Background: an optimization exercise with open tools, aiming at small area and a short achievable clock period. Do not read the settings as production practice. RTL that was checked went through simulation tests only; none was proved equivalent to the original. Some runs may be left out. An edit can pass the tests and still lose a function that they never use. For runs 4 to 8, only the layout was checked, not whether the RTL still works. Power is estimated from default activity; no workload was simulated.

**design/flow/config.mk**
```make
export PLATFORM = sky130hd
export DESIGN_NAME = divmodder
export DESIGN_NICKNAME = divmodder
export VERILOG_FILES = /design/flow/design.v
export SDC_FILE = /design/flow/constraint.sdc
export NUM_CORES = 4
export LEC_CHECK = 0
export CAP_MARGIN = 20
export CORE_MARGIN = 2
export CORE_UTILIZATION = 40
export SLEW_MARGIN = 20
```
**design/flow/constraint.sdc**
```tcl
create_clock -name core_clock -period 85.0 [get_ports {clock}]
set_input_delay 17.0000 -clock core_clock [delete_from_list [all_inputs] [get_ports {clock}]]
set_output_delay 17.0000 -clock core_clock [all_outputs]
set_load 0.01 [all_outputs]
```
**design/flow/design.v**
```verilog
module divmodder #(parameter WIDTH = 32, parameter LATENCY = 4) (
  input clock, input reset,
  input [WIDTH-1:0] in1, input [WIDTH-1:0] in2,
  output [WIDTH-1:0] div, output [WIDTH-1:0] mod);
  wire [0:0] t0 = in1[31];
  wire hi0 = |in2[31:1];
  wire [1:0] df0 = {1'b0, t0} - {1'b0, in2[0:0]};
  wire ge0 = ~df0[1] & ~hi0;
  wire [0:0] r1 = ge0 ? df0[0:0] : t0;
  wire [0:0] q1 = ge0;
  wire [1:0] t1 = {r1, in1[30]};
  wire hi1 = |in2[31:2];
  wire [2:0] df1 = {1'b0, t1} - {1'b0, in2[1:0]};
  wire ge1 = ~df1[2] & ~hi1;
  wire [1:0] r2 = ge1 ? df1[1:0] : t1;
  wire [1:0] q2 = {q1, ge1};
  wire [2:0] t2 = {r2, in1[29]};
  wire hi2 = |in2[31:3];
  wire [3:0] df2 = {1'b0, t2} - {1'b0, in2[2:0]};
  wire ge2 = ~df2[3] & ~hi2;
  wire [2:0] r3 = ge2 ? df2[2:0] : t2;
  wire [2:0] q3 = {q2, ge2};
  reg [31:0] s1_d;
  always @(posedge clock) s1_d <= in2;
  reg [28:0] s1_a;
  always @(posedge clock) s1_a <= in1[28:0];
  reg [2:0] s1_r;
  always @(posedge clock) s1_r <= r3;
  reg [2:0] s1_q;
  always @(posedge clock) s1_q <= q3;
  wire [3:0] t3 = {s1_r, s1_a[28]};
  wire hi3 = |s1_d[31:4];
  wire [4:0] df3 = {1'b0, t3} - {1'b0, s1_d[3:0]};
  wire ge3 = ~df3[4] & ~hi3;
  wire [3:0] r4 = ge3 ? df3[3:0] : t3;
  wire [3:0] q4 = {s1_q, ge3};
  wire [4:0] t4 = {r4, s1_a[27]};
  wire hi4 = |s1_d[31:5];
  wire [5:0] df4 = {1'b0, t4} - {1'b0, s1_d[4:0]};
  wire ge4 = ~df4[5] & ~hi4;
  wire [4:0] r5 = ge4 ? df4[4:0] : t4;
  wire [4:0] q5 = {q4, ge4};
  wire [5:0] t5 = {r5, s1_a[26]};
  wire hi5 = |s1_d[31:6];
  wire [6:0] df5 = {1'b0, t5} - {1'b0, s1_d[5:0]};
  wire ge5 = ~df5[6] & ~hi5;
  wire [5:0] r6 = ge5 ? df5[5:0] : t5;
  wire [5:0] q6 = {q5, ge5};
  wire [6:0] t6 = {r6, s1_a[25]};
  wire hi6 = |s1_d[31:7];
  wire [7:0] df6 = {1'b0, t6} - {1'b0, s1_d[6:0]};
  wire ge6 = ~df6[7] & ~hi6;
  wire [6:0] r7 = ge6 ? df6[6:0] : t6;
  wire [6:0] q7 = {q6, ge6};
  wire [7:0] t7 = {r7, s1_a[24]};
  wire hi7 = |s1_d[31:8];
  wire [8:0] df7 = {1'b0, t7} - {1'b0, s1_d[7:0]};
  wire ge7 = ~df7[8] & ~hi7;
  wire [7:0] r8 = ge7 ? df7[7:0] : t7;
  wire [7:0] q8 = {q7, ge7};
  wire [8:0] t8 = {r8, s1_a[23]};
  wire hi8 = |s1_d[31:9];
  wire [9:0] df8 = {1'b0, t8} - {1'b0, s1_d[8:0]};
  wire ge8 = ~df8[9] & ~hi8;
  wire [8:0] r9 = ge8 ? df8[8:0] : t8;
  wire [8:0] q9 = {q8, ge8};
  wire [9:0] t9 = {r9, s1_a[22]};
  wire hi9 = |s1_d[31:10];
  wire [10:0] df9 = {1'b0, t9} - {1'b0, s1_d[9:0]};
  wire ge9 = ~df9[10] & ~hi9;
  wire [9:0] r10 = ge9 ? df9[9:0] : t9;
  wire [9:0] q10 = {q9, ge9};
  wire [10:0] t10 = {r10, s1_a[21]};
  wire hi10 = |s1_d[31:11];
  wire [11:0] df10 = {1'b0, t10} - {1'b0, s1_d[10:0]};
  wire ge10 = ~df10[11] & ~hi10;
  wire [10:0] r11 = ge10 ? df10[10:0] : t10;
  wire [10:0] q11 = {q10, ge10};
  wire [11:0] t11 = {r11, s1_a[20]};
  wire hi11 = |s1_d[31:12];
  wire [12:0] df11 = {1'b0, t11} - {1'b0, s1_d[11:0]};
  wire ge11 = ~df11[12] & ~hi11;
  wire [11:0] r12 = ge11 ? df11[11:0] : t11;
  wire [11:0] q12 = {q11, ge11};
  wire [12:0] t12 = {r12, s1_a[19]};
  wire hi12 = |s1_d[31:13];
  wire [13:0] df12 = {1'b0, t12} - {1'b0, s1_d[12:0]};
  wire ge12 = ~df12[13] & ~hi12;
  wire [12:0] r13 = ge12 ? df12[12:0] : t12;
  wire [12:0] q13 = {q12, ge12};
  wire [13:0] t13 = {r13, s1_a[18]};
  wire hi13 = |s1_d[31:14];
  wire [14:0] df13 = {1'b0, t13} - {1'b0, s1_d[13:0]};
  wire ge13 = ~df13[14] & ~hi13;
  wire [13:0] r14 = ge13 ? df13[13:0] : t13;
  wire [13:0] q14 = {q13, ge13};
  reg [31:0] s2_d;
  always @(posedge clock) s2_d <= s1_d;
  reg [17:0] s2_a;
  always @(posedge clock) s2_a <= s1_a[17:0];
  reg [13:0] s2_r;
  always @(posedge clock) s2_r <= r14;
  reg [13:0] s2_q;
  always @(posedge clock) s2_q <= q14;
  wire [14:0] t14 = {s2_r, s2_a[17]};
  wire hi14 = |s2_d[31:15];
  wire [15:0] df14 = {1'b0, t14} - {1'b0, s2_d[14:0]};
  wire ge14 = ~df14[15] & ~hi14;
  wire [14:0] r15 = ge14 ? df14[14:0] : t14;
  wire [14:0] q15 = {s2_q, ge14};
  wire [15:0] t15 = {r15, s2_a[16]};
  wire hi15 = |s2_d[31:16];
  wire [16:0] df15 = {1'b0, t15} - {1'b0, s2_d[15:0]};
  wire ge15 = ~df15[16] & ~hi15;
  wire [15:0] r16 = ge15 ? df15[15:0] : t15;
  wire [15:0] q16 = {q15, ge15};
  wire [16:0] t16 = {r16, s2_a[15]};
  wire hi16 = |s2_d[31:17];
  wire [17:0] df16 = {1'b0, t16} - {1'b0, s2_d[16:0]};
  wire ge16 = ~df16[17] & ~hi16;
  wire [16:0] r17 = ge16 ? df16[16:0] : t16;
  wire [16:0] q17 = {q16, ge16};
  wire [17:0] t17 = {r17, s2_a[14]};
  wire hi17 = |s2_d[31:18];
  wire [18:0] df17 = {1'b0, t17} - {1'b0, s2_d[17:0]};
  wire ge17 = ~df17[18] & ~hi17;
  wire [17:0] r18 = ge17 ? df17[17:0] : t17;
  wire [17:0] q18 = {q17, ge17};
  wire [18:0] t18 = {r18, s2_a[13]};
  wire hi18 = |s2_d[31:19];
  wire [19:0] df18 = {1'b0, t18} - {1'b0, s2_d[18:0]};
  wire ge18 = ~df18[19] & ~hi18;
  wire [18:0] r19 = ge18 ? df18[18:0] : t18;
  wire [18:0] q19 = {q18, ge18};
  wire [19:0] t19 = {r19, s2_a[12]};
  wire hi19 = |s2_d[31:20];
  wire [20:0] df19 = {1'b0, t19} - {1'b0, s2_d[19:0]};
  wire ge19 = ~df19[20] & ~hi19;
  wire [19:0] r20 = ge19 ? df19[19:0] : t19;
  wire [19:0] q20 = {q19, ge19};
  wire [20:0] t20 = {r20, s2_a[11]};
  wire hi20 = |s2_d[31:21];
  wire [21:0] df20 = {1'b0, t20} - {1'b0, s2_d[20:0]};
  wire ge20 = ~df20[21] & ~hi20;
  wire [20:0] r21 = ge20 ? df20[20:0] : t20;
  wire [20:0] q21 = {q20, ge20};
  wire [21:0] t21 = {r21, s2_a[10]};
  wire hi21 = |s2_d[31:22];
  wire [22:0] df21 = {1'b0, t21} - {1'b0, s2_d[21:0]};
  wire ge21 = ~df21[22] & ~hi21;
  wire [21:0] r22 = ge21 ? df21[21:0] : t21;
  wire [21:0] q22 = {q21, ge21};
  wire [22:0] t22 = {r22, s2_a[9]};
  wire hi22 = |s2_d[31:23];
  wire [23:0] df22 = {1'b0, t22} - {1'b0, s2_d[22:0]};
  wire ge22 = ~df22[23] & ~hi22;
  wire [22:0] r23 = ge22 ? df22[22:0] : t22;
  wire [22:0] q23 = {q22, ge22};
  reg [31:0] s3_d;
  always @(posedge clock) s3_d <= s2_d;
  reg [8:0] s3_a;
  always @(posedge clock) s3_a <= s2_a[8:0];
  reg [22:0] s3_r;
  always @(posedge clock) s3_r <= r23;
  reg [22:0] s3_q;
  always @(posedge clock) s3_q <= q23;
  wire [23:0] t23 = {s3_r, s3_a[8]};
  wire hi23 = |s3_d[31:24];
  wire [24:0] df23 = {1'b0, t23} - {1'b0, s3_d[23:0]};
  wire ge23 = ~df23[24] & ~hi23;
  wire [23:0] r24 = ge23 ? df23[23:0] : t23;
  wire [23:0] q24 = {s3_q, ge23};
  wire [24:0] t24 = {r24, s3_a[7]};
  wire hi24 = |s3_d[31:25];
  wire [25:0] df24 = {1'b0, t24} - {1'b0, s3_d[24:0]};
  wire ge24 = ~df24[25] & ~hi24;
  wire [24:0] r25 = ge24 ? df24[24:0] : t24;
  wire [24:0] q25 = {q24, ge24};
  wire [25:0] t25 = {r25, s3_a[6]};
  wire hi25 = |s3_d[31:26];
  wire [26:0] df25 = {1'b0, t25} - {1'b0, s3_d[25:0]};
  wire ge25 = ~df25[26] & ~hi25;
  wire [25:0] r26 = ge25 ? df25[25:0] : t25;
  wire [25:0] q26 = {q25, ge25};
  wire [26:0] t26 = {r26, s3_a[5]};
  wire hi26 = |s3_d[31:27];
  wire [27:0] df26 = {1'b0, t26} - {1'b0, s3_d[26:0]};
  wire ge26 = ~df26[27] & ~hi26;
  wire [26:0] r27 = ge26 ? df26[26:0] : t26;
  wire [26:0] q27 = {q26, ge26};
  wire [27:0] t27 = {r27, s3_a[4]};
  wire hi27 = |s3_d[31:28];
  wire [28:0] df27 = {1'b0, t27} - {1'b0, s3_d[27:0]};
  wire ge27 = ~df27[28] & ~hi27;
  wire [27:0] r28 = ge27 ? df27[27:0] : t27;
  wire [27:0] q28 = {q27, ge27};
  wire [28:0] t28 = {r28, s3_a[3]};
  wire hi28 = |s3_d[31:29];
  wire [29:0] df28 = {1'b0, t28} - {1'b0, s3_d[28:0]};
  wire ge28 = ~df28[29] & ~hi28;
  wire [28:0] r29 = ge28 ? df28[28:0] : t28;
  wire [28:0] q29 = {q28, ge28};
  wire [29:0] t29 = {r29, s3_a[2]};
  wire hi29 = |s3_d[31:30];
  wire [30:0] df29 = {1'b0, t29} - {1'b0, s3_d[29:0]};
  wire ge29 = ~df29[30] & ~hi29;
  wire [29:0] r30 = ge29 ? df29[29:0] : t29;
  wire [29:0] q30 = {q29, ge29};
  wire [30:0] t30 = {r30, s3_a[1]};
  wire hi30 = |s3_d[31:31];
  wire [31:0] df30 = {1'b0, t30} - {1'b0, s3_d[30:0]};
  wire ge30 = ~df30[31] & ~hi30;
  wire [30:0] r31 = ge30 ? df30[30:0] : t30;
  wire [30:0] q31 = {q30, ge30};
  reg [31:0] s4_d;
  always @(posedge clock) s4_d <= s3_d;
  reg [0:0] s4_a;
  always @(posedge clock) s4_a <= s3_a[0:0];
  reg [30:0] s4_r;
  always @(posedge clock) s4_r <= r31;
  reg [30:0] s4_q;
  always @(posedge clock) s4_q <= q31;
  wire [31:0] t31 = {s4_r, s4_a[0]};
  wire hi31 = 1'b0;
  wire [32:0] df31 = {1'b0, t31} - {1'b0, s4_d[31:0]};
  wire ge31 = ~df31[32] & ~hi31;
  wire [31:0] r32 = ge31 ? df31[31:0] : t31;
  wire [31:0] q32 = {s4_q, ge31};
  assign div = q32;
  assign mod = r32;
endmodule
```
**design/flow/run.sh**
```bash
#!/bin/bash
# synth_recipe.tcl (not shown) runs the flow's synth.tcl, then flattens the netlist and writes it again
# the make line also repeats each setting of config.mk as NAME=value (left out here)
make -C /OpenROAD-flow-scripts/flow DESIGN_CONFIG=/design/flow/config.mk WORK_HOME=/design/flow/orfs CLKGATE_MAP_FILE= SYNTH_SCRIPT=/design/flow/synth_recipe.tcl finish
```
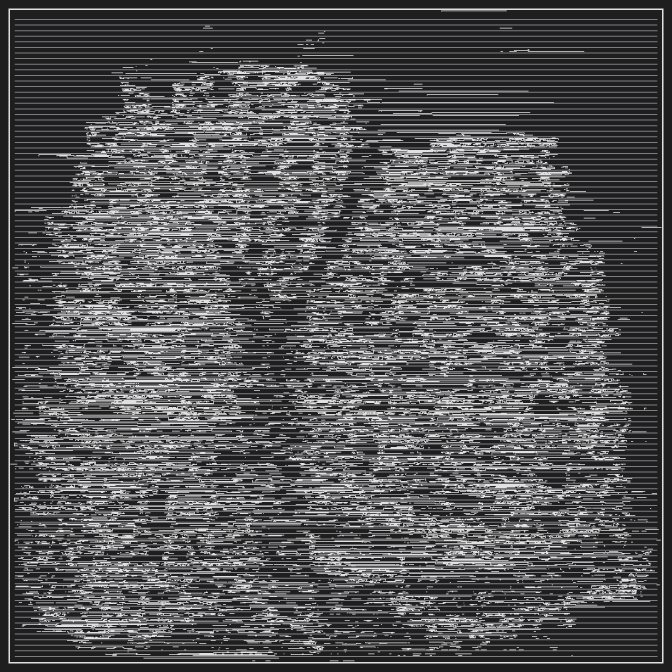
run_1/met1.png
Supply wires on this layer in gray.
share of all routed wire: 47%
wire length on this layer: 58.6 mm

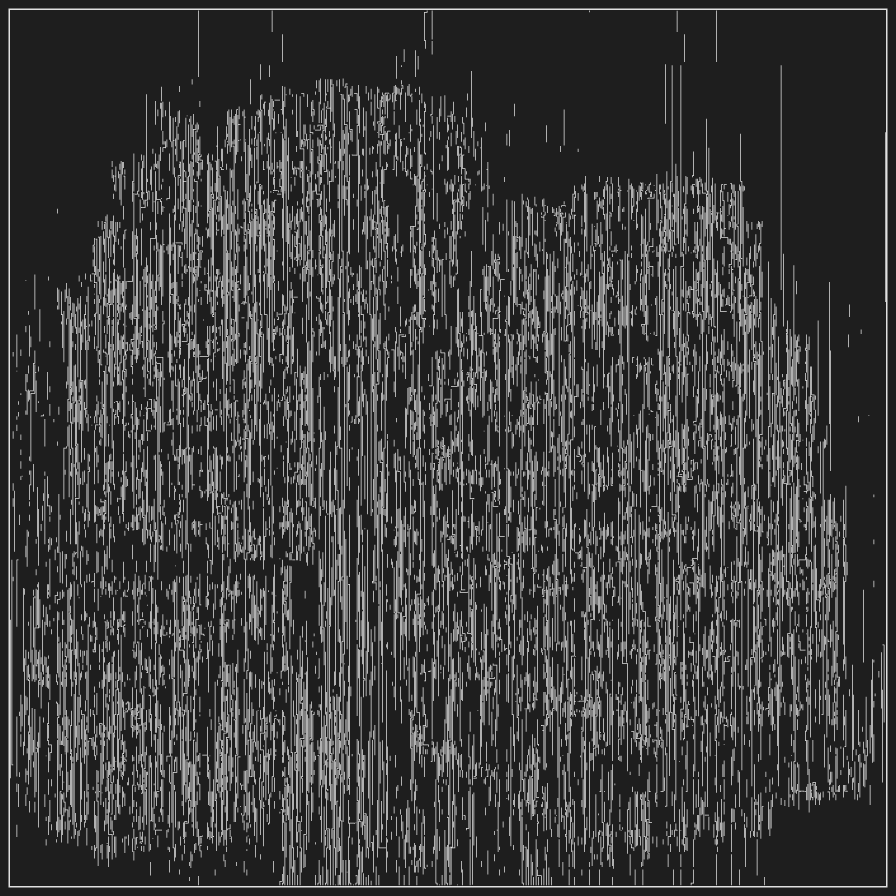
run_1/met2.png
wire length on this layer: 57.3 mm
main direction: vertical

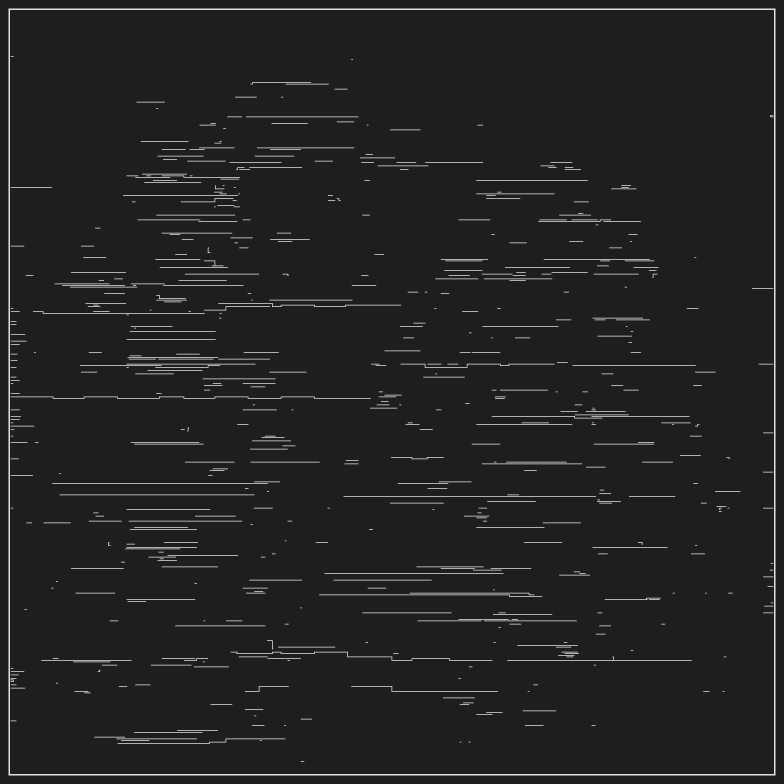
run_1/met3.png
wire length on this layer: 6180 µm
nets with wire on the layer: 396
longest straight run: 105 µm
share of all routed wire: 4.9%
main direction: horizontal

==> results.toml, run 1 <==
[outcome]
status = "timing/DRC/antenna clean"

[clock_tree]
insertion_delay_ps = 640
cts_sinks = 327
cts_buffer_depth = 3
cts-root-buf = "clkbuf_16"
cts_setup_buffers = 0
hold_buffers = 0
cts_tree = "built"
clkTransAtPathRegs_ps = 60
cts_buffers = 40

[detailed_routing]
drt_wl_total_mm = 125.9
wirelength_met1_mm = 58.60
num_vias = 38330
routedWlPerCell_um = 19.06
dr_wl_met3_mm = 6.183
drc = 0
drtIter0Drc = 2700
route.met2.wl_mm = 57.31

[die]
io_pins = 130
tapCellCount = 1276
die-area_um2 = 100800
rows = 114
die_h_um = 317.4
start_util_pct = 40.51
core_um2 = 96990

[cells_and_area]
fillers = 9779
seqCellArea_um2 = 6546
seq_area_share_pct = 15.05
layout_common_cells = "ha_1, nor2_1, nand2_1, a21oi_1, inv_1"
buffer_area_share_pct = 3.844
layout-drive-gt1-share_pct = 5.739
antennaDiodeCount = 1
nets = 5926
seq_cells = 327

[synthesis]
synth_top_area_share_pct = 16.78
synth_seq_cells = 327
postSynthAreaPerCell_um2 = 7.552
yosys_warnings = 1
synth_edf_count = 0
syn_nets = 5827
synth_common_cells = "ha_1, nor2_1, nand2_1"
async_flop_share_pct = 0
yosys.area.top_type = "ha_1"
synth_cells = 5203
synth_area_um2 = 39300
ys_seq_area_share_pct = 16.66

[placed_design]
dp_worst_setup_slack_ps = 57540
place.gp.congestion = 0.9238
placed_cells = 6536
io_buffers = 128
dpl_cell_area_um2 = 42090
dp_hpwl_mm = 101.5

[global_route]
grt_max_degree = 56
globalRouteMet2Util_pct = 39.81

[worst_hold_path]
hold_path_depth = 0
holdPathEnd = "s4_q[16]$_DFF_P_"

[worst_setup_path]
crit_path_top_delay_cell = "o41ai_1"
rr_worst_depth = 94
crit_arrival_ps = 28530
worstPathRequired_ps = 85470
crit_type = "reg2reg"
r2r_slack_ps = 56950
reg2reg_to = "s4_r[16]$_DFF_P_"
crit_end = "s4_r[16]$_DFF_P_"

[power_and_ir_drop]
p_int_uw = 411.1
pwr-share-seq_pct = 25.4
sw_frac_of_total_pct = 39.40
p_total_uw = 678.5
p_per_area_nw_per_um2 = 15.60

[sta]
finalHoldViolations = 0
worstMarginPinSlew_ps = 1097
tns_ps = 0
final.period_utilization_pct = 33.00

[flow_run]
maxCapViolations = 0
## run 1: registers in the layout, summed over array words and instances (netlist names)
signal,flops
s1_a,29
s3_q,23
s2_q,14
s4_q,31
s4_a,1
s4_d,32
s1_d,32
s2_d,32
s2_a,18
s3_r,23
s3_a,9
s2_r,14
s4_r,31
s1_q,3
s3_d,32
s1_r,3
## run 1: kinds of logic after synthesis
kind of cell,after synthesis,synth area share [%]
AOI/OAI and AO/OA,1779,30.15
and+or+nand+nor,1590,19.20
adders and majority gates,558,18.36
buffers and inverters,493,4.789
DFF,327,16.66
xor gates and xnor gates,324,7.222
muxes,132,3.627
## run 1: power by group through the flow
stage | clock network, µW | registers (µW) | logic (µW)
finish | 181 | 172 | 325
global route | 194 | 173 | 361
CTS | 187 | 172 | 323
detailed placement | 0 | 176 | 320
global placement | 0 | 176 | 318
floorplan | 0 | 171 | 238
## run 1: critical path: cells and delay by family, from the launching register on
family	cells	cell delay (ps)
compound gates	47	13430
fa+ha+maj	8	2740
buf+inv	19	5260
flops	1	460
mux	1	610
simple gates	19	5230
==> run 2: changes to the inputs <==
--- a/design/flow/config.mk
+++ b/design/flow/config.mk
@@ -9,3 +9,4 @@
 export CORE_MARGIN = 2
-export CORE_UTILIZATION = 40
+export CORE_UTILIZATION = 65
+export PLACE_DENSITY = 0.75
 export SLEW_MARGIN = 20
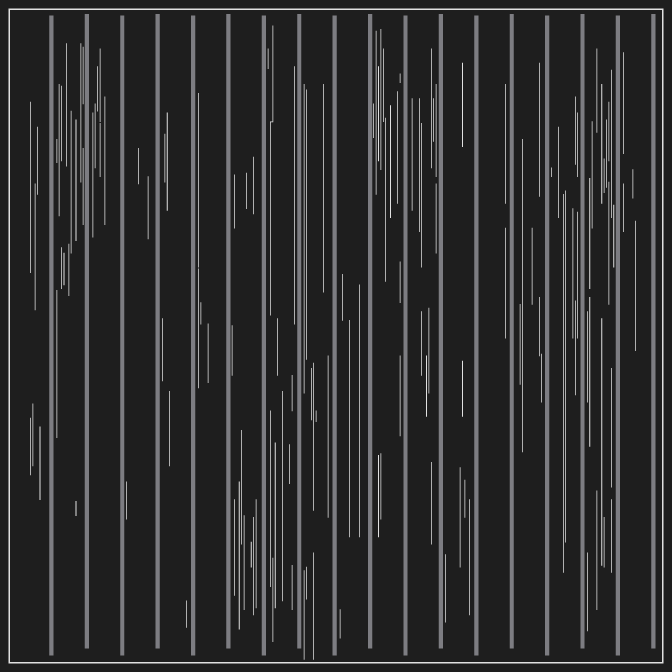
run_2/met4.png
Supply wires on this layer in gray.
main direction: vertical
nets with wire on the layer: 110
wire length on this layer: 5450 µm
longest straight run: 145 µm

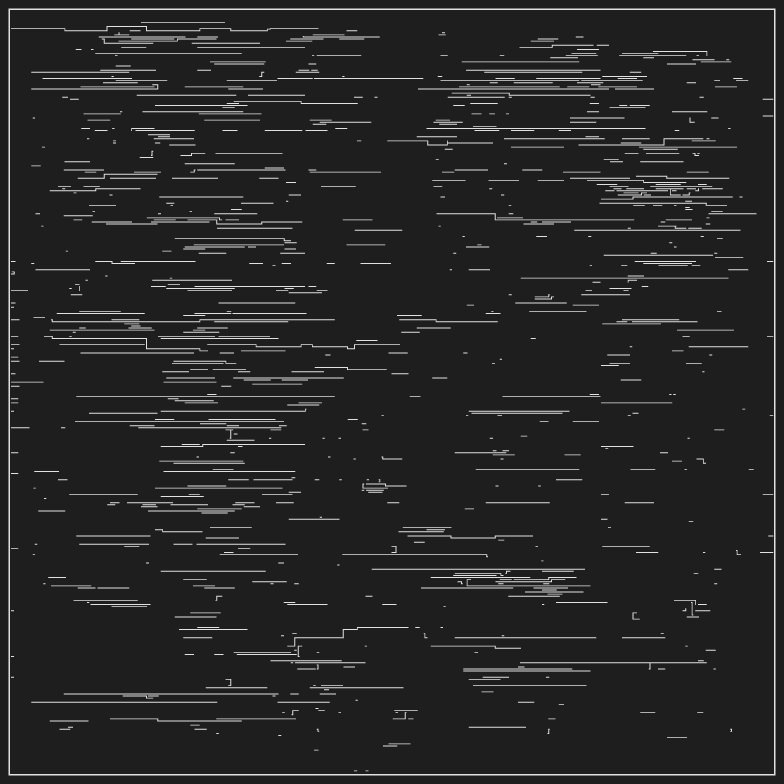
run_2/met3.png
wire length on this layer: 8000 µm
share of all routed wire: 6.8%
main direction: horizontal
longest straight run: 84.2 µm
nets with wire on the layer: 509

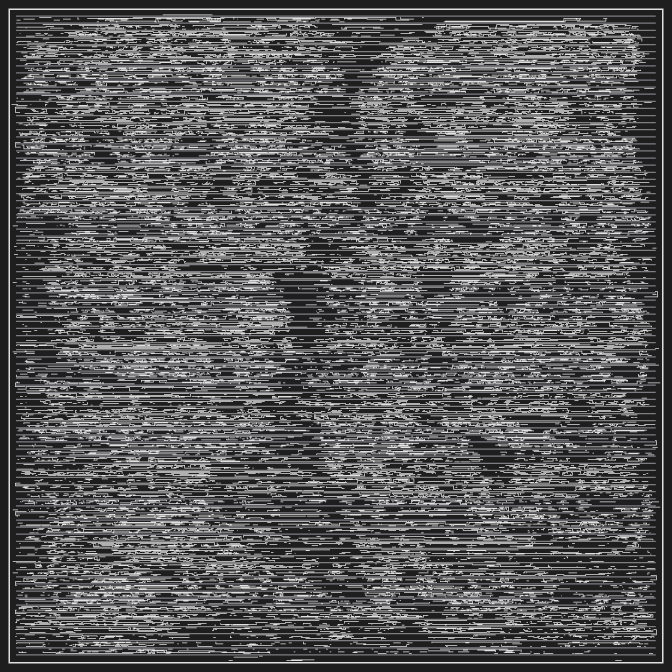
run_2/met1.png
Supply wires on this layer in gray.
longest straight run: 79.1 µm
nets with wire on the layer: 5681
wire length on this layer: 50.5 mm

==> results.toml, run 2 <==
[detailed_routing]
routedWlPerCell_um = 19.40
drc = 0
vias_per_cell = 6.425
drt_wl_total_mm = 118.3
num_vias = 39180
postRouteAntennaNets = 0
drtIter0Drc = 3240
dr.pass1.iters = 6

[cells_and_area]
layout-drive-gt1-share_pct = 5.473
nets = 5914
final_common_cell = "ha_1"
layout_common_cells = "ha_1, nor2_1, nand2_1, a21oi_1, inv_1"
antennaDiodeCount = 0
syn2layout_area_growth_pct = 8.521
design_area_um2 = 42640
fillers = 5135
stdcell_count = 6099

[die]
core_um2 = 60020
die-area_um2 = 62440
rows = 90
die_h_um = 249.9
die_w_um = 249.9
start_util_pct = 65.47
io_pins = 130

[power_and_ir_drop]
p_int_uw = 399.9
comb_cell_power_uw = 324
switching_power_uw = 259.6
sw_frac_of_total_pct = 39.36
p_clk_share_pct = 24.7
p_total_uw = 659.5
peakVddDrop_uv = 16.54
clk-power_uw = 163
pwr-share-comb_pct = 49.2
pwr-share-seq_pct = 26.2
p_per_area_nw_per_um2 = 15.47
p_seq_uw = 173
power_leader = "combinational logic"

[sta]
layout_min_cycle_time_ps = 29000
worstMarginPinSlew_ps = 1116
relSlewSlack_pct = 25.03
slew_violations = 0
fmax_ghz = 0.03448
rsz0062_at_grt = "no"
setup_viol = 0
fin_worst_skew_ps = 37.95
finalHoldViolations = 0
tns_ps = 0
final.period_utilization_pct = 34.12
worst_slack_ps = 56000

[synthesis]
synth_area_leaders = "ha_1, dfxtp_1, a21oi_1"
yosys_warnings = 1
ys_types = 96
async_flop_share_pct = 0
yosys.cell_count.top_type = "ha_1"
synth_compound_area_share_pct = 30.15
yosys.area.top_type = "ha_1"
synthMuxAreaShare_pct = 3.627
synth_seq_cells = 327
synth_area_um2 = 39300
synth_edf_count = 0
yosys.area_share.simple_pct = 19.20
syn_nets = 5827
ys_seq_area_share_pct = 16.66
yosys.area_share.xor_xnor_pct = 7.222
synth_common_cells = "ha_1, nor2_1, nand2_1"
synth_cells = 5203
synth_top_area_share_pct = 16.78
postSynthAreaPerCell_um2 = 7.552
synthAdderAreaFrac_pct = 18.36
synth_top_family_by_area = "compound AO/OA/AOI/OAI gates"

[global_route]
grt_pass1_wl_mm = 186.7
grt_antenna_before_repair = 5
grt_max_degree = 63
grt_overflow = 0
grtUsageTotal_pct = 36.59
grt_pass1_vias = 36040

[placed_design]
dp_hpwl_mm = 94.19
io_buffers = 128
dp_worst_setup_slack_ps = 56930
dpl_cell_area_um2 = 41410
place.gp.congestion = 0.9883
placed_cells = 6034

[clock_tree]
insertion_delay_ps = 590
cts-root-buf = "clkbuf_16"
cts_buffer_depth = 3
cts_tree = "built"
cts_setup_buffers = 0
cts_buffers = 36
hold_buffers = 0
ctsResizeCount = 0
cts_sinks = 327
clkTransAtPathRegs_ps = 60

[worst_setup_path]
crit_top_cell = "inv_1"
crit_cells = 99
crit_path_top_delay_cell = "inv_1"
worstPathRequired_ps = 85440
crit_arrival_ps = 29440
crit_type = "reg2reg"
rr_worst_depth = 99
crit_family = "compound AO/OA/AOI/OAI gates"
cp_num_buf_inv = 17
cp-start-kind = "flop"
cp_max_fo = 31
end_kind = "flop"

[worst_hold_path]
hold_path_depth = 0
holdCritPathClass = "reg2reg"

[flow_run]
maxCapViolations = 0

[outcome]
status = "timing/DRC/antenna clean"
run 2: changes by cell type in the layout (fill, tap and decap cells not counted), sizes merged:
cell | previous run | this run
bufinv | 4 | 3
clkinvlp | 0 | 3
clkbuf | 49 | 46
inv | 374 | 368
buf | 52 | 44
diode | 1 | 0
run 2: worst paths after layout:
| kind | to | from | slack, ps |
|---|---|---|---|
| worst max-delay path | s3_r[10]$_DFF_P_ | s2_d[1]$_DFF_P_ | 56000 |
| worst min-delay path | s4_q[26]$_DFF_P_ | s3_q[18]$_DFF_P_ | 320 |
| worst max register to register | s3_r[10]$_DFF_P_ | s2_d[1]$_DFF_P_ | 56000 |
| worst min register to register | s4_q[26]$_DFF_P_ | s3_q[18]$_DFF_P_ | 320 |
run 2: area by class of cell:
class                      count  area (µm²)  share of cell area [%]
tap                          782       978.4                   2.294
sequential                   327        6546                   15.35
clock inverter                19       229.0                  0.5369
clock buffer                  46       999.7                   2.344
timing repair buffer         172        1612                   3.779
inverter                     370        1389                   3.257
multi-input combinational   4383       30890                   72.44
run 2: routing by layer:
metal	up-vias	share of wire, %	track usage, %
met3	313	6.8	4.224
met2	1350	46	61.57
met4	0	4.6	15.52
li1	19350	-	-
met1	18170	43	47.33
met5	-	0	0
==> run 3: changes to the inputs <==
--- a/design/flow/config.mk
+++ b/design/flow/config.mk
@@ -10,2 +10,3 @@
 export CORE_UTILIZATION = 65
+export GPL_TIMING_DRIVEN = 1
 export PLACE_DENSITY = 0.75
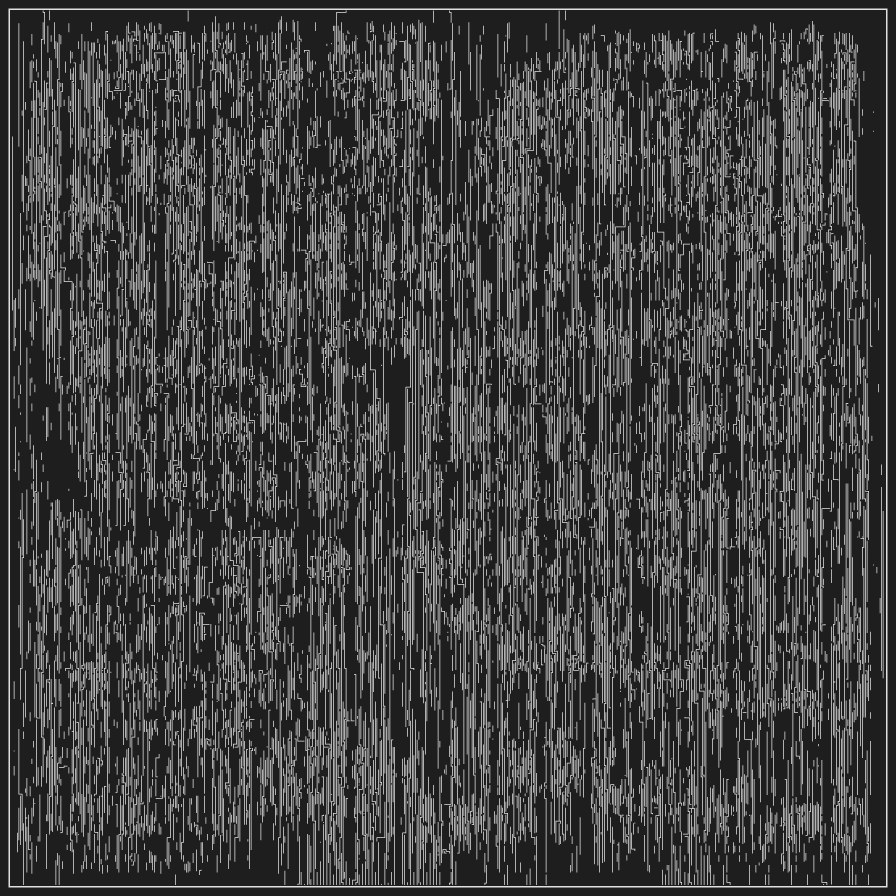
run_3/met2.png
nets with wire on the layer: 5081
wire length on this layer: 54.4 mm

==> results.toml, run 3 <==
[outcome]
status = "timing/DRC/antenna clean"

[worst_setup_path]
rr_worst_depth = 99
startpoint = "s2_d[1]$_DFF_P_"
cp_num_buf_inv = 17
reg2reg_to = "s3_r[10]$_DFF_P_"
crit_top_cell = "inv_1"
crit_type = "reg2reg"
timing.rr.start = "s2_d[1]$_DFF_P_"
cp_max_fo = 31
crit_path_top_delay_cell = "inv_1"
crit_family = "compound AO/OA/AOI/OAI gates"
worstPathRequired_ps = 85440
crit_arrival_ps = 29440
cp-start-kind = "flop"
end_kind = "flop"
crit_cells = 99
crit_end = "s3_r[10]$_DFF_P_"

[clock_tree]
ctsResizeCount = 0
cts_buffer_depth = 3
cts_setup_buffers = 0
clkTransAtPathRegs_ps = 60
insertion_delay_ps = 590
hold_buffers = 0
cts_tree = "built"
cts_buffers = 36
cts_sinks = 327

[detailed_routing]
drc = 0
dr.pass1.iters = 6
drtIter0Drc = 3240
postRouteAntennaNets = 0
drt_wl_total_mm = 118.3
routedWlPerCell_um = 19.40
vias_per_cell = 6.425

[synthesis]
yosys.cell_count.top_type = "ha_1"
synth_top_family_by_area = "compound AO/OA/AOI/OAI gates"
synth_compound_area_share_pct = 30.15
syn_nets = 5827
synth_area_um2 = 39300
synthAdderAreaFrac_pct = 18.36
synth_seq_cells = 327
yosys.area_share.xor_xnor_pct = 7.222
synth_cells = 5203
yosys.area_share.simple_pct = 19.20
async_flop_share_pct = 0
yosys.area.top_type = "ha_1"
yosys_warnings = 1
synth_common_cells = "ha_1, nor2_1, nand2_1"
synth_area_leaders = "ha_1, dfxtp_1, a21oi_1"
postSynthAreaPerCell_um2 = 7.552
ys_seq_area_share_pct = 16.66
synth_top_area_share_pct = 16.78

[cells_and_area]
nets = 5914
design_area_um2 = 42640
seqCellArea_um2 = 6546
fillers = 5135
multiInputGateArea_um2 = 30890
stdcell_count = 6099
layout_common_cells = "ha_1, nor2_1, nand2_1, a21oi_1, inv_1"
syn2layout_area_growth_pct = 8.521
final_common_cell = "ha_1"
antennaDiodeCount = 0

[worst_hold_path]
hold_path_depth = 0
holdCritPathClass = "reg2reg"

[placed_design]
io_buffers = 128
place.gp.congestion = 0.9883
dp_hpwl_mm = 94.19
dp_worst_setup_slack_ps = 56930

[power_and_ir_drop]
p_seq_uw = 173
pwr-share-seq_pct = 26.2
p_per_area_nw_per_um2 = 15.47
clk-power_uw = 163
comb_cell_power_uw = 324
switching_power_uw = 259.6
pwr-share-comb_pct = 49.2
power_leader = "combinational logic"
sw_frac_of_total_pct = 39.36
peakVddDrop_uv = 16.54

[die]
rows = 90
core_um2 = 60020
start_util_pct = 65.47
io_pins = 130
die-area_um2 = 62440
die_w_um = 249.9
die_h_um = 249.9

[sta]
fin_worst_skew_ps = 37.95
tns_ps = 0
rsz0062_at_grt = "no"
worst_slack_ps = 56000
layout_min_cycle_time_ps = 29000
finalHoldViolations = 0
final.period_utilization_pct = 34.12

[global_route]
grtUsageTotal_pct = 36.59
met3_usage_pct = 4.224
busiest_layer = "met2"
globalRouteMet2Util_pct = 61.57
## run 3: cell counts after synthesis
Identical to the previous run, type by type.
## run 3: worst min-delay path by stage
stage                                start                to  slack (ps)
final                     s3_q[18]$_DFF_P_  s4_q[26]$_DFF_P_         320
after global routing       s2_a[7]$_DFF_P_   s3_a[7]$_DFF_P_         330
after CTS                 s3_q[16]$_DFF_P_  s4_q[24]$_DFF_P_         320
after detailed placement   s2_a[2]$_DFF_P_   s3_a[2]$_DFF_P_         310
after global placement    s1_a[14]$_DFF_P_  s2_a[14]$_DFF_P_         310
after floorplan            s1_a[0]$_DFF_P_   s2_a[0]$_DFF_P_         310
## run 3: layout make-up
class	instances	share of cell area, %
multi-input combinational	4383	72.44
sequential	327	15.35
timing repair buffer	172	3.779
inverter	370	3.257
clock buffer	46	2.344
tap	782	2.294
clock inverter	19	0.5369
## run 3: worst register-to-register path, delay by kind of cell, from the launching register on
family	cells	cell delay, ps
compound gates	51	14170
fa+ha+maj	9	2900
buf+inv	17	5700
flops	1	300
mux	2	860
simple gates	20	4930
## run 3: per-layer routing
metal / share of wire, % / routed length [µm]
met2: 46 / 54390
met4: 4.6 / 5451
met5: 0 / 0
met1: 43 / 50500
met3: 6.8 / 8000
==> run 4: changes to the inputs <==
==> design/flow/design.v (replaced) <==
module divmodder
  #( parameter WIDTH = 32,
     parameter LATENCY = 4 
   )
   (
     input clock,
     input reset,
     input [WIDTH-1:0] in1,
     input [WIDTH-1:0] in2,
     output reg [WIDTH-1:0] div,
     output reg [WIDTH-1:0] mod
   );
  integer i;
  reg [WIDTH-1:0] sr1[LATENCY];
  reg [WIDTH-1:0] sr2[LATENCY];
  always @(posedge clock) begin
    begin
      sr1[0] <= in1 % in2;
      sr2[0] <= in1 / in2;
      for(i=1; i<LATENCY; i=i+1) begin
        sr1[i] <= sr1[i-1];
        sr2[i] <= sr2[i-1];
      end
    end
  end
  always @(*) begin
    mod = sr1[LATENCY-1];
    div = sr2[LATENCY-1];
  end
endmodule 
--- a/design/flow/config.mk
+++ b/design/flow/config.mk
@@ -9,5 +9,3 @@
 export CORE_MARGIN = 2
-export CORE_UTILIZATION = 65
-export GPL_TIMING_DRIVEN = 1
-export PLACE_DENSITY = 0.75
+export CORE_UTILIZATION = 40
 export SLEW_MARGIN = 20
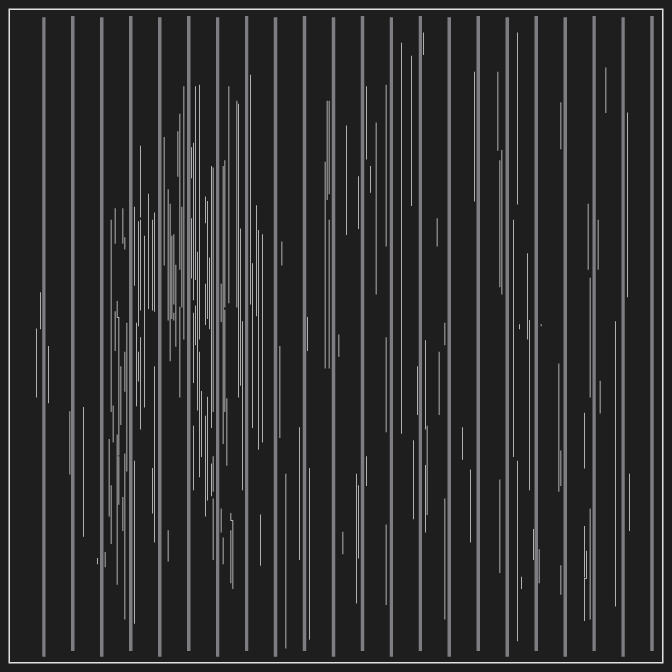
run_4/met4.png
Supply wires on this layer in gray.
longest straight run: 183 µm
share of all routed wire: 4.9%

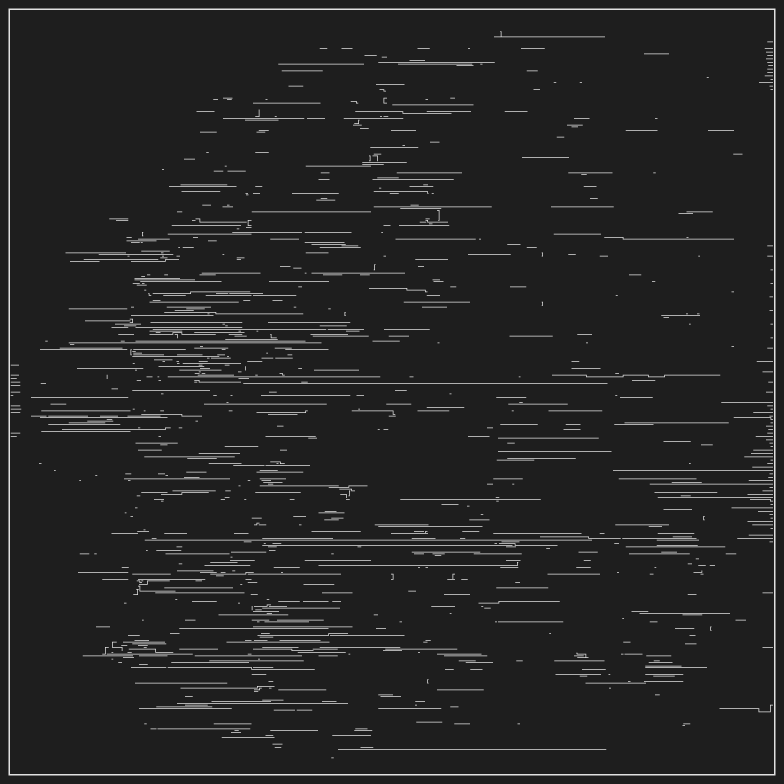
run_4/met3.png
share of all routed wire: 5.9%
main direction: horizontal
longest straight run: 179 µm
wire length on this layer: 9000 µm
nets with wire on the layer: 562

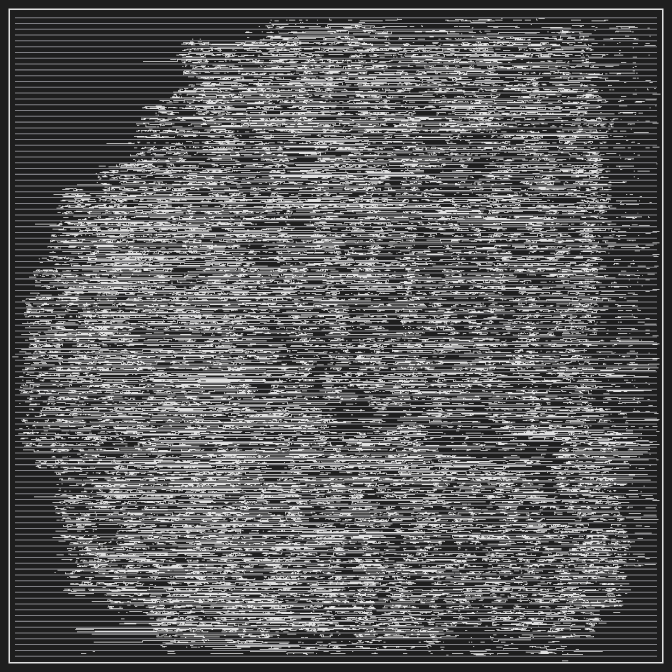
run_4/met1.png
Supply wires on this layer in gray.
share of all routed wire: 44%
wire length on this layer: 67.0 mm
nets with wire on the layer: 7394
main direction: horizontal
longest straight run: 72.2 µm

==> results.toml, run 4 <==
[power_and_ir_drop]
p_per_area_nw_per_um2 = 12.62
power_leader = "combinational logic"
sw_frac_of_total_pct = 36.86
pwr-share-seq_pct = 22.1
clk-power_uw = 107
comb_cell_power_uw = 457

[detailed_routing]
dr.pass1.iters = 6
dr_wl_met3_mm = 8.996
vias_per_cell = 5.488
routedWlPerCell_um = 18.36
drc = 0
route.met2.wl_mm = 69.23
drtIter0Drc = 2979
drt_wl_total_mm = 152.6
postRouteAntennaNets = 0

[placed_design]
dp_worst_setup_slack_ps = -1575
dp_hpwl_mm = 126.6
io_buffers = 128

[worst_hold_path]
holdPathEnd = "sr2[2][21]$_DFF_P_"
hold_path_depth = 0
hold_start = "sr2[1][21]$_DFF_P_"

[worst_setup_path]
worstPathRequired_ps = 85420
crit_top_cell = "buf_4"
cp_num_buf_inv = 67
timing.rr.start = "sr2[2][10]$_DFF_P_"
crit_path_top_delay_cell = "or4_2"
cp_max_fo = 16
reg2reg_to = "sr2[3][10]$_DFF_P_"
crit_family = "compound AO/OA/AOI/OAI gates"
crit_end = "sr1[0][26]$_DFF_P_"
rr_worst_depth = 0

[clock_tree]
cts_tree = "built"
cts_setup_buffers = 1
cts_buffer_depth = 3
cts_sinks = 256
hold_buffers = 0
cts_buffers = 25

[synthesis]
yosys.cell_count.top_type = "ha_1"
postSynthAreaPerCell_um2 = 7.439
synth_common_cells = "ha_1, nand2_1, nor2_1"
async_flop_share_pct = 0
yosys.area.top_type = "ha_1"
yosys_warnings = 3
synth_area_um2 = 36360
synth_top_area_share_pct = 18.20

[cells_and_area]
syn2layout_area_growth_pct = 57.65
design_area_um2 = 57330
layout_common_cells = "buf_4, ha_1, nand2_1, nor2_1, a21oi_1"

[die]
start_util_pct = 40.40
core_um2 = 90010
die_h_um = 305.5
die_w_um = 305.5
rows = 110
io_pins = 130

[sta]
worst_slack_ps = 2414
tns_ps = 0
finalHoldViolations = 0
layout_min_cycle_time_ps = 82590
final.period_utilization_pct = 97.16

[outcome]
status = "timing/DRC/antenna clean"

[global_route]
globalRouteMet2Util_pct = 53.16
run 4: cell types whose count changed after synthesis, moves of 30 or more:
cell / change
o21ai_0: -69
xor2_1: +30
a21oi_1: -40
nor2b_1: -38
nor2_1: -42
dfxtp_1: -71
nand2_1: +69
a211oi_1: -51
inv_1: -170
nor3_1: +57
fa_1: -30
run 4: logic make-up (layout without fill, tap and decap cells):
family | count (synthesis) | in the layout | share of synthesized area, %
buffers and inverters | 355 | 2602 | 4.164
AOI/OAI and AO/OA | 1643 | 1643 | 30.46
adders and majority gates | 530 | 530 | 18.26
muxes | 92 | 92 | 2.756
DFF | 256 | 256 | 14.09
xor gates and xnor gates | 351 | 351 | 8.455
other | 0 | 2 | 0
and+or+nand+nor | 1661 | 1661 | 21.81
run 4: final cells by class:
class,count,area [µm²]
clock buffers,32,691.9
inverters,209,793.3
fillers,8100,32690
diodes,2,5.005
multi-input cells,4277,30970
clock inverters,13,118.9
flip-flops and latches,256,5125
well taps,1176,1471
repair buffers,2348,18150
run 4: stage by stage:
step	cells	utilization, %
global placement	8223	61.05
floorplan	4888	-
detailed placement	8223	61.05
global route	8311	63.68
finish	8313	63.69
CTS	8269	62.12
## Run 5: large edit since run 4, in outline
design/flow/design.v: 30 -> 2036 lines; modules unchanged: 0
  divmodder: edited, 30 -> 2036 lines
==> design/flow/flow/run.sh (new file) <==
#!/bin/bash
# The standard layout, with plain buf_1 cells as the port buffers
# (instead of the default delay-buffer cells), and timing repair asked
# to leave a setup margin, so that it speeds up the critical paths.
set -euo pipefail
bash standard.sh "BUFFER_PORTS_ARGS=-buffer_cell sky130_fd_sc_hd__buf_1" "SETUP_SLACK_MARGIN=64.5" finish > standard.log 2>&1
==> design/flow/standard.sh (new file) <==
#!/bin/bash
# synth_recipe.tcl (not shown) runs the flow's synth.tcl, then flattens the netlist and writes it again
# the make line also repeats each setting of config.mk as NAME=value (left out here)
make -C /OpenROAD-flow-scripts/flow DESIGN_CONFIG=/design/flow/config.mk WORK_HOME=/design/flow/orfs CLKGATE_MAP_FILE= SYNTH_SCRIPT=/design/flow/synth_recipe.tcl "${@:-finish}"
--- a/design/flow/config.mk
+++ b/design/flow/config.mk
@@ -6,6 +6,7 @@
 export NUM_CORES = 4
 export LEC_CHECK = 0
+export ABC_AREA = 1
 export CAP_MARGIN = 20
 export CORE_MARGIN = 2
-export CORE_UTILIZATION = 40
+export CORE_UTILIZATION = 55
 export SLEW_MARGIN = 20
removed: design/flow/run.sh
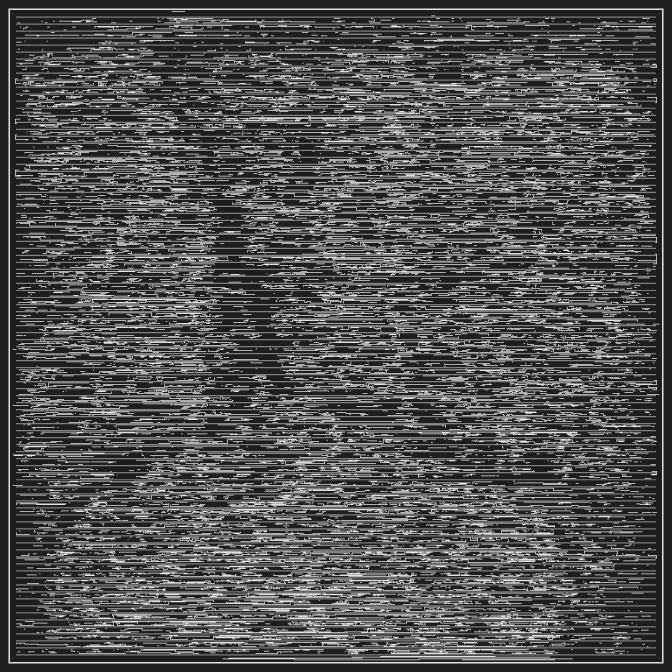
run_5/met1.png
Supply wires on this layer in gray.
nets with wire on the layer: 5367
share of all routed wire: 42%
wire length on this layer: 42.0 mm

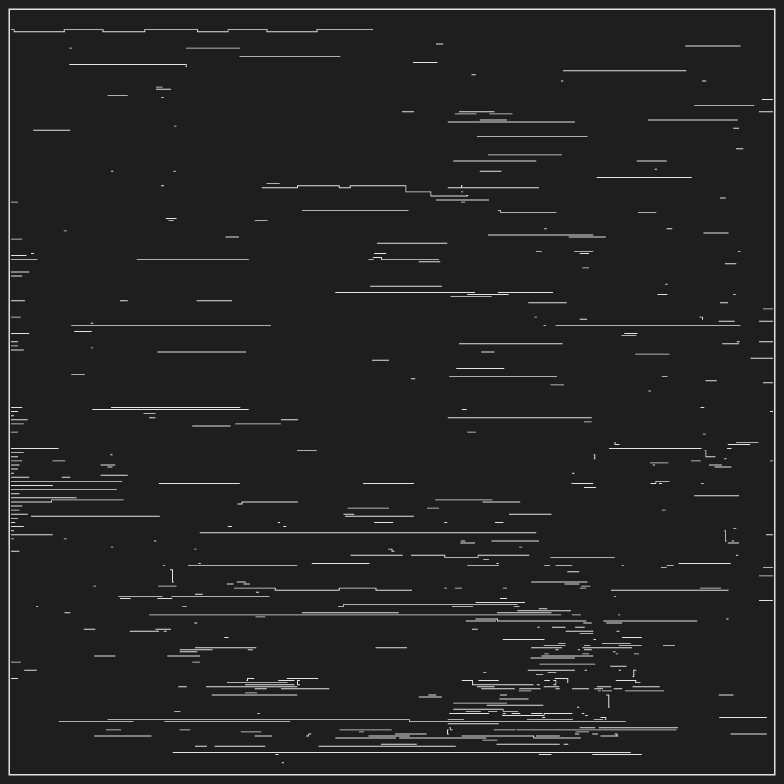
run_5/met3.png
main direction: horizontal
share of all routed wire: 4.7%

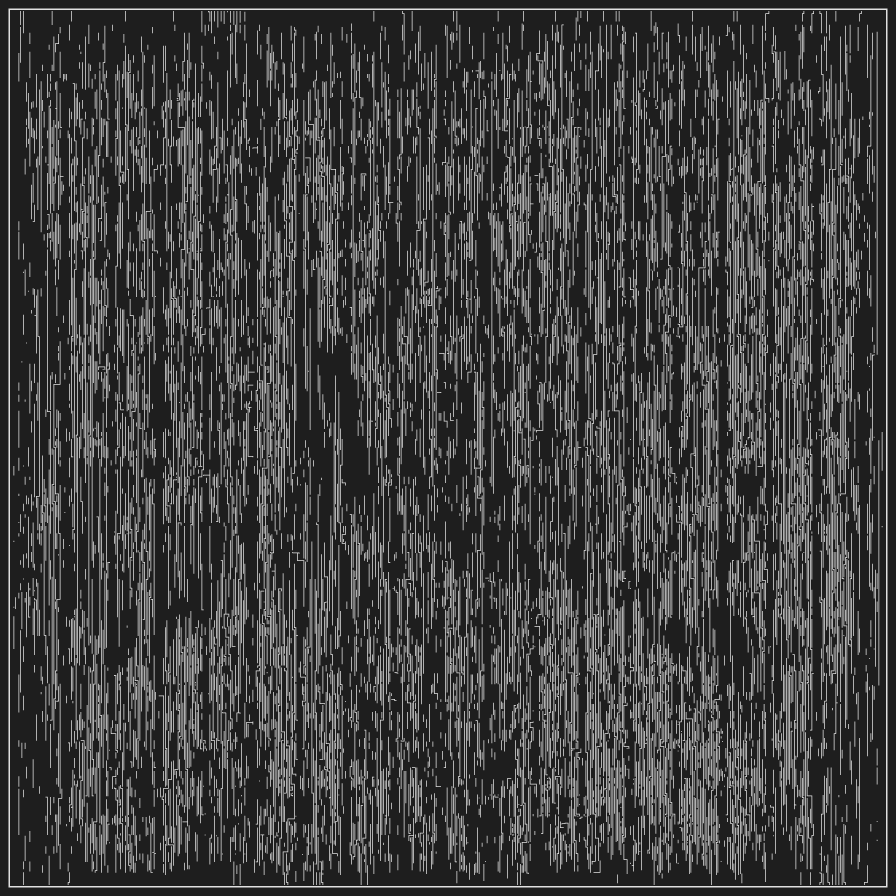
run_5/met2.png
longest straight run: 117 µm
share of all routed wire: 50%

==> results.toml, run 5 <==
[cells_and_area]
layout_common_cells = "nand2_1, inv_1, ha_1, buf_4, dfxtp_1"
syn2layout_area_growth_pct = 34.73
final_common_cell = "nand2_1"
fin_util_pct = 74.73
fillers = 4627
antennaDiodeCount = 0
layout-drive-gt1-share_pct = 33.83
nets = 5672

[worst_setup_path]
cp_max_fo = 8
r2r_slack_ps = 63910
worstPathRequired_ps = 85450
cp-start-kind = "flop"
crit_top_cell = "nand2_2"
crit_path_top_delay_cell = "fa_1"
cp_num_buf_inv = 42
reg2reg_to = "s3_r[6]$_DFF_P_"
end_kind = "flop"
rr_worst_depth = 154
timing.rr.start = "s2_a[17]$_DFF_P_"
crit_family = "simple AND/OR/NAND/NOR gates"
crit_type = "reg2reg"
slowest_delay_ps = 430
crit_arrival_ps = 21540

[synthesis]
async_flop_share_pct = 0
synth_cells = 4257
yosys_warnings = 1
postSynthAreaPerCell_um2 = 8.011
synthAdderAreaFrac_pct = 33.56
synthMuxAreaShare_pct = 1.328
yosys.area_share.simple_pct = 24.24
synth_area_um2 = 34100
synth_compound_area_share_pct = 9.290
synth_ff_type = "dfxtp_1"
ys_types = 60
yosys.cell_count.top_type = "nand2_1"
yosys.area_share.xor_xnor_pct = 5.573
syn_nets = 5075
synth_top_family_by_area = "adder cells"
synth_seq_cells = 327
yosys.area.top_type = "dfxtp_1"
synth_top_area_share_pct = 19.20
synth_area_leaders = "dfxtp_1, ha_1, fa_1"
synth_common_cells = "nand2_1, ha_1, inv_1"
synth_edf_count = 0

[placed_design]
io_buffers = 128
place.gp.congestion = 0.8581
dp_worst_setup_slack_ps = 57220
dp_hpwl_mm = 65.73

[worst_hold_path]
hold_path_depth = 0
holdPathEnd = "s4_q[26]$_DFF_P_"
holdCritPathClass = "reg2reg"
hold_start = "s3_q[17]$_DFF_P_"

[global_route]
grt_pass1_wl_mm = 152.1
grt_max_degree = 41
grtUsageTotal_pct = 29.68
grt_pass1_vias = 29940
globalRouteMet2Util_pct = 53.14
met3_usage_pct = 3.968
grt_overflow = 0
busiest_layer = "met2"
gr-usage-met1_pct = 36.98
grt_antenna_before_repair = 1

[detailed_routing]
drc = 0
routedWlPerCell_um = 17.69
top_layer = "met4"
dr_wl_met3_mm = 4.734
vias_per_cell = 5.474
drt_wl_total_mm = 100.4
wirelength_met1_mm = 42.05
postRouteAntennaNets = 0
drtIter0Drc = 1423
dr.pass1.iters = 6
num_vias = 31050
route.met2.wl_mm = 50.07

[die]
start_util_pct = 55.46
core_um2 = 61480
die_h_um = 253.0
die-area_um2 = 64010
rows = 91
io_pins = 130
die_w_um = 253.0

[sta]
tns_ps = 0
worst_slack_ps = 63910
setup_viol = 0
rsz0062_at_grt = "yes"
timing.hold.ws_ps = 321.4
slew_violations = 0
fin_worst_skew_ps = 20.73
final.period_utilization_pct = 24.81
finalHoldViolations = 0
layout_min_cycle_time_ps = 21090
worstMarginPinSlew_ps = 1083
relSlewSlack_pct = 27.67

[clock_tree]
insertion_delay_ps = 580
cts_tree = "built"
cts_buffers = 38
htreeDepth = 2
cts_sinks = 327
cts-root-buf = "clkbuf_16"
cts_buffer_depth = 3

[outcome]
status = "timing/DRC/antenna clean"

[power_and_ir_drop]
peakVddDrop_uv = 22.99
p_total_uw = 669.4
p_leak_uw = 0.02197
p_per_area_nw_per_um2 = 14.57
[run 5: worst max-delay path by stage]
stage,to,cells past startpoint
floorplan,s4_df[31]$_DFF_P_,155
global placement,s3_r[22]$_DFF_P_,158
detailed placement,s3_r[22]$_DFF_P_,156
CTS,s3_r[22]$_DFF_P_,151
global route,s3_r[6]$_DFF_P_,160
finish,s3_r[6]$_DFF_P_,154
[run 5: timing repair]
action	in CTS	in global routing
hold buffers	0	0
gates resized for setup	674	516
pin swaps	214	326
setup endpoints to repair	105	69
cloned	35	6
setup buffers	275	171
[run 5: area by class of cell]
type,instances,area [µm²],share of cell area [%]
repair buffers,624,5248,11.42
clock inverters,19,305.3,0.6645
well taps,790,988.4,2.151
multi-input cells,3364,29610,64.44
flip-flops and latches,327,6641,14.46
clock buffers,50,1057,2.301
inverters,487,2004,4.363
repair inverters,12,92.59,0.2015
[run 5: per-stage QoR]
stage,instances,cell area (µm²)
floorplan,4257,34180
global placement,5117,35370
detailed placement,5117,35370
CTS,5496,42250
global route,5673,45940
finish,5673,45940
[run 5: where the power goes]
group | leakage, µW | internal, µW | switching (µW)
registers | 0.00274 | 172 | 13.1
clock network | 0.000664 | 110 | 69.6
logic | 0.0186 | 140 | 165
==> run 6: too many edits to list; what changed since run 5 <==
design/flow/design.v: 2036 -> 2503 lines; modules unchanged: 0
  divmodder: edited, 2036 -> 2503 lines
==> design/flow/run.sh (new file) <==
#!/bin/bash
# synth_recipe.tcl (not shown) runs the flow's synth.tcl, then flattens the netlist and writes it again
# the make line also repeats each setting of config.mk as NAME=value (left out here)
make -C /OpenROAD-flow-scripts/flow DESIGN_CONFIG=/design/flow/config.mk WORK_HOME=/design/flow/orfs CLKGATE_MAP_FILE= SYNTH_SCRIPT=/design/flow/synth_recipe.tcl finish
--- a/design/flow/config.mk
+++ b/design/flow/config.mk
@@ -6,7 +6,6 @@
 export NUM_CORES = 4
 export LEC_CHECK = 0
-export ABC_AREA = 1
 export CAP_MARGIN = 20
 export CORE_MARGIN = 2
-export CORE_UTILIZATION = 55
+export CORE_UTILIZATION = 40
 export SLEW_MARGIN = 20
removed: design/flow/flow/run.sh
removed: design/flow/standard.sh
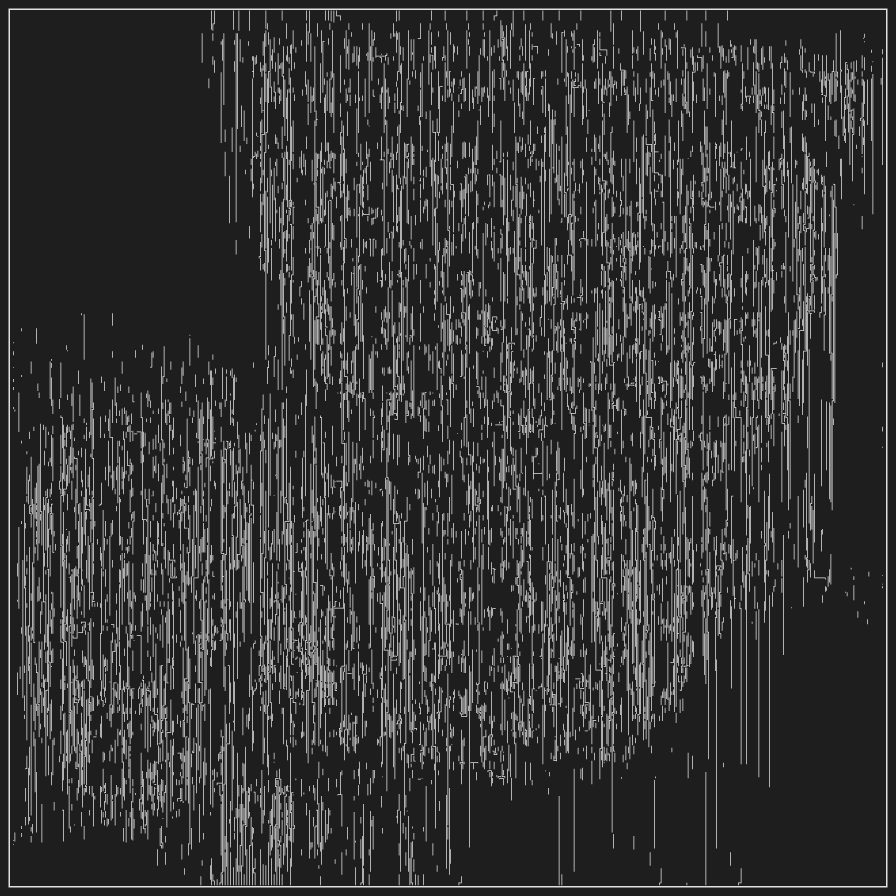
run_6/met2.png
share of all routed wire: 46%
nets with wire on the layer: 4040
wire length on this layer: 41.1 mm

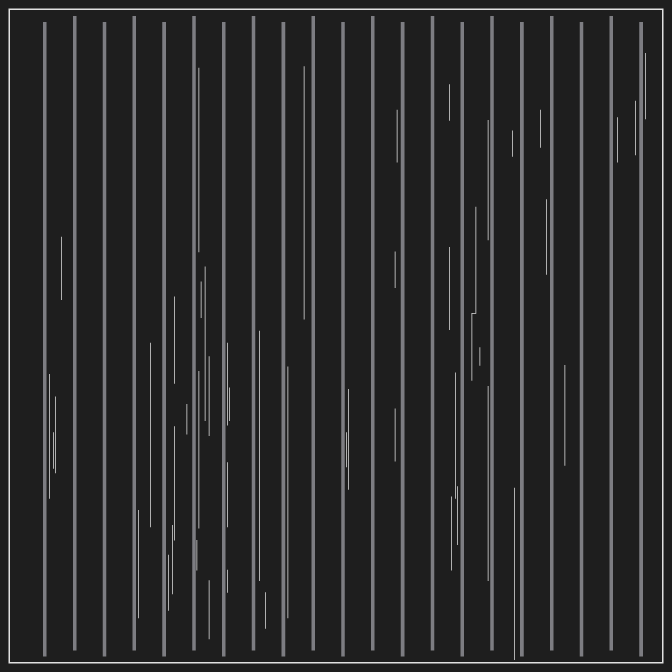
run_6/met4.png
Supply wires on this layer in gray.
share of all routed wire: 2.2%
main direction: vertical

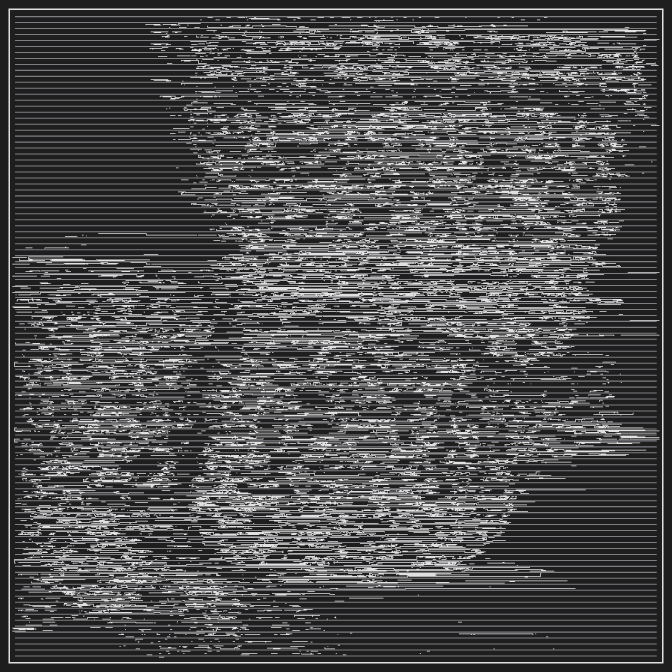
run_6/met1.png
Supply wires on this layer in gray.
main direction: horizontal
longest straight run: 77.3 µm
wire length on this layer: 43.8 mm

==> results.toml, run 6 <==
[sta]
layout_min_cycle_time_ps = 27520
rsz0062_at_grt = "no"
final.period_utilization_pct = 32.37
worstMarginPinSlew_ps = 1070
relSlewSlack_pct = 28.69

[die]
core_um2 = 85010
start_util_pct = 40.33
rows = 107
die_h_um = 296.8
die-area_um2 = 88070

[synthesis]
yosys.area_share.simple_pct = 14.97
ys_types = 104
yosys.cell_count.top_type = "ha_1"
synth_cells = 4028
yosys_warnings = 1
synthMuxAreaShare_pct = 5.255
synth_edf_count = 0
yosys.area_share.xor_xnor_pct = 6.948
syn_nets = 4715
postSynthAreaPerCell_um2 = 8.512
synth_area_leaders = "dfxtp_1, ha_1, fa_1"
synth_top_family_by_area = "adder cells"
synth_area_um2 = 34290

[cells_and_area]
nNonClkInverters = 331
layout-drive-gt1-share_pct = 6.774
largest_cell_class = "multi-input gates"
buffer_area_share_pct = 3.981
nClkBuffers = 50
syn2layout_area_growth_pct = 11.46
layout_common_cells = "ha_1, dfxtp_1, inv_1, nor2_1"
buffers = 160
seqCellArea_um2 = 6566
multi_input_area_share_pct = 68.24
seq_area_share_pct = 17.18
fillers = 8377
final_common_cell = "ha_1"

[placed_design]
place.gp.congestion = 0.8977

[power_and_ir_drop]
sw_frac_of_total_pct = 37.10
switching_power_uw = 250.2
p_total_uw = 674.3
peakVddDrop_uv = 16.51
p_int_uw = 424.1

[worst_setup_path]
cp_max_fo = 37
cp_num_buf_inv = 7
slowest_delay_ps = 870
crit_path_top_delay_cell = "a31oi_4"
crit_end = "s3_r[8]$_DFF_P_"
cp-start-kind = "flop"
rr_worst_depth = 84
r2r_slack_ps = 57480

[worst_hold_path]
holdCritPathClass = "reg2reg"
holdPathEnd = "s2_a[11]$_DFF_P_"
hold_start = "s1_a[11]$_DFF_P_"
hold_path_depth = 0

[detailed_routing]
postRouteAntennaNets = 0
drc = 0
dr.pass1.iters = 5
num_vias = 29120
routedWlPerCell_um = 16.96
drt_wl_total_mm = 90.06
route.met2.wl_mm = 41.06

[global_route]
grt_pass1_wl_mm = 147.9
grt_pass1_vias = 28380
grt_max_degree = 57
grt_overflow = 0
grt_antenna_before_repair = 5

[clock_tree]
cts-root-buf = "clkbuf_16"
hold_buffers = 0
htreeDepth = 2
ctsResizeCount = 0

[outcome]
status = "timing/DRC/antenna clean"
==> run 6: cell count changes in the layout (fill, tap and decap cells not counted), moves of 128 or more <==
cell	previous run	this run
a21oi_1	110	254
clkdlybuf4s50_1	0	128
buf_4	359	32
o21ai_0	24	181
nand2_1	884	254
nand2_2	257	0
nor2_1	102	273
nand3_1	225	81
buf_1	128	0
==> run 6: metrics by stage <==
stage	hold WS, ps	cells	util, %	instance area [µm²]	setup WS [ps]
floorplan	309.6	4028	-	34290	61390
global placement	311.2	5237	43.34	36850	57760
detailed placement	312.1	5237	43.34	36850	57660
CTS	323.4	5307	44.95	38210	57570
global route	326.9	5308	44.95	38210	55270
finish	322.0	5309	44.95	38220	57480
==> run 6: power groups by stage <==
| stage | sequential [µW] | combinational [µW] | clock [µW] |
|---|---|---|---|
| 5_1_grt | 176 | 365 | 190 |
| 3_3_place_gp | 178 | 318 | 0 |
| 6_report | 174 | 322 | 178 |
| 2_1_floorplan | 173 | 238 | 0 |
| 4_1_cts | 175 | 324 | 183 |
| 3_5_place_dp | 178 | 321 | 0 |
==> run 7: changes to the inputs <==
--- a/design/flow/config.mk
+++ b/design/flow/config.mk
@@ -7,2 +7,3 @@
 export LEC_CHECK = 0
+export ABC_AREA = 1
 export CAP_MARGIN = 20
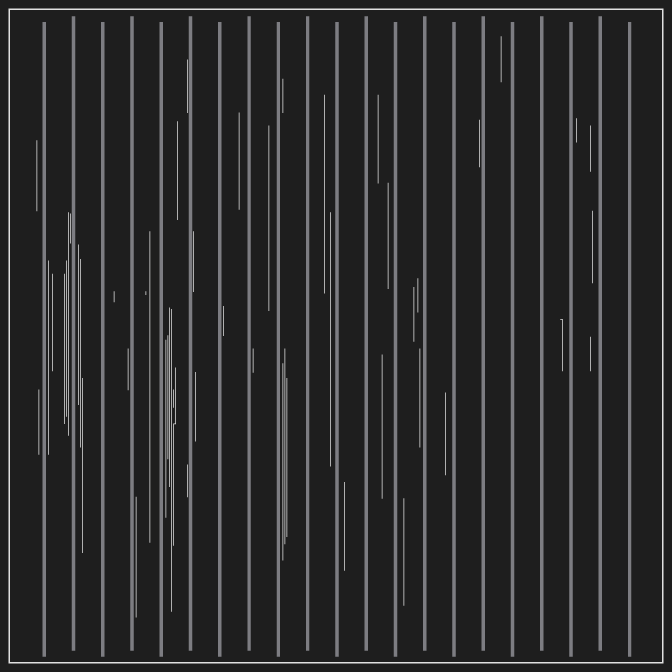
run_7/met4.png
Supply wires on this layer in gray.
longest straight run: 144 µm
main direction: vertical
share of all routed wire: 3.0%
wire length on this layer: 2680 µm
nets with wire on the layer: 32

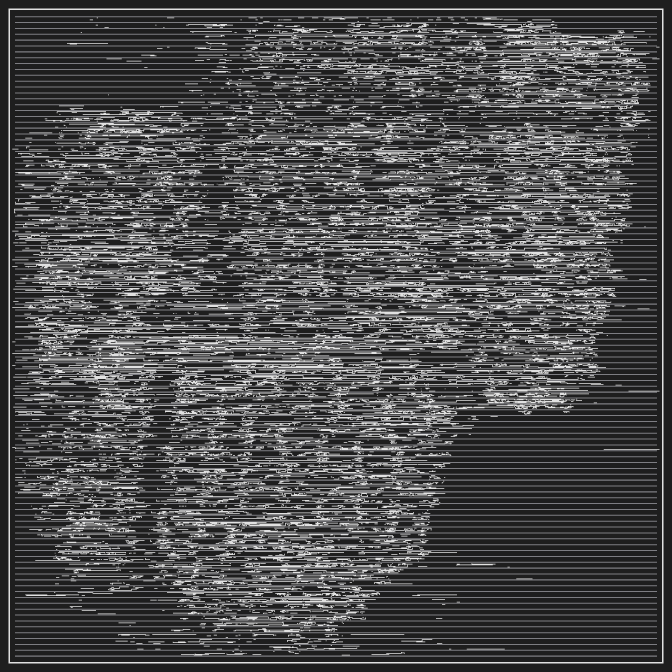
run_7/met1.png
Supply wires on this layer in gray.
share of all routed wire: 47%
longest straight run: 68.1 µm
wire length on this layer: 42.6 mm
nets with wire on the layer: 5635
main direction: horizontal

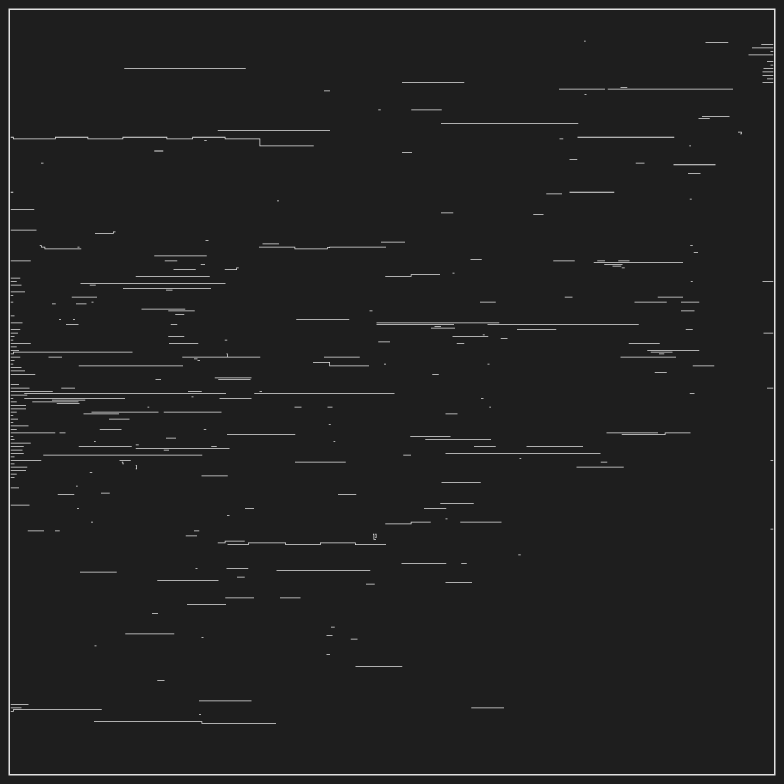
run_7/met3.png
main direction: horizontal
longest straight run: 79.6 µm
share of all routed wire: 3.4%

==> results.toml, run 7 <==
[outcome]
status = "timing/DRC/antenna clean"

[power_and_ir_drop]
p_per_area_nw_per_um2 = 15.71
peakVddDrop_uv = 17.34
p_total_uw = 618.7

[synthesis]
synth_cells = 5111
yosys.area.top_type = "dfxtp_1"
synth_area_um2 = 35590
yosys.cell_count.top_type = "nand2_1"
synth_edf_count = 0
ys_types = 67
synth_ff_type = "dfxtp_1"
syn_nets = 5798
yosys_warnings = 1
postSynthAreaPerCell_um2 = 6.963
synth_area_leaders = "dfxtp_1, ha_1, nand2_1"

[worst_setup_path]
crit_cells = 31
crit_path_top_delay_cell = "inv_2"
timing.rr.start = "s1_d[1]$_DFF_P_"
r2r_slack_ps = 63680
cp_max_fo = 46
cp-start-kind = "flop"
crit_end = "mod[12]"
crit_type = "reg2out"
cp_num_buf_inv = 6
rr_worst_depth = 127
slowest_delay_ps = 630

[cells_and_area]
seqCellArea_um2 = 6566
syn2layout_area_growth_pct = 10.63
nNonClkInverters = 685
fillers = 9016
largest_cell_class = "multi-input gates"
multi_input_area_share_pct = 65.73
fin_util_pct = 44.62
buffer_area_share_pct = 3.693
layout-drive-gt1-share_pct = 6.187
design_area_um2 = 39370
final_common_cell = "nand2_1"
nClkBuffers = 49
antennaDiodeCount = 0
seq_cells = 328
stdcell_count = 6418
buffers = 151
layout_common_cells = "nand2_1, inv_1, nand3_1, ha_1, dfxtp_1"
seq_area_share_pct = 16.68

[sta]
timing.hold.ws_ps = 320.8
worst_slack_ps = 60610
rsz0062_at_grt = "no"
final.period_utilization_pct = 28.69
slew_violations = 0
worstMarginPinSlew_ps = 837.3
layout_min_cycle_time_ps = 24390
relSlewSlack_pct = 43.75
fin_worst_skew_ps = 60.72
setup_viol = 0

[detailed_routing]
route.met2.wl_mm = 42.01
top_layer = "met5"
routedWlPerCell_um = 14.07
num_vias = 31690
drc = 0
dr.pass1.iters = 5
vias_per_cell = 4.938
drt_wl_total_mm = 90.31
postRouteAntennaNets = 0

[clock_tree]
cts-root-buf = "clkbuf_16"
hold_buffers = 0
htreeDepth = 2
cts_buffers = 41
ctsResizeCount = 0
cts_setup_buffers = 0
cts_buffer_depth = 3

[worst_hold_path]
hold_path_depth = 0
hold_start = "s1_a[14]$_DFF_P_"
holdCritPathClass = "reg2reg"
holdPathEnd = "s2_a[14]$_DFF_P_"

[global_route]
grt_antenna_before_repair = 5
grt_pass1_wl_mm = 150.6
grt_max_degree = 47
grt_overflow = 0
grt_pass1_vias = 30140

[die]
core_um2 = 88240
die_h_um = 302.3
die-area_um2 = 91380
die_w_um = 302.3
rows = 109
start_util_pct = 40.33

[placed_design]
placed_cells = 6343
place.gp.congestion = 0.9130
dp_worst_setup_slack_ps = 61280
dpl_cell_area_um2 = 37940
-- run 7: cell types whose count changed after synthesis, moves of 62 or more --
| cell | previous run | this run |
|---|---|---|
| nand2b_1 | 62 | 0 |
| inv_1 | 314 | 656 |
| nand2_1 | 254 | 1346 |
| o21ai_0 | 183 | 96 |
| and2_1 | 36 | 98 |
| xnor2_1 | 160 | 87 |
| o21a_1 | 88 | 4 |
| nand3_1 | 81 | 614 |
| a21o_1 | 149 | 42 |
| mux2_2 | 72 | 1 |
| mux2i_1 | 99 | 5 |
-- run 7: kinds of logic (layout without fill, tap and decap cells) --
logic type | Yosys count | count (layout) | synth area share (%)
flip-flops | 328 | 328 | 18.45
XOR/XNOR | 235 | 235 | 5.783
multiplexers | 6 | 6 | 0.1723
adder cells (fa/ha/maj) | 621 | 621 | 24.53
AND/OR/NAND/NOR | 2567 | 2567 | 32.30
buffers and inverters | 769 | 911 | 8.831
AO/OA/AOI/OAI | 585 | 585 | 9.935
-- run 7: power breakdown --
group | switching (µW) | internal [µW]
Sequential | 9.14 | 162
Clock | 77.7 | 105
Combinational | 152 | 112
Total | 239 | 380
==> run 8: changes to the inputs <==
--- a/design/flow/design.v
+++ b/design/flow/design.v
@@ -2162,13 +2162,5 @@
   wire [29:0] q30 = {q29, ge29};
-  reg [31:0] s4_d;
-  always @(posedge clock) s4_d <= s3_d;
-  reg [1:0] s4_a;
-  always @(posedge clock) s4_a <= s3_a[1:0];
-  reg [29:0] s4_r;
-  always @(posedge clock) s4_r <= r30;
-  reg [29:0] s4_q;
-  always @(posedge clock) s4_q <= q30;
-  wire [30:0] t30 = {s4_r, s4_a[1]};
-  wire hi30 = |s4_d[31:31];
-  wire [30:0] dd30 = s4_d[30:0];
+  wire [30:0] t30 = {r30, s3_a[1]};
+  wire hi30 = |s3_d[31:31];
+  wire [30:0] dd30 = s3_d[30:0];
   wire [30:0] pg30 = ~(t30 ^ dd30);
@@ -2329,4 +2321,12 @@
   wire [30:0] r31 = ge30 ? df30 : t30;
-  wire [30:0] q31 = {s4_q, ge30};
-  wire [31:0] t31 = {r31, s4_a[0]};
+  wire [30:0] q31 = {q30, ge30};
+  reg [31:0] s4_d;
+  always @(posedge clock) s4_d <= s3_d;
+  reg [0:0] s4_a;
+  always @(posedge clock) s4_a <= s3_a[0:0];
+  reg [30:0] s4_r;
+  always @(posedge clock) s4_r <= r31;
+  reg [30:0] s4_q;
+  always @(posedge clock) s4_q <= q31;
+  wire [31:0] t31 = {s4_r, s4_a[0]};
   wire hi31 = 1'b0;
@@ -2499,3 +2499,3 @@
   wire [31:0] r32 = ge31 ? df31 : t31;
-  wire [31:0] q32 = {q31, ge31};
+  wire [31:0] q32 = {s4_q, ge31};
   assign div = q32;
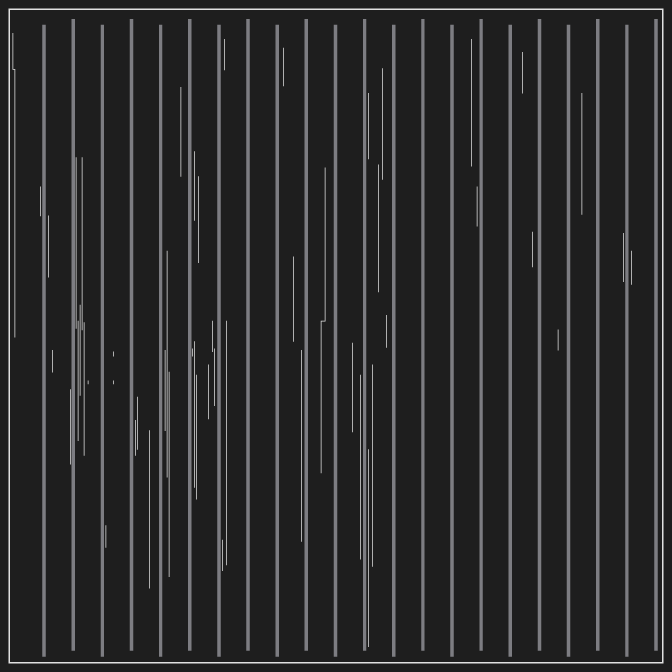
run_8/met4.png
Supply wires on this layer in gray.
nets with wire on the layer: 37
main direction: vertical
longest straight run: 125 µm
share of all routed wire: 2.5%

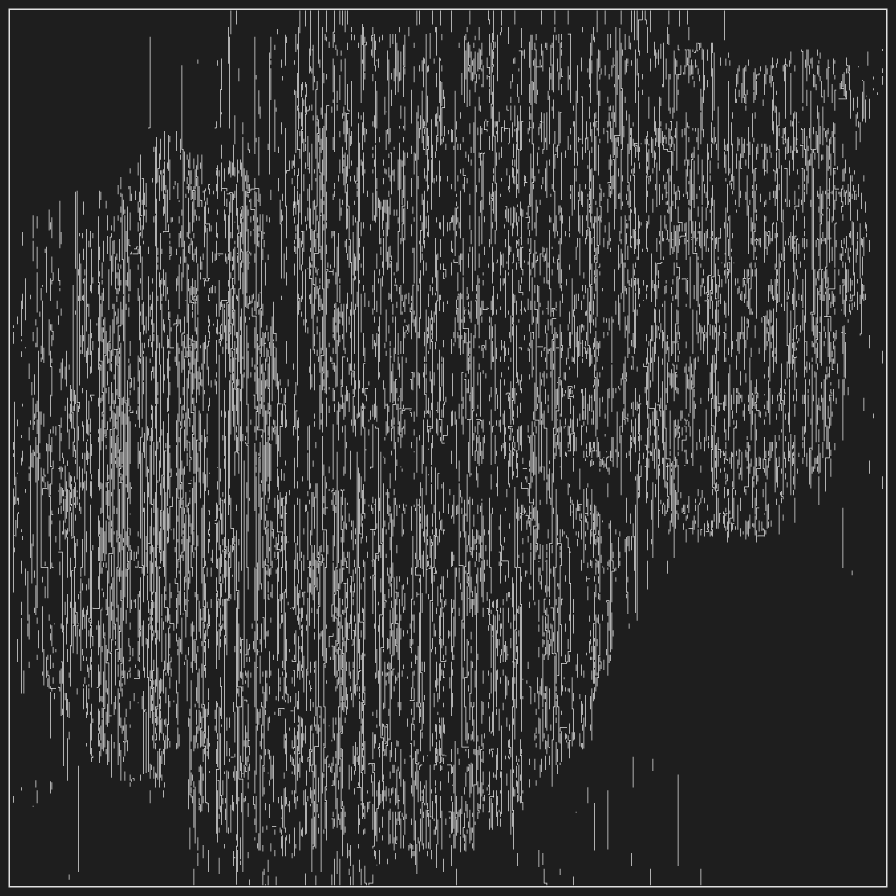
run_8/met2.png
longest straight run: 169 µm
share of all routed wire: 47%
nets with wire on the layer: 4836

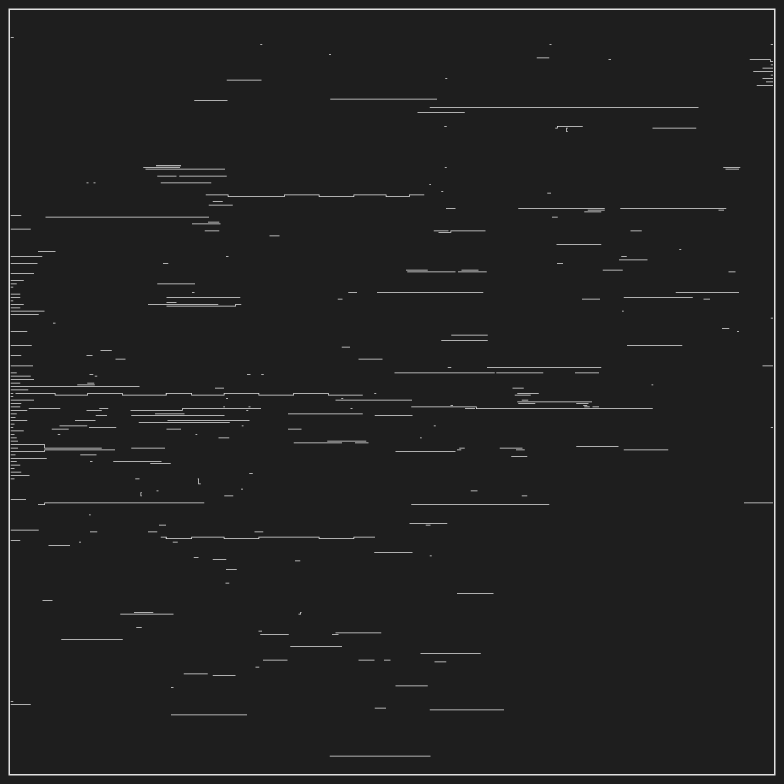
run_8/met3.png
wire length on this layer: 3020 µm
share of all routed wire: 3.3%
nets with wire on the layer: 207
longest straight run: 107 µm

==> results.toml, run 8 <==
[outcome]
status = "timing/DRC/antenna clean"

[power_and_ir_drop]
comb_cell_power_uw = 269
pwr-share-seq_pct = 28.0
p_clk_share_pct = 29.2
peakVddDrop_uv = 15.37
pwr-share-comb_pct = 42.8
clk-power_uw = 184
p_per_area_nw_per_um2 = 15.80
power_leader = "combinational logic"
p_seq_uw = 176
p_total_uw = 628.9

[synthesis]
synth_compound_area_share_pct = 8.982
synth_cells = 5260
yosys_warnings = 1
synthMuxAreaShare_pct = 0.1428
ys_types = 63
yosys.cell_count.top_type = "nand2_1"
yosys.area_share.xor_xnor_pct = 5.560
synth_edf_count = 0
syn_nets = 5947
synth_area_um2 = 35910
synth_area_leaders = "dfxtp_1, ha_1, nand2_1"
yosys.area.top_type = "dfxtp_1"
synth_top_family_by_area = "simple AND/OR/NAND/NOR gates"
synth_ff_type = "dfxtp_1"
postSynthAreaPerCell_um2 = 6.828
yosys.area_share.simple_pct = 33.74
synthAdderAreaFrac_pct = 24.31

[die]
core_um2 = 88650
die_h_um = 303.6
start_util_pct = 40.51
die_w_um = 303.6
rows = 109

[worst_setup_path]
r2r_slack_ps = 61960
crit_arrival_ps = 23500
crit_path_top_delay_cell = "nand3_1"
crit_type = "reg2reg"
cp_max_fo = 21
timing.rr.start = "s1_d[3]$_DFF_P_"
rr_worst_depth = 121
crit_family = "simple AND/OR/NAND/NOR gates"
cp-start-kind = "flop"

[sta]
final.period_utilization_pct = 27.10
fin_worst_skew_ps = 39.94
layout_min_cycle_time_ps = 23040
rsz0062_at_grt = "no"
setup_viol = 0
worst_slack_ps = 61960
relSlewSlack_pct = 35.43
worstMarginPinSlew_ps = 967.2

[detailed_routing]
top_layer = "met5"
vias_per_cell = 4.974
drt_wl_total_mm = 92.71
routedWlPerCell_um = 14.11
drc = 0
route.met2.wl_mm = 43.22
dr.pass1.iters = 6
postRouteAntennaNets = 0
drtIter0Drc = 1500

[clock_tree]
ctsResizeCount = 0
cts_buffer_depth = 3
hold_buffers = 0
cts_buffers = 43
cts-root-buf = "clkbuf_16"

[cells_and_area]
fin_util_pct = 44.90
design_area_um2 = 39800
layout_common_cells = "nand2_1, inv_1, nand3_1, ha_1, dfxtp_1"
syn2layout_area_growth_pct = 10.83
stdcell_count = 6572
layout-drive-gt1-share_pct = 5.494

[global_route]
grt_pass1_wl_mm = 156.1
grt_antenna_before_repair = 2
grt_max_degree = 38

[worst_hold_path]
holdCritPathClass = "reg2reg"
hold_path_depth = 0
hold_start = "s1_a[16]$_DFF_P_"
holdPathEnd = "s2_a[16]$_DFF_P_"

[placed_design]
place.gp.congestion = 0.9006
dp_worst_setup_slack_ps = 61920
placed_cells = 6493
-- run 8: changes by cell type after synthesis, moves of 14 or more --
cell	before	now
a21oi_1	250	264
nand2_1	1346	1400
and2_1	98	114
nand3_1	614	675
inv_1	656	700
o21ai_0	96	118
o21ai_2	18	3
o21ai_1	55	23
-- run 8: cell type report --
type	instances	area, µm²
fillers	9190	48850
multi-input cells	4123	26130
flip-flops and latches	329	6586
inverters	720	2703
repair buffers	156	1491
well taps	1165	1458
clock buffers	57	1209
clock inverters	21	226.5
diodes	1	2.502
-- run 8: worst max-delay path by stage --
| stage | end | start | cells after the start |
|---|---|---|---|
| 3_3_place_gp | s1_r[3]$_DFF_P_ | in2[20] | 26 |
| 4_1_cts | s2_r[6]$_DFF_P_ | s1_d[3]$_DFF_P_ | 123 |
| 5_1_grt | s2_r[6]$_DFF_P_ | s1_d[3]$_DFF_P_ | 123 |
| 3_5_place_dp | s1_r[3]$_DFF_P_ | in2[20] | 28 |
| 6_report | s2_r[6]$_DFF_P_ | s1_d[3]$_DFF_P_ | 121 |
| 2_1_floorplan | s1_r[1]$_DFF_P_ | in2[6] | 24 |
==> run 9: changes to the inputs <==
--- a/design/flow/design.v
+++ b/design/flow/design.v
@@ -40,5 +40,13 @@
   wire [2:0] q3 = {q2, ge2};
-  wire [3:0] t3 = {r3, in1[28]};
-  wire hi3 = |in2[31:4];
-  wire [3:0] dd3 = in2[3:0];
+  reg [31:0] s1_d;
+  always @(posedge clock) s1_d <= in2;
+  reg [28:0] s1_a;
+  always @(posedge clock) s1_a <= in1[28:0];
+  reg [2:0] s1_r;
+  always @(posedge clock) s1_r <= r3;
+  reg [2:0] s1_q;
+  always @(posedge clock) s1_q <= q3;
+  wire [3:0] t3 = {s1_r, s1_a[28]};
+  wire hi3 = |s1_d[31:4];
+  wire [3:0] dd3 = s1_d[3:0];
   wire [3:0] pg3 = ~(t3 ^ dd3);
@@ -57,12 +65,4 @@
   wire [3:0] r4 = ge3 ? df3 : t3;
-  wire [3:0] q4 = {q3, ge3};
-  reg [31:0] s1_d;
-  always @(posedge clock) s1_d <= in2;
-  reg [27:0] s1_a;
-  always @(posedge clock) s1_a <= in1[27:0];
-  reg [3:0] s1_r;
-  always @(posedge clock) s1_r <= r4;
-  reg [3:0] s1_q;
-  always @(posedge clock) s1_q <= q4;
-  wire [4:0] t4 = {s1_r, s1_a[27]};
+  wire [3:0] q4 = {s1_q, ge3};
+  wire [4:0] t4 = {r4, s1_a[27]};
   wire hi4 = |s1_d[31:5];
@@ -85,3 +85,3 @@
   wire [4:0] r5 = ge4 ? df4 : t4;
-  wire [4:0] q5 = {s1_q, ge4};
+  wire [4:0] q5 = {q4, ge4};
   wire [5:0] t5 = {r5, s1_a[26]};
@@ -456,5 +456,13 @@
   wire [13:0] q14 = {q13, ge13};
-  wire [14:0] t14 = {r14, s1_a[17]};
-  wire hi14 = |s1_d[31:15];
-  wire [14:0] dd14 = s1_d[14:0];
+  reg [31:0] s2_d;
+  always @(posedge clock) s2_d <= s1_d;
+  reg [17:0] s2_a;
+  always @(posedge clock) s2_a <= s1_a[17:0];
+  reg [13:0] s2_r;
+  always @(posedge clock) s2_r <= r14;
+  reg [13:0] s2_q;
+  always @(posedge clock) s2_q <= q14;
+  wire [14:0] t14 = {s2_r, s2_a[17]};
+  wire hi14 = |s2_d[31:15];
+  wire [14:0] dd14 = s2_d[14:0];
   wire [14:0] pg14 = ~(t14 ^ dd14);
@@ -521,12 +529,4 @@
   wire [14:0] r15 = ge14 ? df14 : t14;
-  wire [14:0] q15 = {q14, ge14};
-  reg [31:0] s2_d;
-  always @(posedge clock) s2_d <= s1_d;
-  reg [16:0] s2_a;
-  always @(posedge clock) s2_a <= s1_a[16:0];
-  reg [14:0] s2_r;
-  always @(posedge clock) s2_r <= r15;
-  reg [14:0] s2_q;
-  always @(posedge clock) s2_q <= q15;
-  wire [15:0] t15 = {s2_r, s2_a[16]};
+  wire [14:0] q15 = {s2_q, ge14};
+  wire [15:0] t15 = {r15, s2_a[16]};
   wire hi15 = |s2_d[31:16];
@@ -603,3 +603,3 @@
   wire [15:0] r16 = ge15 ? df15 : t15;
-  wire [15:0] q16 = {s2_q, ge15};
+  wire [15:0] q16 = {q15, ge15};
   wire [16:0] t16 = {r16, s2_a[15]};
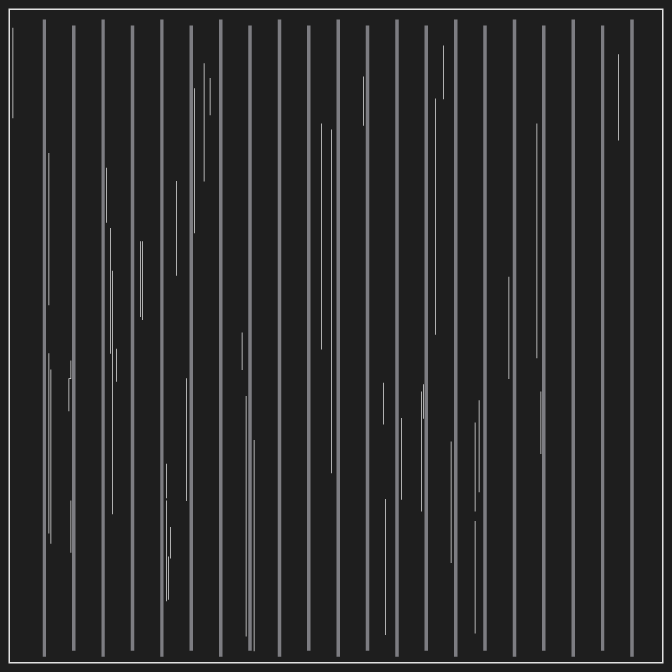
run_9/met4.png
Supply wires on this layer in gray.
share of all routed wire: 2.4%
longest straight run: 158 µm

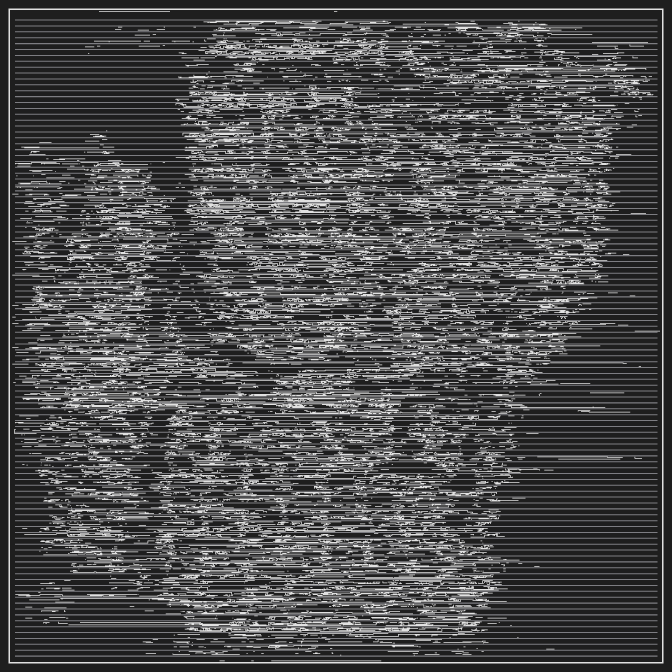
run_9/met1.png
Supply wires on this layer in gray.
main direction: horizontal
share of all routed wire: 48%
nets with wire on the layer: 5681
wire length on this layer: 43.6 mm

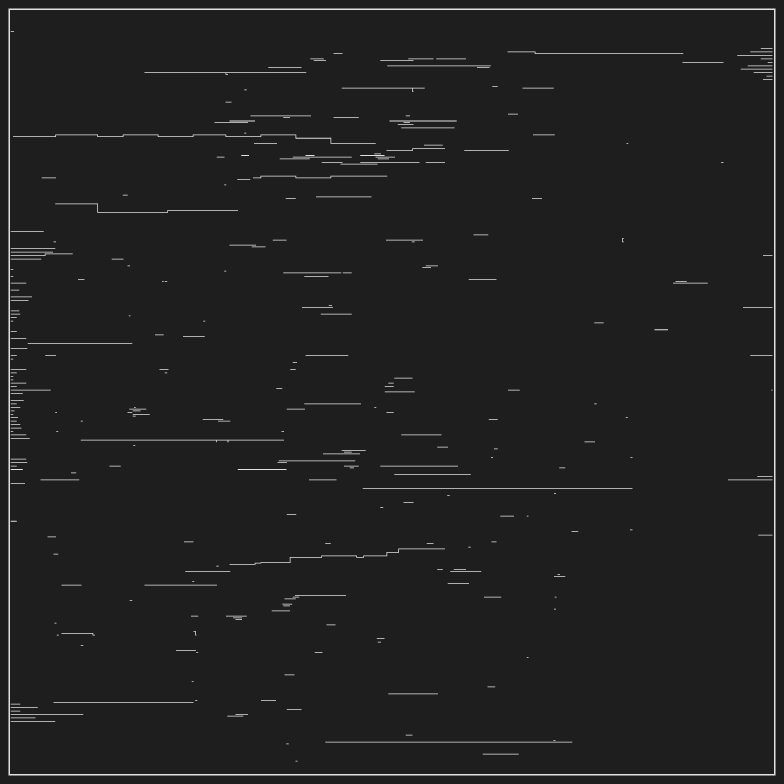
run_9/met3.png
nets with wire on the layer: 216
wire length on this layer: 2610 µm
share of all routed wire: 2.9%
longest straight run: 106 µm
main direction: horizontal

==> results.toml, run 9 <==
[outcome]
status = "timing/DRC/antenna clean"

[detailed_routing]
dr.pass1.iters = 5
drt_wl_total_mm = 90.24
routedWlPerCell_um = 14.01
vias_per_cell = 4.947
drc = 0

[synthesis]
yosys.cell_count.top_type = "nand2_1"
synth_compound_area_share_pct = 10.04
yosys.area_share.xor_xnor_pct = 5.878
syn_nets = 5834
yosys_warnings = 1
synth_top_family_by_area = "simple AND/OR/NAND/NOR gates"
yosys.area_share.simple_pct = 32.21

[worst_setup_path]
timing.rr.start = "s1_d[0]$_DFF_P_"
cp_max_fo = 21
cp-start-kind = "flop"
crit_family = "simple AND/OR/NAND/NOR gates"
crit_type = "reg2reg"
crit_arrival_ps = 23500
startpoint = "s1_d[0]$_DFF_P_"

[clock_tree]
cts_buffer_depth = 3
cts_buffers = 42
cts-root-buf = "clkbuf_16"

[die]
tapCellCount = 1155
die_h_um = 301.1
die_w_um = 301.1

[cells_and_area]
seqCellArea_um2 = 6546
design_area_um2 = 39210
layout_common_cells = "nand2_1, inv_1, nand3_1, ha_1, dfxtp_1"
syn2layout_area_growth_pct = 11.04
multiInputGateArea_um2 = 25740
buffers = 149
seq_area_share_pct = 16.69
multi_input_area_share_pct = 65.63
nClkBuffers = 54

[power_and_ir_drop]
p_per_area_nw_per_um2 = 16.05
peakVddDrop_uv = 16.98
p_total_uw = 629.2

[global_route]
grt_max_degree = 43
grt_antenna_before_repair = 2

[sta]
fin_worst_skew_ps = 23.38
final.period_utilization_pct = 27.12
worstMarginPinSlew_ps = 968.2
layout_min_cycle_time_ps = 23060

[placed_design]
place.gp.congestion = 0.8783
dp_worst_setup_slack_ps = 61830
placed_cells = 6366
[run 9: final timing paths]
kind              cells after the start  slack (ps)               end
setup / recovery                    129       61950   s2_r[2]$_DFF_P_
hold / removal                        0         320  s2_a[13]$_DFF_P_
setup reg to reg                    129       61950   s2_r[2]$_DFF_P_
hold reg to reg                       0         320  s2_a[13]$_DFF_P_
[run 9: layer usage]
layer | routed length (µm) | global-route usage, %
met3 | 2606 | 2.060
met5 | 0 | 0
met4 | 2183 | 5.176
met2 | 41860 | 35.34
met1 | 43590 | 26.69
[run 9: kinds of logic (layout without fill, tap and decap cells)]
group | Yosys count | count (layout)
adders and majority gates | 621 | 621
buffers and inverters | 775 | 914
AOI/OAI and AO/OA | 613 | 613
muxes | 1 | 1
xor gates and xnor gates | 237 | 237
DFF | 327 | 327
and+or+nand+nor | 2573 | 2573
[run 9: power breakdown]
part | leakage (µW) | internal [µW] | total [µW] | switching [µW]
Clock | 0.000694 | 113 | 188 | 74.4
Sequential | 0.00273 | 164 | 176 | 11.1
Combinational | 0.0171 | 113 | 266 | 153
Total | 0.0205 | 390 | 629 | 239
==> run 10: changes to the inputs <==
==> design/flow/flow/run.sh (new file) <==
#!/bin/bash
# The standard layout, with plain buf_1 cells as the port buffers
# (instead of the default delay-buffer cells).
set -euo pipefail
bash standard.sh "BUFFER_PORTS_ARGS=-buffer_cell sky130_fd_sc_hd__buf_1" finish > standard.log 2>&1
==> design/flow/standard.sh (new file) <==
#!/bin/bash
# synth_recipe.tcl (not shown) runs the flow's synth.tcl, then flattens the netlist and writes it again
# the make line also repeats each setting of config.mk as NAME=value (left out here)
make -C /OpenROAD-flow-scripts/flow DESIGN_CONFIG=/design/flow/config.mk WORK_HOME=/design/flow/orfs CLKGATE_MAP_FILE= SYNTH_SCRIPT=/design/flow/synth_recipe.tcl "${@:-finish}"
removed: design/flow/run.sh
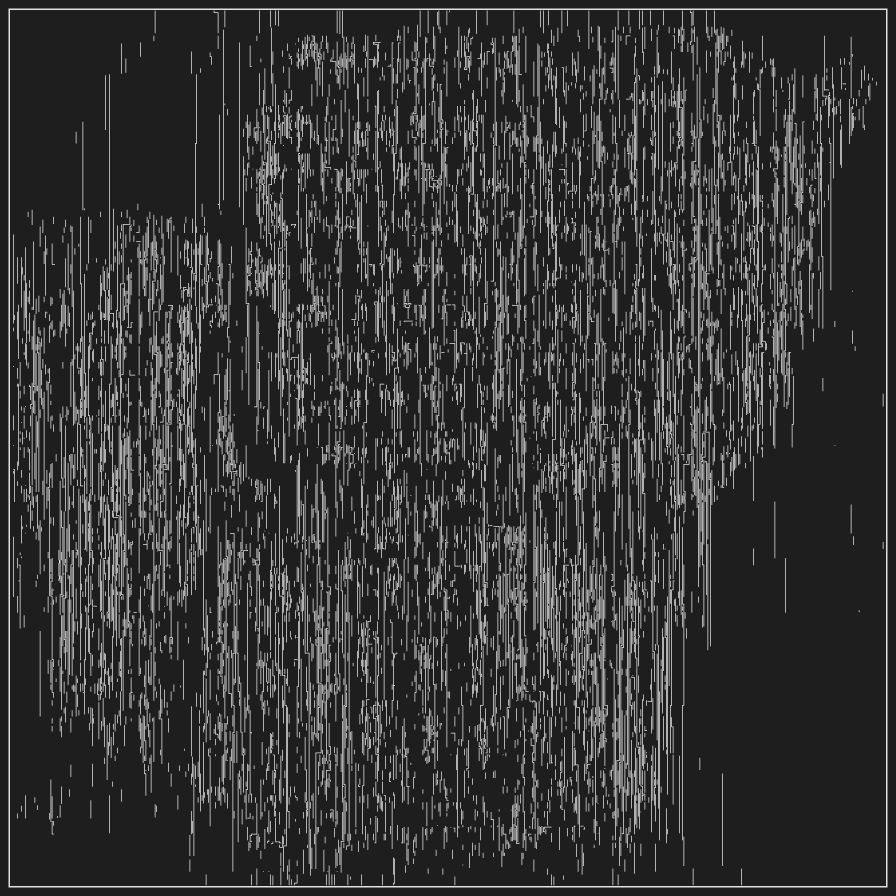
run_10/met2.png
wire length on this layer: 41.3 mm
longest straight run: 122 µm
share of all routed wire: 46%
nets with wire on the layer: 4677
main direction: vertical

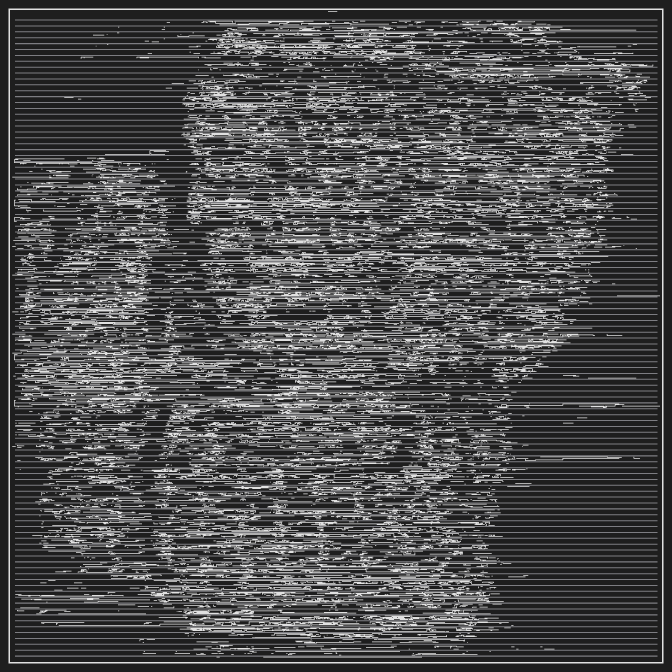
run_10/met1.png
Supply wires on this layer in gray.
nets with wire on the layer: 5645
share of all routed wire: 48%

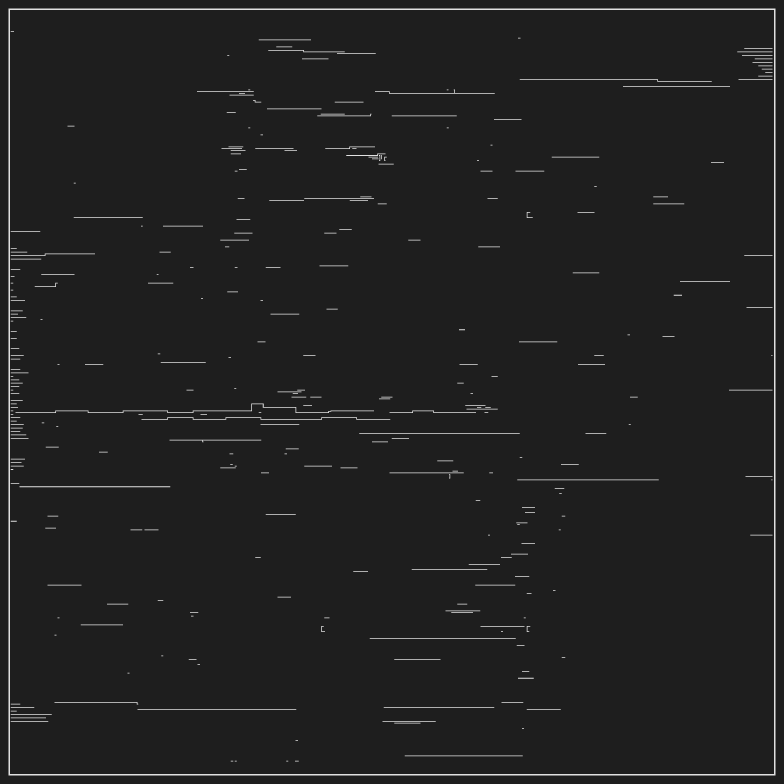
run_10/met3.png
nets with wire on the layer: 208
main direction: horizontal
longest straight run: 63.0 µm

==> results.toml, run 10 <==
[power_and_ir_drop]
p_seq_uw = 176
p_int_uw = 373.7
p_clk_share_pct = 30.8
power_leader = "combinational logic"
pwr-share-seq_pct = 28.6
peakVddDrop_uv = 14.91
sw_frac_of_total_pct = 39.09
switching_power_uw = 239.9
p_total_uw = 613.6
pwr-share-comb_pct = 40.6
p_per_area_nw_per_um2 = 15.98
clk-power_uw = 189

[cells_and_area]
layout_common_cells = "nand2_1, inv_1, nand3_1, ha_1, dfxtp_1"
fillers = 9084
design_area_um2 = 38410
syn2layout_area_growth_pct = 8.755

[detailed_routing]
routedWlPerCell_um = 13.97
vias_per_cell = 4.971
route.met2.wl_mm = 41.30
top_layer = "met4"
dr_wl_met3_mm = 2.554
wirelength_met1_mm = 43.37
drc = 0
postRouteAntennaNets = 0
drt_wl_total_mm = 89.99
dr.pass1.iters = 6

[sta]
fin_worst_skew_ps = 24.18
final.period_utilization_pct = 27.18
worstMarginPinSlew_ps = 986.5
rsz0062_at_grt = "no"
timing.hold.ws_ps = 324.4
layout_min_cycle_time_ps = 23100
tns_ps = 0

[global_route]
grt_antenna_before_repair = 0
busiest_layer = "met2"
met3_usage_pct = 1.902
grt_pass1_vias = 30570
gr-usage-met1_pct = 26.31
globalRouteMet2Util_pct = 34.92

[clock_tree]
cts_buffer_depth = 3
cts_buffers = 42
cts-root-buf = "clkbuf_16"

[worst_setup_path]
cp_max_fo = 21
crit_cells = 129
crit_path_top_delay_cell = "dfxtp_1"
crit_family = "simple AND/OR/NAND/NOR gates"
rr_worst_depth = 129
cp-start-kind = "flop"
crit_type = "reg2reg"
r2r_slack_ps = 61900
crit_arrival_ps = 23590

[die]
core_um2 = 87160
die_w_um = 301.1
die_h_um = 301.1

[placed_design]
dpl_cell_area_um2 = 36950
dp_worst_setup_slack_ps = 61800
placed_cells = 6365
io_buffers = 128
place.gp.congestion = 0.8891

[outcome]
status = "timing/DRC/antenna clean"

[synthesis]
yosys.cell_count.top_type = "nand2_1"
synth_cells = 5147
[run 10: cell counts after synthesis]
No cell type changed its count.
[run 10: final timing paths]
check	from	end
max	s1_d[0]$_DFF_P_	s2_r[8]$_DFF_P_
min	s1_a[17]$_DFF_P_	s2_a[17]$_DFF_P_
max reg2reg	s1_d[0]$_DFF_P_	s2_r[8]$_DFF_P_
min reg2reg	s1_a[17]$_DFF_P_	s2_a[17]$_DFF_P_
[run 10: layout make-up]
type                       count  area, µm²  area share (%)
multi-input combinational   4045      25740           67.01
sequential                   327       6548           17.05
inverter                     690       2591           6.747
tap                         1155       1445           3.763
clock buffer                  53       1122           2.922
timing repair buffer         148      630.6           1.642
clock inverter                25      334.1          0.8698
[run 10: cells by family (layout without fill, tap and decap cells)]
group | Yosys count | in the layout | share of synthesized area, %
AND/OR/NAND/NOR | 2573 | 2573 | 32.21
buffers and inverters | 775 | 916 | 8.588
adder cells (fa/ha/maj) | 621 | 621 | 24.72
AO/OA/AOI/OAI | 613 | 613 | 10.04
flip-flops | 327 | 327 | 18.54
XOR/XNOR | 237 | 237 | 5.878
multiplexers | 1 | 1 | 0.02834
==> run 11: changes to the inputs <==
==> design/flow/flow/run.sh (replaced) <==
#!/bin/bash
# The standard layout, with plain buf_1 cells as the port buffers
# (instead of the default delay-buffer cells), and timing repair asked
# to leave a setup margin, so that it speeds up the critical paths.
set -euo pipefail
bash standard.sh "BUFFER_PORTS_ARGS=-buffer_cell sky130_fd_sc_hd__buf_1" "SETUP_SLACK_MARGIN=63" finish > standard.log 2>&1
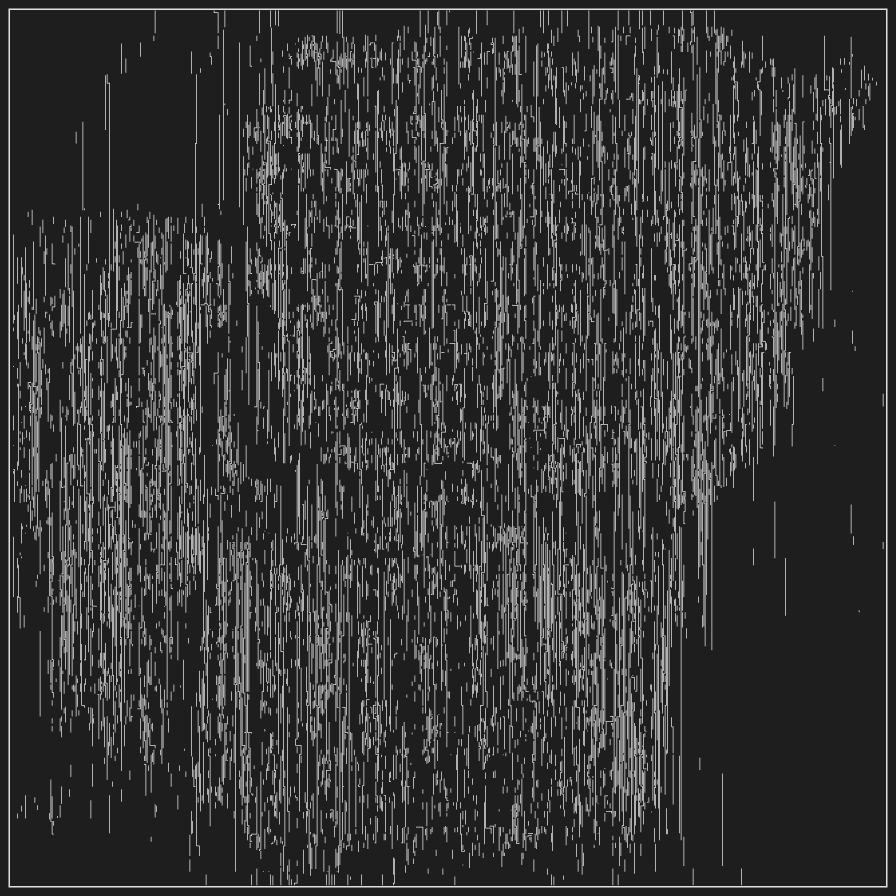
run_11/met2.png
wire length on this layer: 42.4 mm
share of all routed wire: 46%
nets with wire on the layer: 4755
main direction: vertical

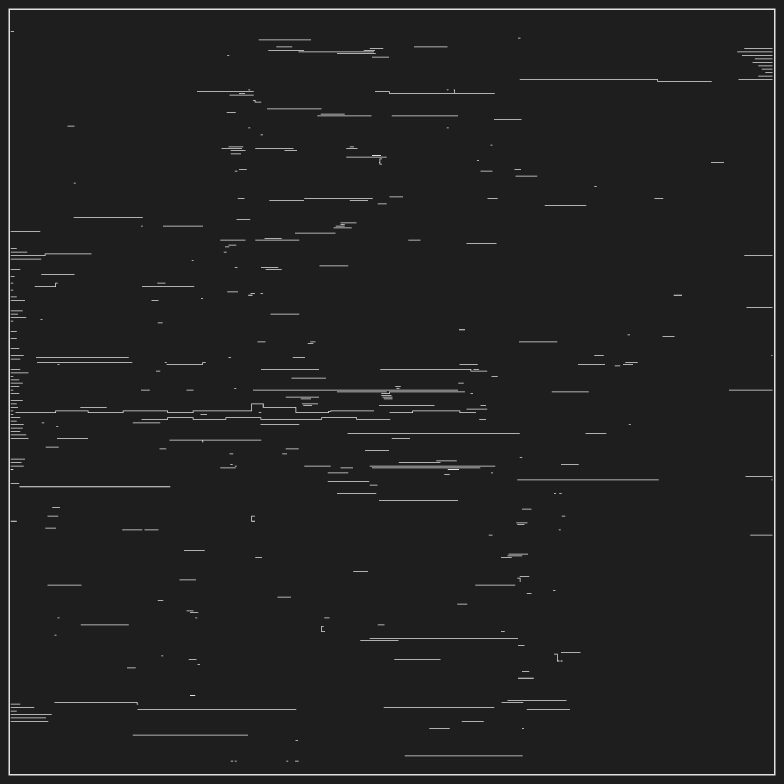
run_11/met3.png
wire length on this layer: 3030 µm
main direction: horizontal
nets with wire on the layer: 230
share of all routed wire: 3.3%
longest straight run: 80.5 µm

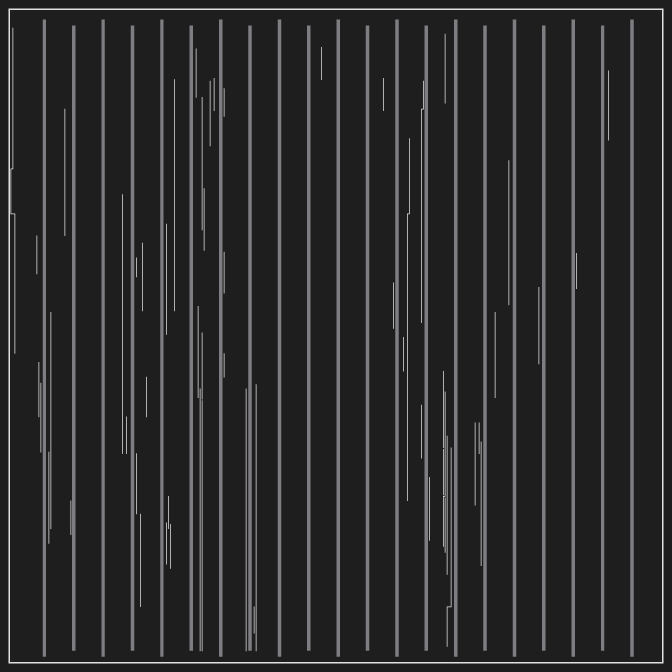
run_11/met4.png
Supply wires on this layer in gray.
wire length on this layer: 2730 µm
nets with wire on the layer: 40
longest straight run: 133 µm
share of all routed wire: 3.0%
main direction: vertical

==> results.toml, run 11 <==
[detailed_routing]
drt_wl_total_mm = 92.29
dr.pass1.iters = 7
drc = 0
wirelength_met1_mm = 44.08
routedWlPerCell_um = 14.21
top_layer = "met4"
postRouteAntennaNets = 0
vias_per_cell = 4.997
route.met2.wl_mm = 42.44
dr_wl_met3_mm = 3.033
num_vias = 32460

[sta]
rsz0062_at_grt = "no"
fin_worst_skew_ps = 26.41
fmax_ghz = 0.04616
worst_slack_ps = 63340
final.period_utilization_pct = 25.49
layout_min_cycle_time_ps = 21660
timing.hold.ws_ps = 324.4
finalHoldViolations = 0
worstMarginPinSlew_ps = 1008
setup_viol = 0
tns_ps = 0

[synthesis]
ys_seq_area_share_pct = 18.54
postSynthAreaPerCell_um2 = 6.861
synthAdderAreaFrac_pct = 24.72
yosys.cell_count.top_type = "nand2_1"
synth_seq_cells = 327
yosys_warnings = 1
yosys.area_share.xor_xnor_pct = 5.878
synth_area_um2 = 35320
synthMuxAreaShare_pct = 0.02834
synth_area_leaders = "dfxtp_1, ha_1, nand2_1"
synth_top_family_by_area = "simple AND/OR/NAND/NOR gates"
async_flop_share_pct = 0
synth_edf_count = 0
synth_compound_area_share_pct = 10.04
yosys.area.top_type = "dfxtp_1"
yosys.area_share.simple_pct = 32.21
synth_cells = 5147

[power_and_ir_drop]
peakVddDrop_uv = 14.90
p_per_area_nw_per_um2 = 15.75
p_total_uw = 617.0

[global_route]
grt_overflow = 0
grt_max_degree = 42
met3_usage_pct = 1.902
grt_antenna_before_repair = 0
globalRouteMet2Util_pct = 34.95
gr-usage-met1_pct = 26.32
busiest_layer = "met2"
grt_pass1_vias = 30640

[cells_and_area]
nClkBuffers = 53
buffer_area_share_pct = 2.645
nets = 5993
multiInputGateArea_um2 = 26010
buffers = 193
fillers = 9005
multi_input_gates = 4052
clk_share_pct = 3.718
largest_cell_class = "multi-input gates"
multi_input_area_share_pct = 66.40
syn2layout_area_growth_pct = 10.93
seq_area_share_pct = 16.77
seqCellArea_um2 = 6571
layout_common_cells = "nand2_1, inv_1, nand3_1, ha_1, dfxtp_1"
seq_cells = 327
layout-drive-gt1-share_pct = 6.685
nNonClkInverters = 690
design_area_um2 = 39180

[worst_setup_path]
cp-start-kind = "input pin"
crit_arrival_ps = 22160
cp_max_fo = 4
crit_type = "in2reg"
rr_worst_depth = 129
crit_end = "s1_r[0]$_DFF_P_"
startpoint = "in2[20]"
r2r_slack_ps = 64910
end_kind = "flop"
timing.rr.start = "s1_d[0]$_DFF_P_"
reg2reg_to = "s2_r[8]$_DFF_P_"

[placed_design]
dpl_cell_area_um2 = 36950
dp_worst_setup_slack_ps = 61800
placed_cells = 6365
place.gp.congestion = 0.8891
io_buffers = 128

[die]
rows = 108
tapCellCount = 1155
io_pins = 130
core_um2 = 87160
die_w_um = 301.1
die_h_um = 301.1
start_util_pct = 40.52

[worst_hold_path]
holdPathEnd = "s2_a[17]$_DFF_P_"
hold_start = "s1_a[17]$_DFF_P_"

[clock_tree]
cts_buffer_depth = 3
cts_tree = "built"
clkTransAtPathRegs_ps = 60
cts_buffers = 42
cts-root-buf = "clkbuf_16"

[outcome]
status = "timing/DRC/antenna clean"
==> run 11: cell count changes in the layout (fill, tap and decap cells not counted), sizes merged <==
cell | previous run | this run
nand2 | 1394 | 1395
inv | 692 | 684
nor2 | 251 | 252
clkinvlp | 6 | 16
buf | 148 | 192
o21ai | 157 | 158
nand3 | 608 | 611
clkinv | 11 | 9
nand3b | 23 | 24
clkbuf | 53 | 54
==> run 11: timing repair <==
action,in CTS,in global routing
setup buffers,0,45
hold buffers,0,0
pin swaps,1,7
gates cloned,0,7
setup endpoints to repair,70,71
gates resized for setup,15,83
==> run 11: power by group <==
group | internal (µW) | total, µW | switching, µW
clock network | 113 | 189 | 75.6
registers | 164 | 176 | 11.3
logic | 96.9 | 252 | 155
total | 375 | 617 | 242
==> run 11: critical path, cell delays in order <==
cell	delay, ps
buf_1	180
nor4_1	900
nand4_1	240
inv_1	140
nand3_1	110
or4_1	420
inv_1	90
o21ai_0	140
fa_1	450
nor4_1	290
nand4_1	170
inv_1	160
o21ai_0	160
fa_1	450
fa_1	370
nor3_1	460
inv_1	170
o21ai_0	260
==> run 12: changes to the inputs <==
--- a/design/flow/flow/run.sh
+++ b/design/flow/flow/run.sh
@@ -5,2 +5,2 @@
 set -euo pipefail
-bash standard.sh "BUFFER_PORTS_ARGS=-buffer_cell sky130_fd_sc_hd__buf_1" "SETUP_SLACK_MARGIN=63" finish > standard.log 2>&1
+bash standard.sh "BUFFER_PORTS_ARGS=-buffer_cell sky130_fd_sc_hd__buf_1" "SETUP_SLACK_MARGIN=67" finish > standard.log 2>&1
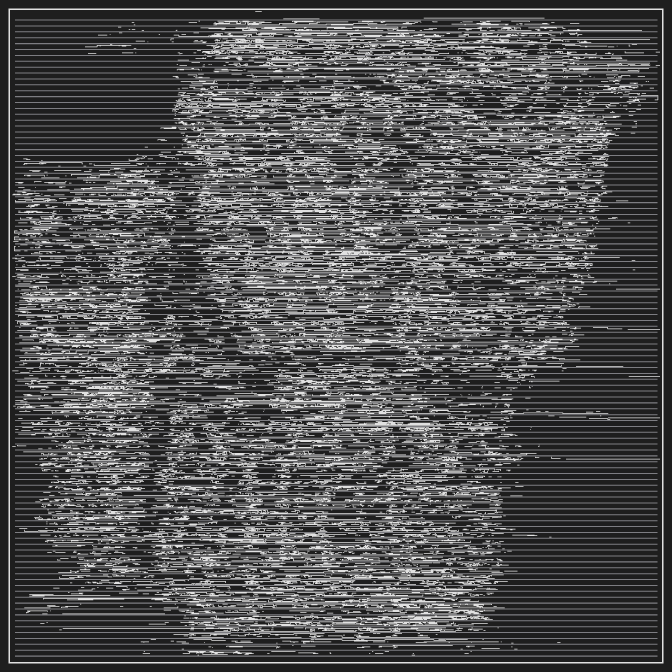
run_12/met1.png
Supply wires on this layer in gray.
main direction: horizontal
longest straight run: 72.0 µm

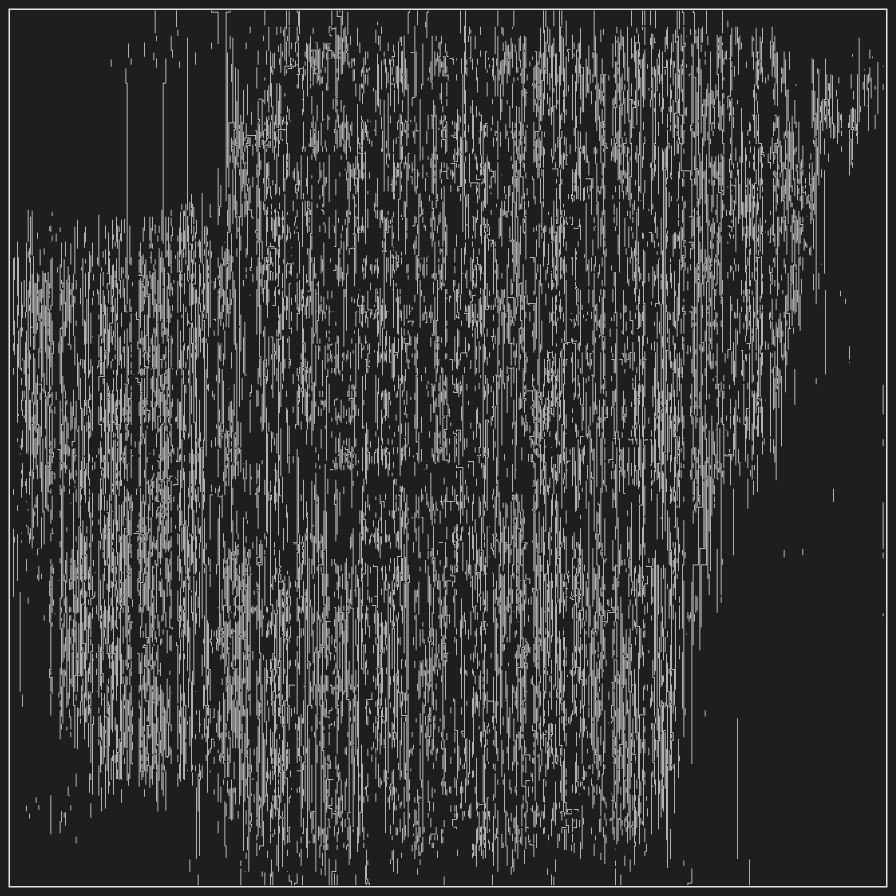
run_12/met2.png
longest straight run: 101 µm
main direction: vertical
nets with wire on the layer: 5268
wire length on this layer: 52.8 mm
share of all routed wire: 48%

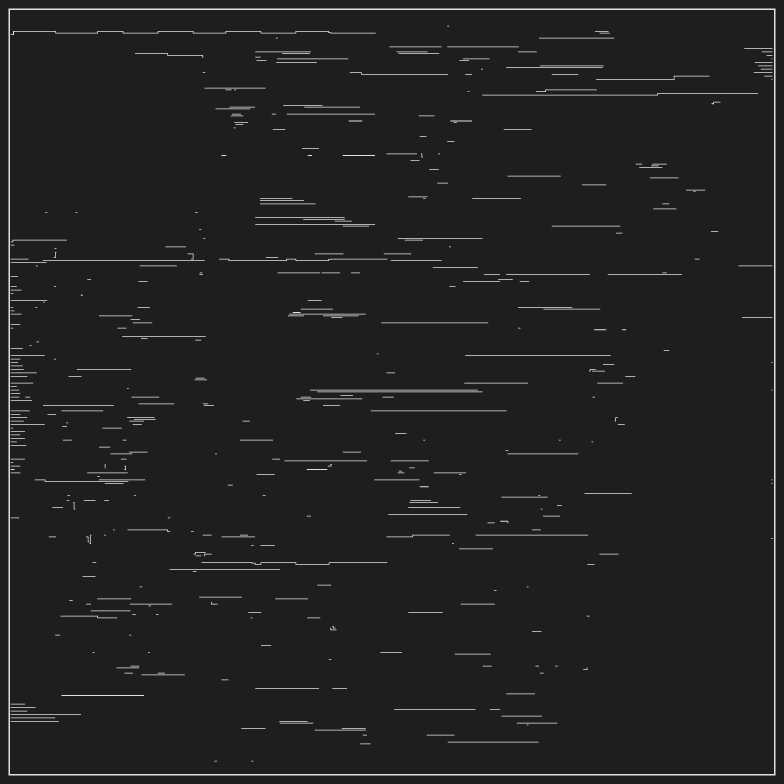
run_12/met3.png
wire length on this layer: 3910 µm
nets with wire on the layer: 283
share of all routed wire: 3.5%
longest straight run: 69.0 µm

==> results.toml, run 12 <==
[outcome]
status = "timing/DRC/antenna clean"

[worst_setup_path]
crit_arrival_ps = 3560
slowest_delay_ps = 400
crit_top_cell = "buf_6"
crit_chain = "inv_1, ha_1, a21oi_2, nor2_1, nor2_2, nor2_1, nor2_2, inv_1, a221o_2, a211oi_4, buf_6, nand2_8, buf_4, buf_6, inv_8, nand3_4, o21ai_4, buf_6"
end_kind = "primary output"
rr_worst_depth = 131
timing.rr.start = "s1_d[0]$_DFF_P_"
startpoint = "s4_r[15]$_DFF_P_"
cp_max_fo = 5
crit_end = "mod[30]"
r2r_slack_ps = 67330
reg2reg_to = "s2_r[5]$_DFF_P_"
cp-start-kind = "flop"
crit_type = "reg2out"
crit_path_top_delay_cell = "a221o_2"

[cells_and_area]
layout_common_cells = "nand2_1, inv_1, nand3_1, ha_1, buf_4"
layout-drive-gt1-share_pct = 24.07
multi_input_gates = 4061
seq_cells = 327
nets = 6346
multi_input_area_share_pct = 63.00
buffers = 525
buffer_area_share_pct = 10.28
nClkBuffers = 47
seqCellArea_um2 = 6685
fillers = 8155
nNonClkInverters = 703
largest_cell_class = "multi-input gates"
multiInputGateArea_um2 = 29360
seq_area_share_pct = 14.35
clk_share_pct = 3.050
syn2layout_area_growth_pct = 31.96

[synthesis]
syn_nets = 5834
synth_edf_count = 0
yosys.area_share.simple_pct = 32.21
yosys.area_share.xor_xnor_pct = 5.878
async_flop_share_pct = 0
yosys.area.top_type = "dfxtp_1"
yosys.cell_count.top_type = "nand2_1"
synth_area_um2 = 35320
synth_seq_cells = 327
synth_top_family_by_area = "simple AND/OR/NAND/NOR gates"
postSynthAreaPerCell_um2 = 6.861
synth_compound_area_share_pct = 10.04
synthMuxAreaShare_pct = 0.02834
synthAdderAreaFrac_pct = 24.72
synth_area_leaders = "dfxtp_1, ha_1, nand2_1"
synth_cells = 5147
yosys_warnings = 1

[clock_tree]
cts-root-buf = "clkbuf_16"
cts_buffer_depth = 3
hold_buffers = 0
clkTransAtPathRegs_ps = 60
cts_sinks = 327
htreeDepth = 2
cts_tree = "built"
cts_buffers = 41

[placed_design]
placed_cells = 6364
io_buffers = 128
dp_hpwl_mm = 75.41
place.gp.congestion = 0.8799
dp_worst_setup_slack_ps = 61710

[global_route]
grt_antenna_before_repair = 0
grtUsageTotal_pct = 22.68
grt_pass1_wl_mm = 167.4
grt_overflow = 0
grt_pass1_vias = 32920
grt_max_degree = 43

[sta]
rsz0062_at_grt = "yes"
worstMarginPinSlew_ps = 894.7
layout_min_cycle_time_ps = 20560
fmax_ghz = 0.04864
tns_ps = 0
finalHoldViolations = 0
setup_viol = 0
fin_worst_skew_ps = 36.64
worst_slack_ps = 64440
final.period_utilization_pct = 24.19

[power_and_ir_drop]
p_total_uw = 738.5
p_per_area_nw_per_um2 = 15.85
pwr-share-seq_pct = 23.9
comb_cell_power_uw = 377
p_int_uw = 435.6
peakVddDrop_uv = 19.63
pwr-share-comb_pct = 51.1
switching_power_uw = 302.9
p_seq_uw = 176
power_leader = "combinational logic"
sw_frac_of_total_pct = 41.01
p_clk_share_pct = 25.0
p_leak_uw = 0.02335
clk-power_uw = 185

[die]
die_h_um = 301.1
io_pins = 130
core_um2 = 87160
die_w_um = 301.1
rows = 108
tapCellCount = 1155
start_util_pct = 40.52

[detailed_routing]
drt_wl_total_mm = 110.4
dr.pass1.iters = 5
drc = 0
postRouteAntennaNets = 0
vias_per_cell = 5.135
routedWlPerCell_um = 16.12
drtIter0Drc = 2007
num_vias = 35160

[worst_hold_path]
holdPathEnd = "s4_q[18]$_DFF_P_"
hold_start = "s3_q[10]$_DFF_P_"
[run 12: cell counts after synthesis]
Identical to the previous run, type by type.
[run 12: timing repair]
item / 4_1_cts / 5_1_grt
buffers inserted: 195 / 162
endpoints found under the setup margin: 144 / 141
resized for setup: 543 / 524
cloned: 28 / 22
pin swaps: 97 / 241
[run 12: kinds of logic after synthesis]
logic type | after synthesis
and+or+nand+nor | 2573
xor gates and xnor gates | 237
muxes | 1
AOI/OAI and AO/OA | 613
adders and majority gates | 621
DFF | 327
buffers and inverters | 775
[run 12: per-layer routing]
layer	global-route usage (%)	up-vias	wire (µm)
met5	0	-	0
met4	6.100	0	3013
met3	2.421	166	3909
met2	39.35	648	52780
met1	29.80	16440	50660
li1	-	17910	-
[run 12: through the flow]
step                hold slack [ps]  area, µm²
floorplan                     309.5      35880
global placement              310.1      37410
detailed placement            312.1      37410
CTS                           321.4      42780
global route                  328.7      46600
finish                        320.0      46600
[run 12: worst max-delay path, delay by kind of cell (launching register included)]
family	cells	cell delay [ps]
AOI/OAI and AO/OA	4	930
buffers and inverters	7	860
DFF	1	350
and+or+nand+nor	6	560
adders and majority gates	1	250

-- port drivers added, routing unchanged --
The flow's constraints put no driver on any port. The routed layouts listed below were extracted and timed again, unchanged, in two steps.
Step 1 assumes that a clkbuf_16 drives the clock port and a buf_2 every other input.
Step 2 adds t to the input delays and takes it off the output delays; t is the mean of the earliest and latest rising clock arrival at the registers after step 1. Input paths then give back, and output paths get back, about the clock's delay inside the block.
Three values: ideal ports, drivers, drivers and shift; two values: the first two.
| run | t (ns) | setup WS [ns] | hold WS [ns] | worst setup path after step 2 |
|---|---|---|---|---|
| run 1 | 0.685 | 56.946 / 56.946 / 56.946 | 0.318 / 0.318 / 0.318 | register to register |
| run 2 | 0.635 | 55.996 / 55.996 / 55.996 | 0.323 / 0.323 / 0.323 | register to register |
| run 3 | 0.635 | 55.996 / 55.996 / 55.996 | 0.323 / 0.323 / 0.323 | register to register |
| run 4 | 0.605 | 2.414 / 2.456 / 1.850 | 0.317 / 0.317 / 0.317 | input to register |
| run 5 | 0.634 | 63.913 / 63.913 / 63.913 | 0.321 / 0.321 / 0.321 | register to register |
| run 6 | 0.635 | 57.482 / 57.482 / 57.482 | 0.322 / 0.322 / 0.322 | register to register |
| run 7 | 0.639 | 60.610 / 60.549 / 61.188 | 0.321 / 0.321 / 0.321 | register to output |
| run 8 | 0.661 | 61.963 / 61.963 / 61.857 | 0.316 / 0.316 / 0.316 | input to register |
| run 9 | 0.645 | 61.945 / 61.945 / 61.945 | 0.315 / 0.315 / 0.315 | register to register |
| run 10 | 0.669 | 61.895 / 61.895 / 61.895 | 0.324 / 0.324 / 0.324 | register to register |
| run 11 | 0.671 | 63.336 / 63.328 / 62.713 | 0.324 / 0.324 / 0.324 | input to register |
| run 12 | 0.662 | 64.442 / 64.374 / 64.139 | 0.320 / 0.320 / 0.320 | input to register |
After both steps every run listed still meets setup and hold. For run 11, which loses most, drivers alone change the setup slack by -0.008 ns; drivers and shift together by -0.623 ns.
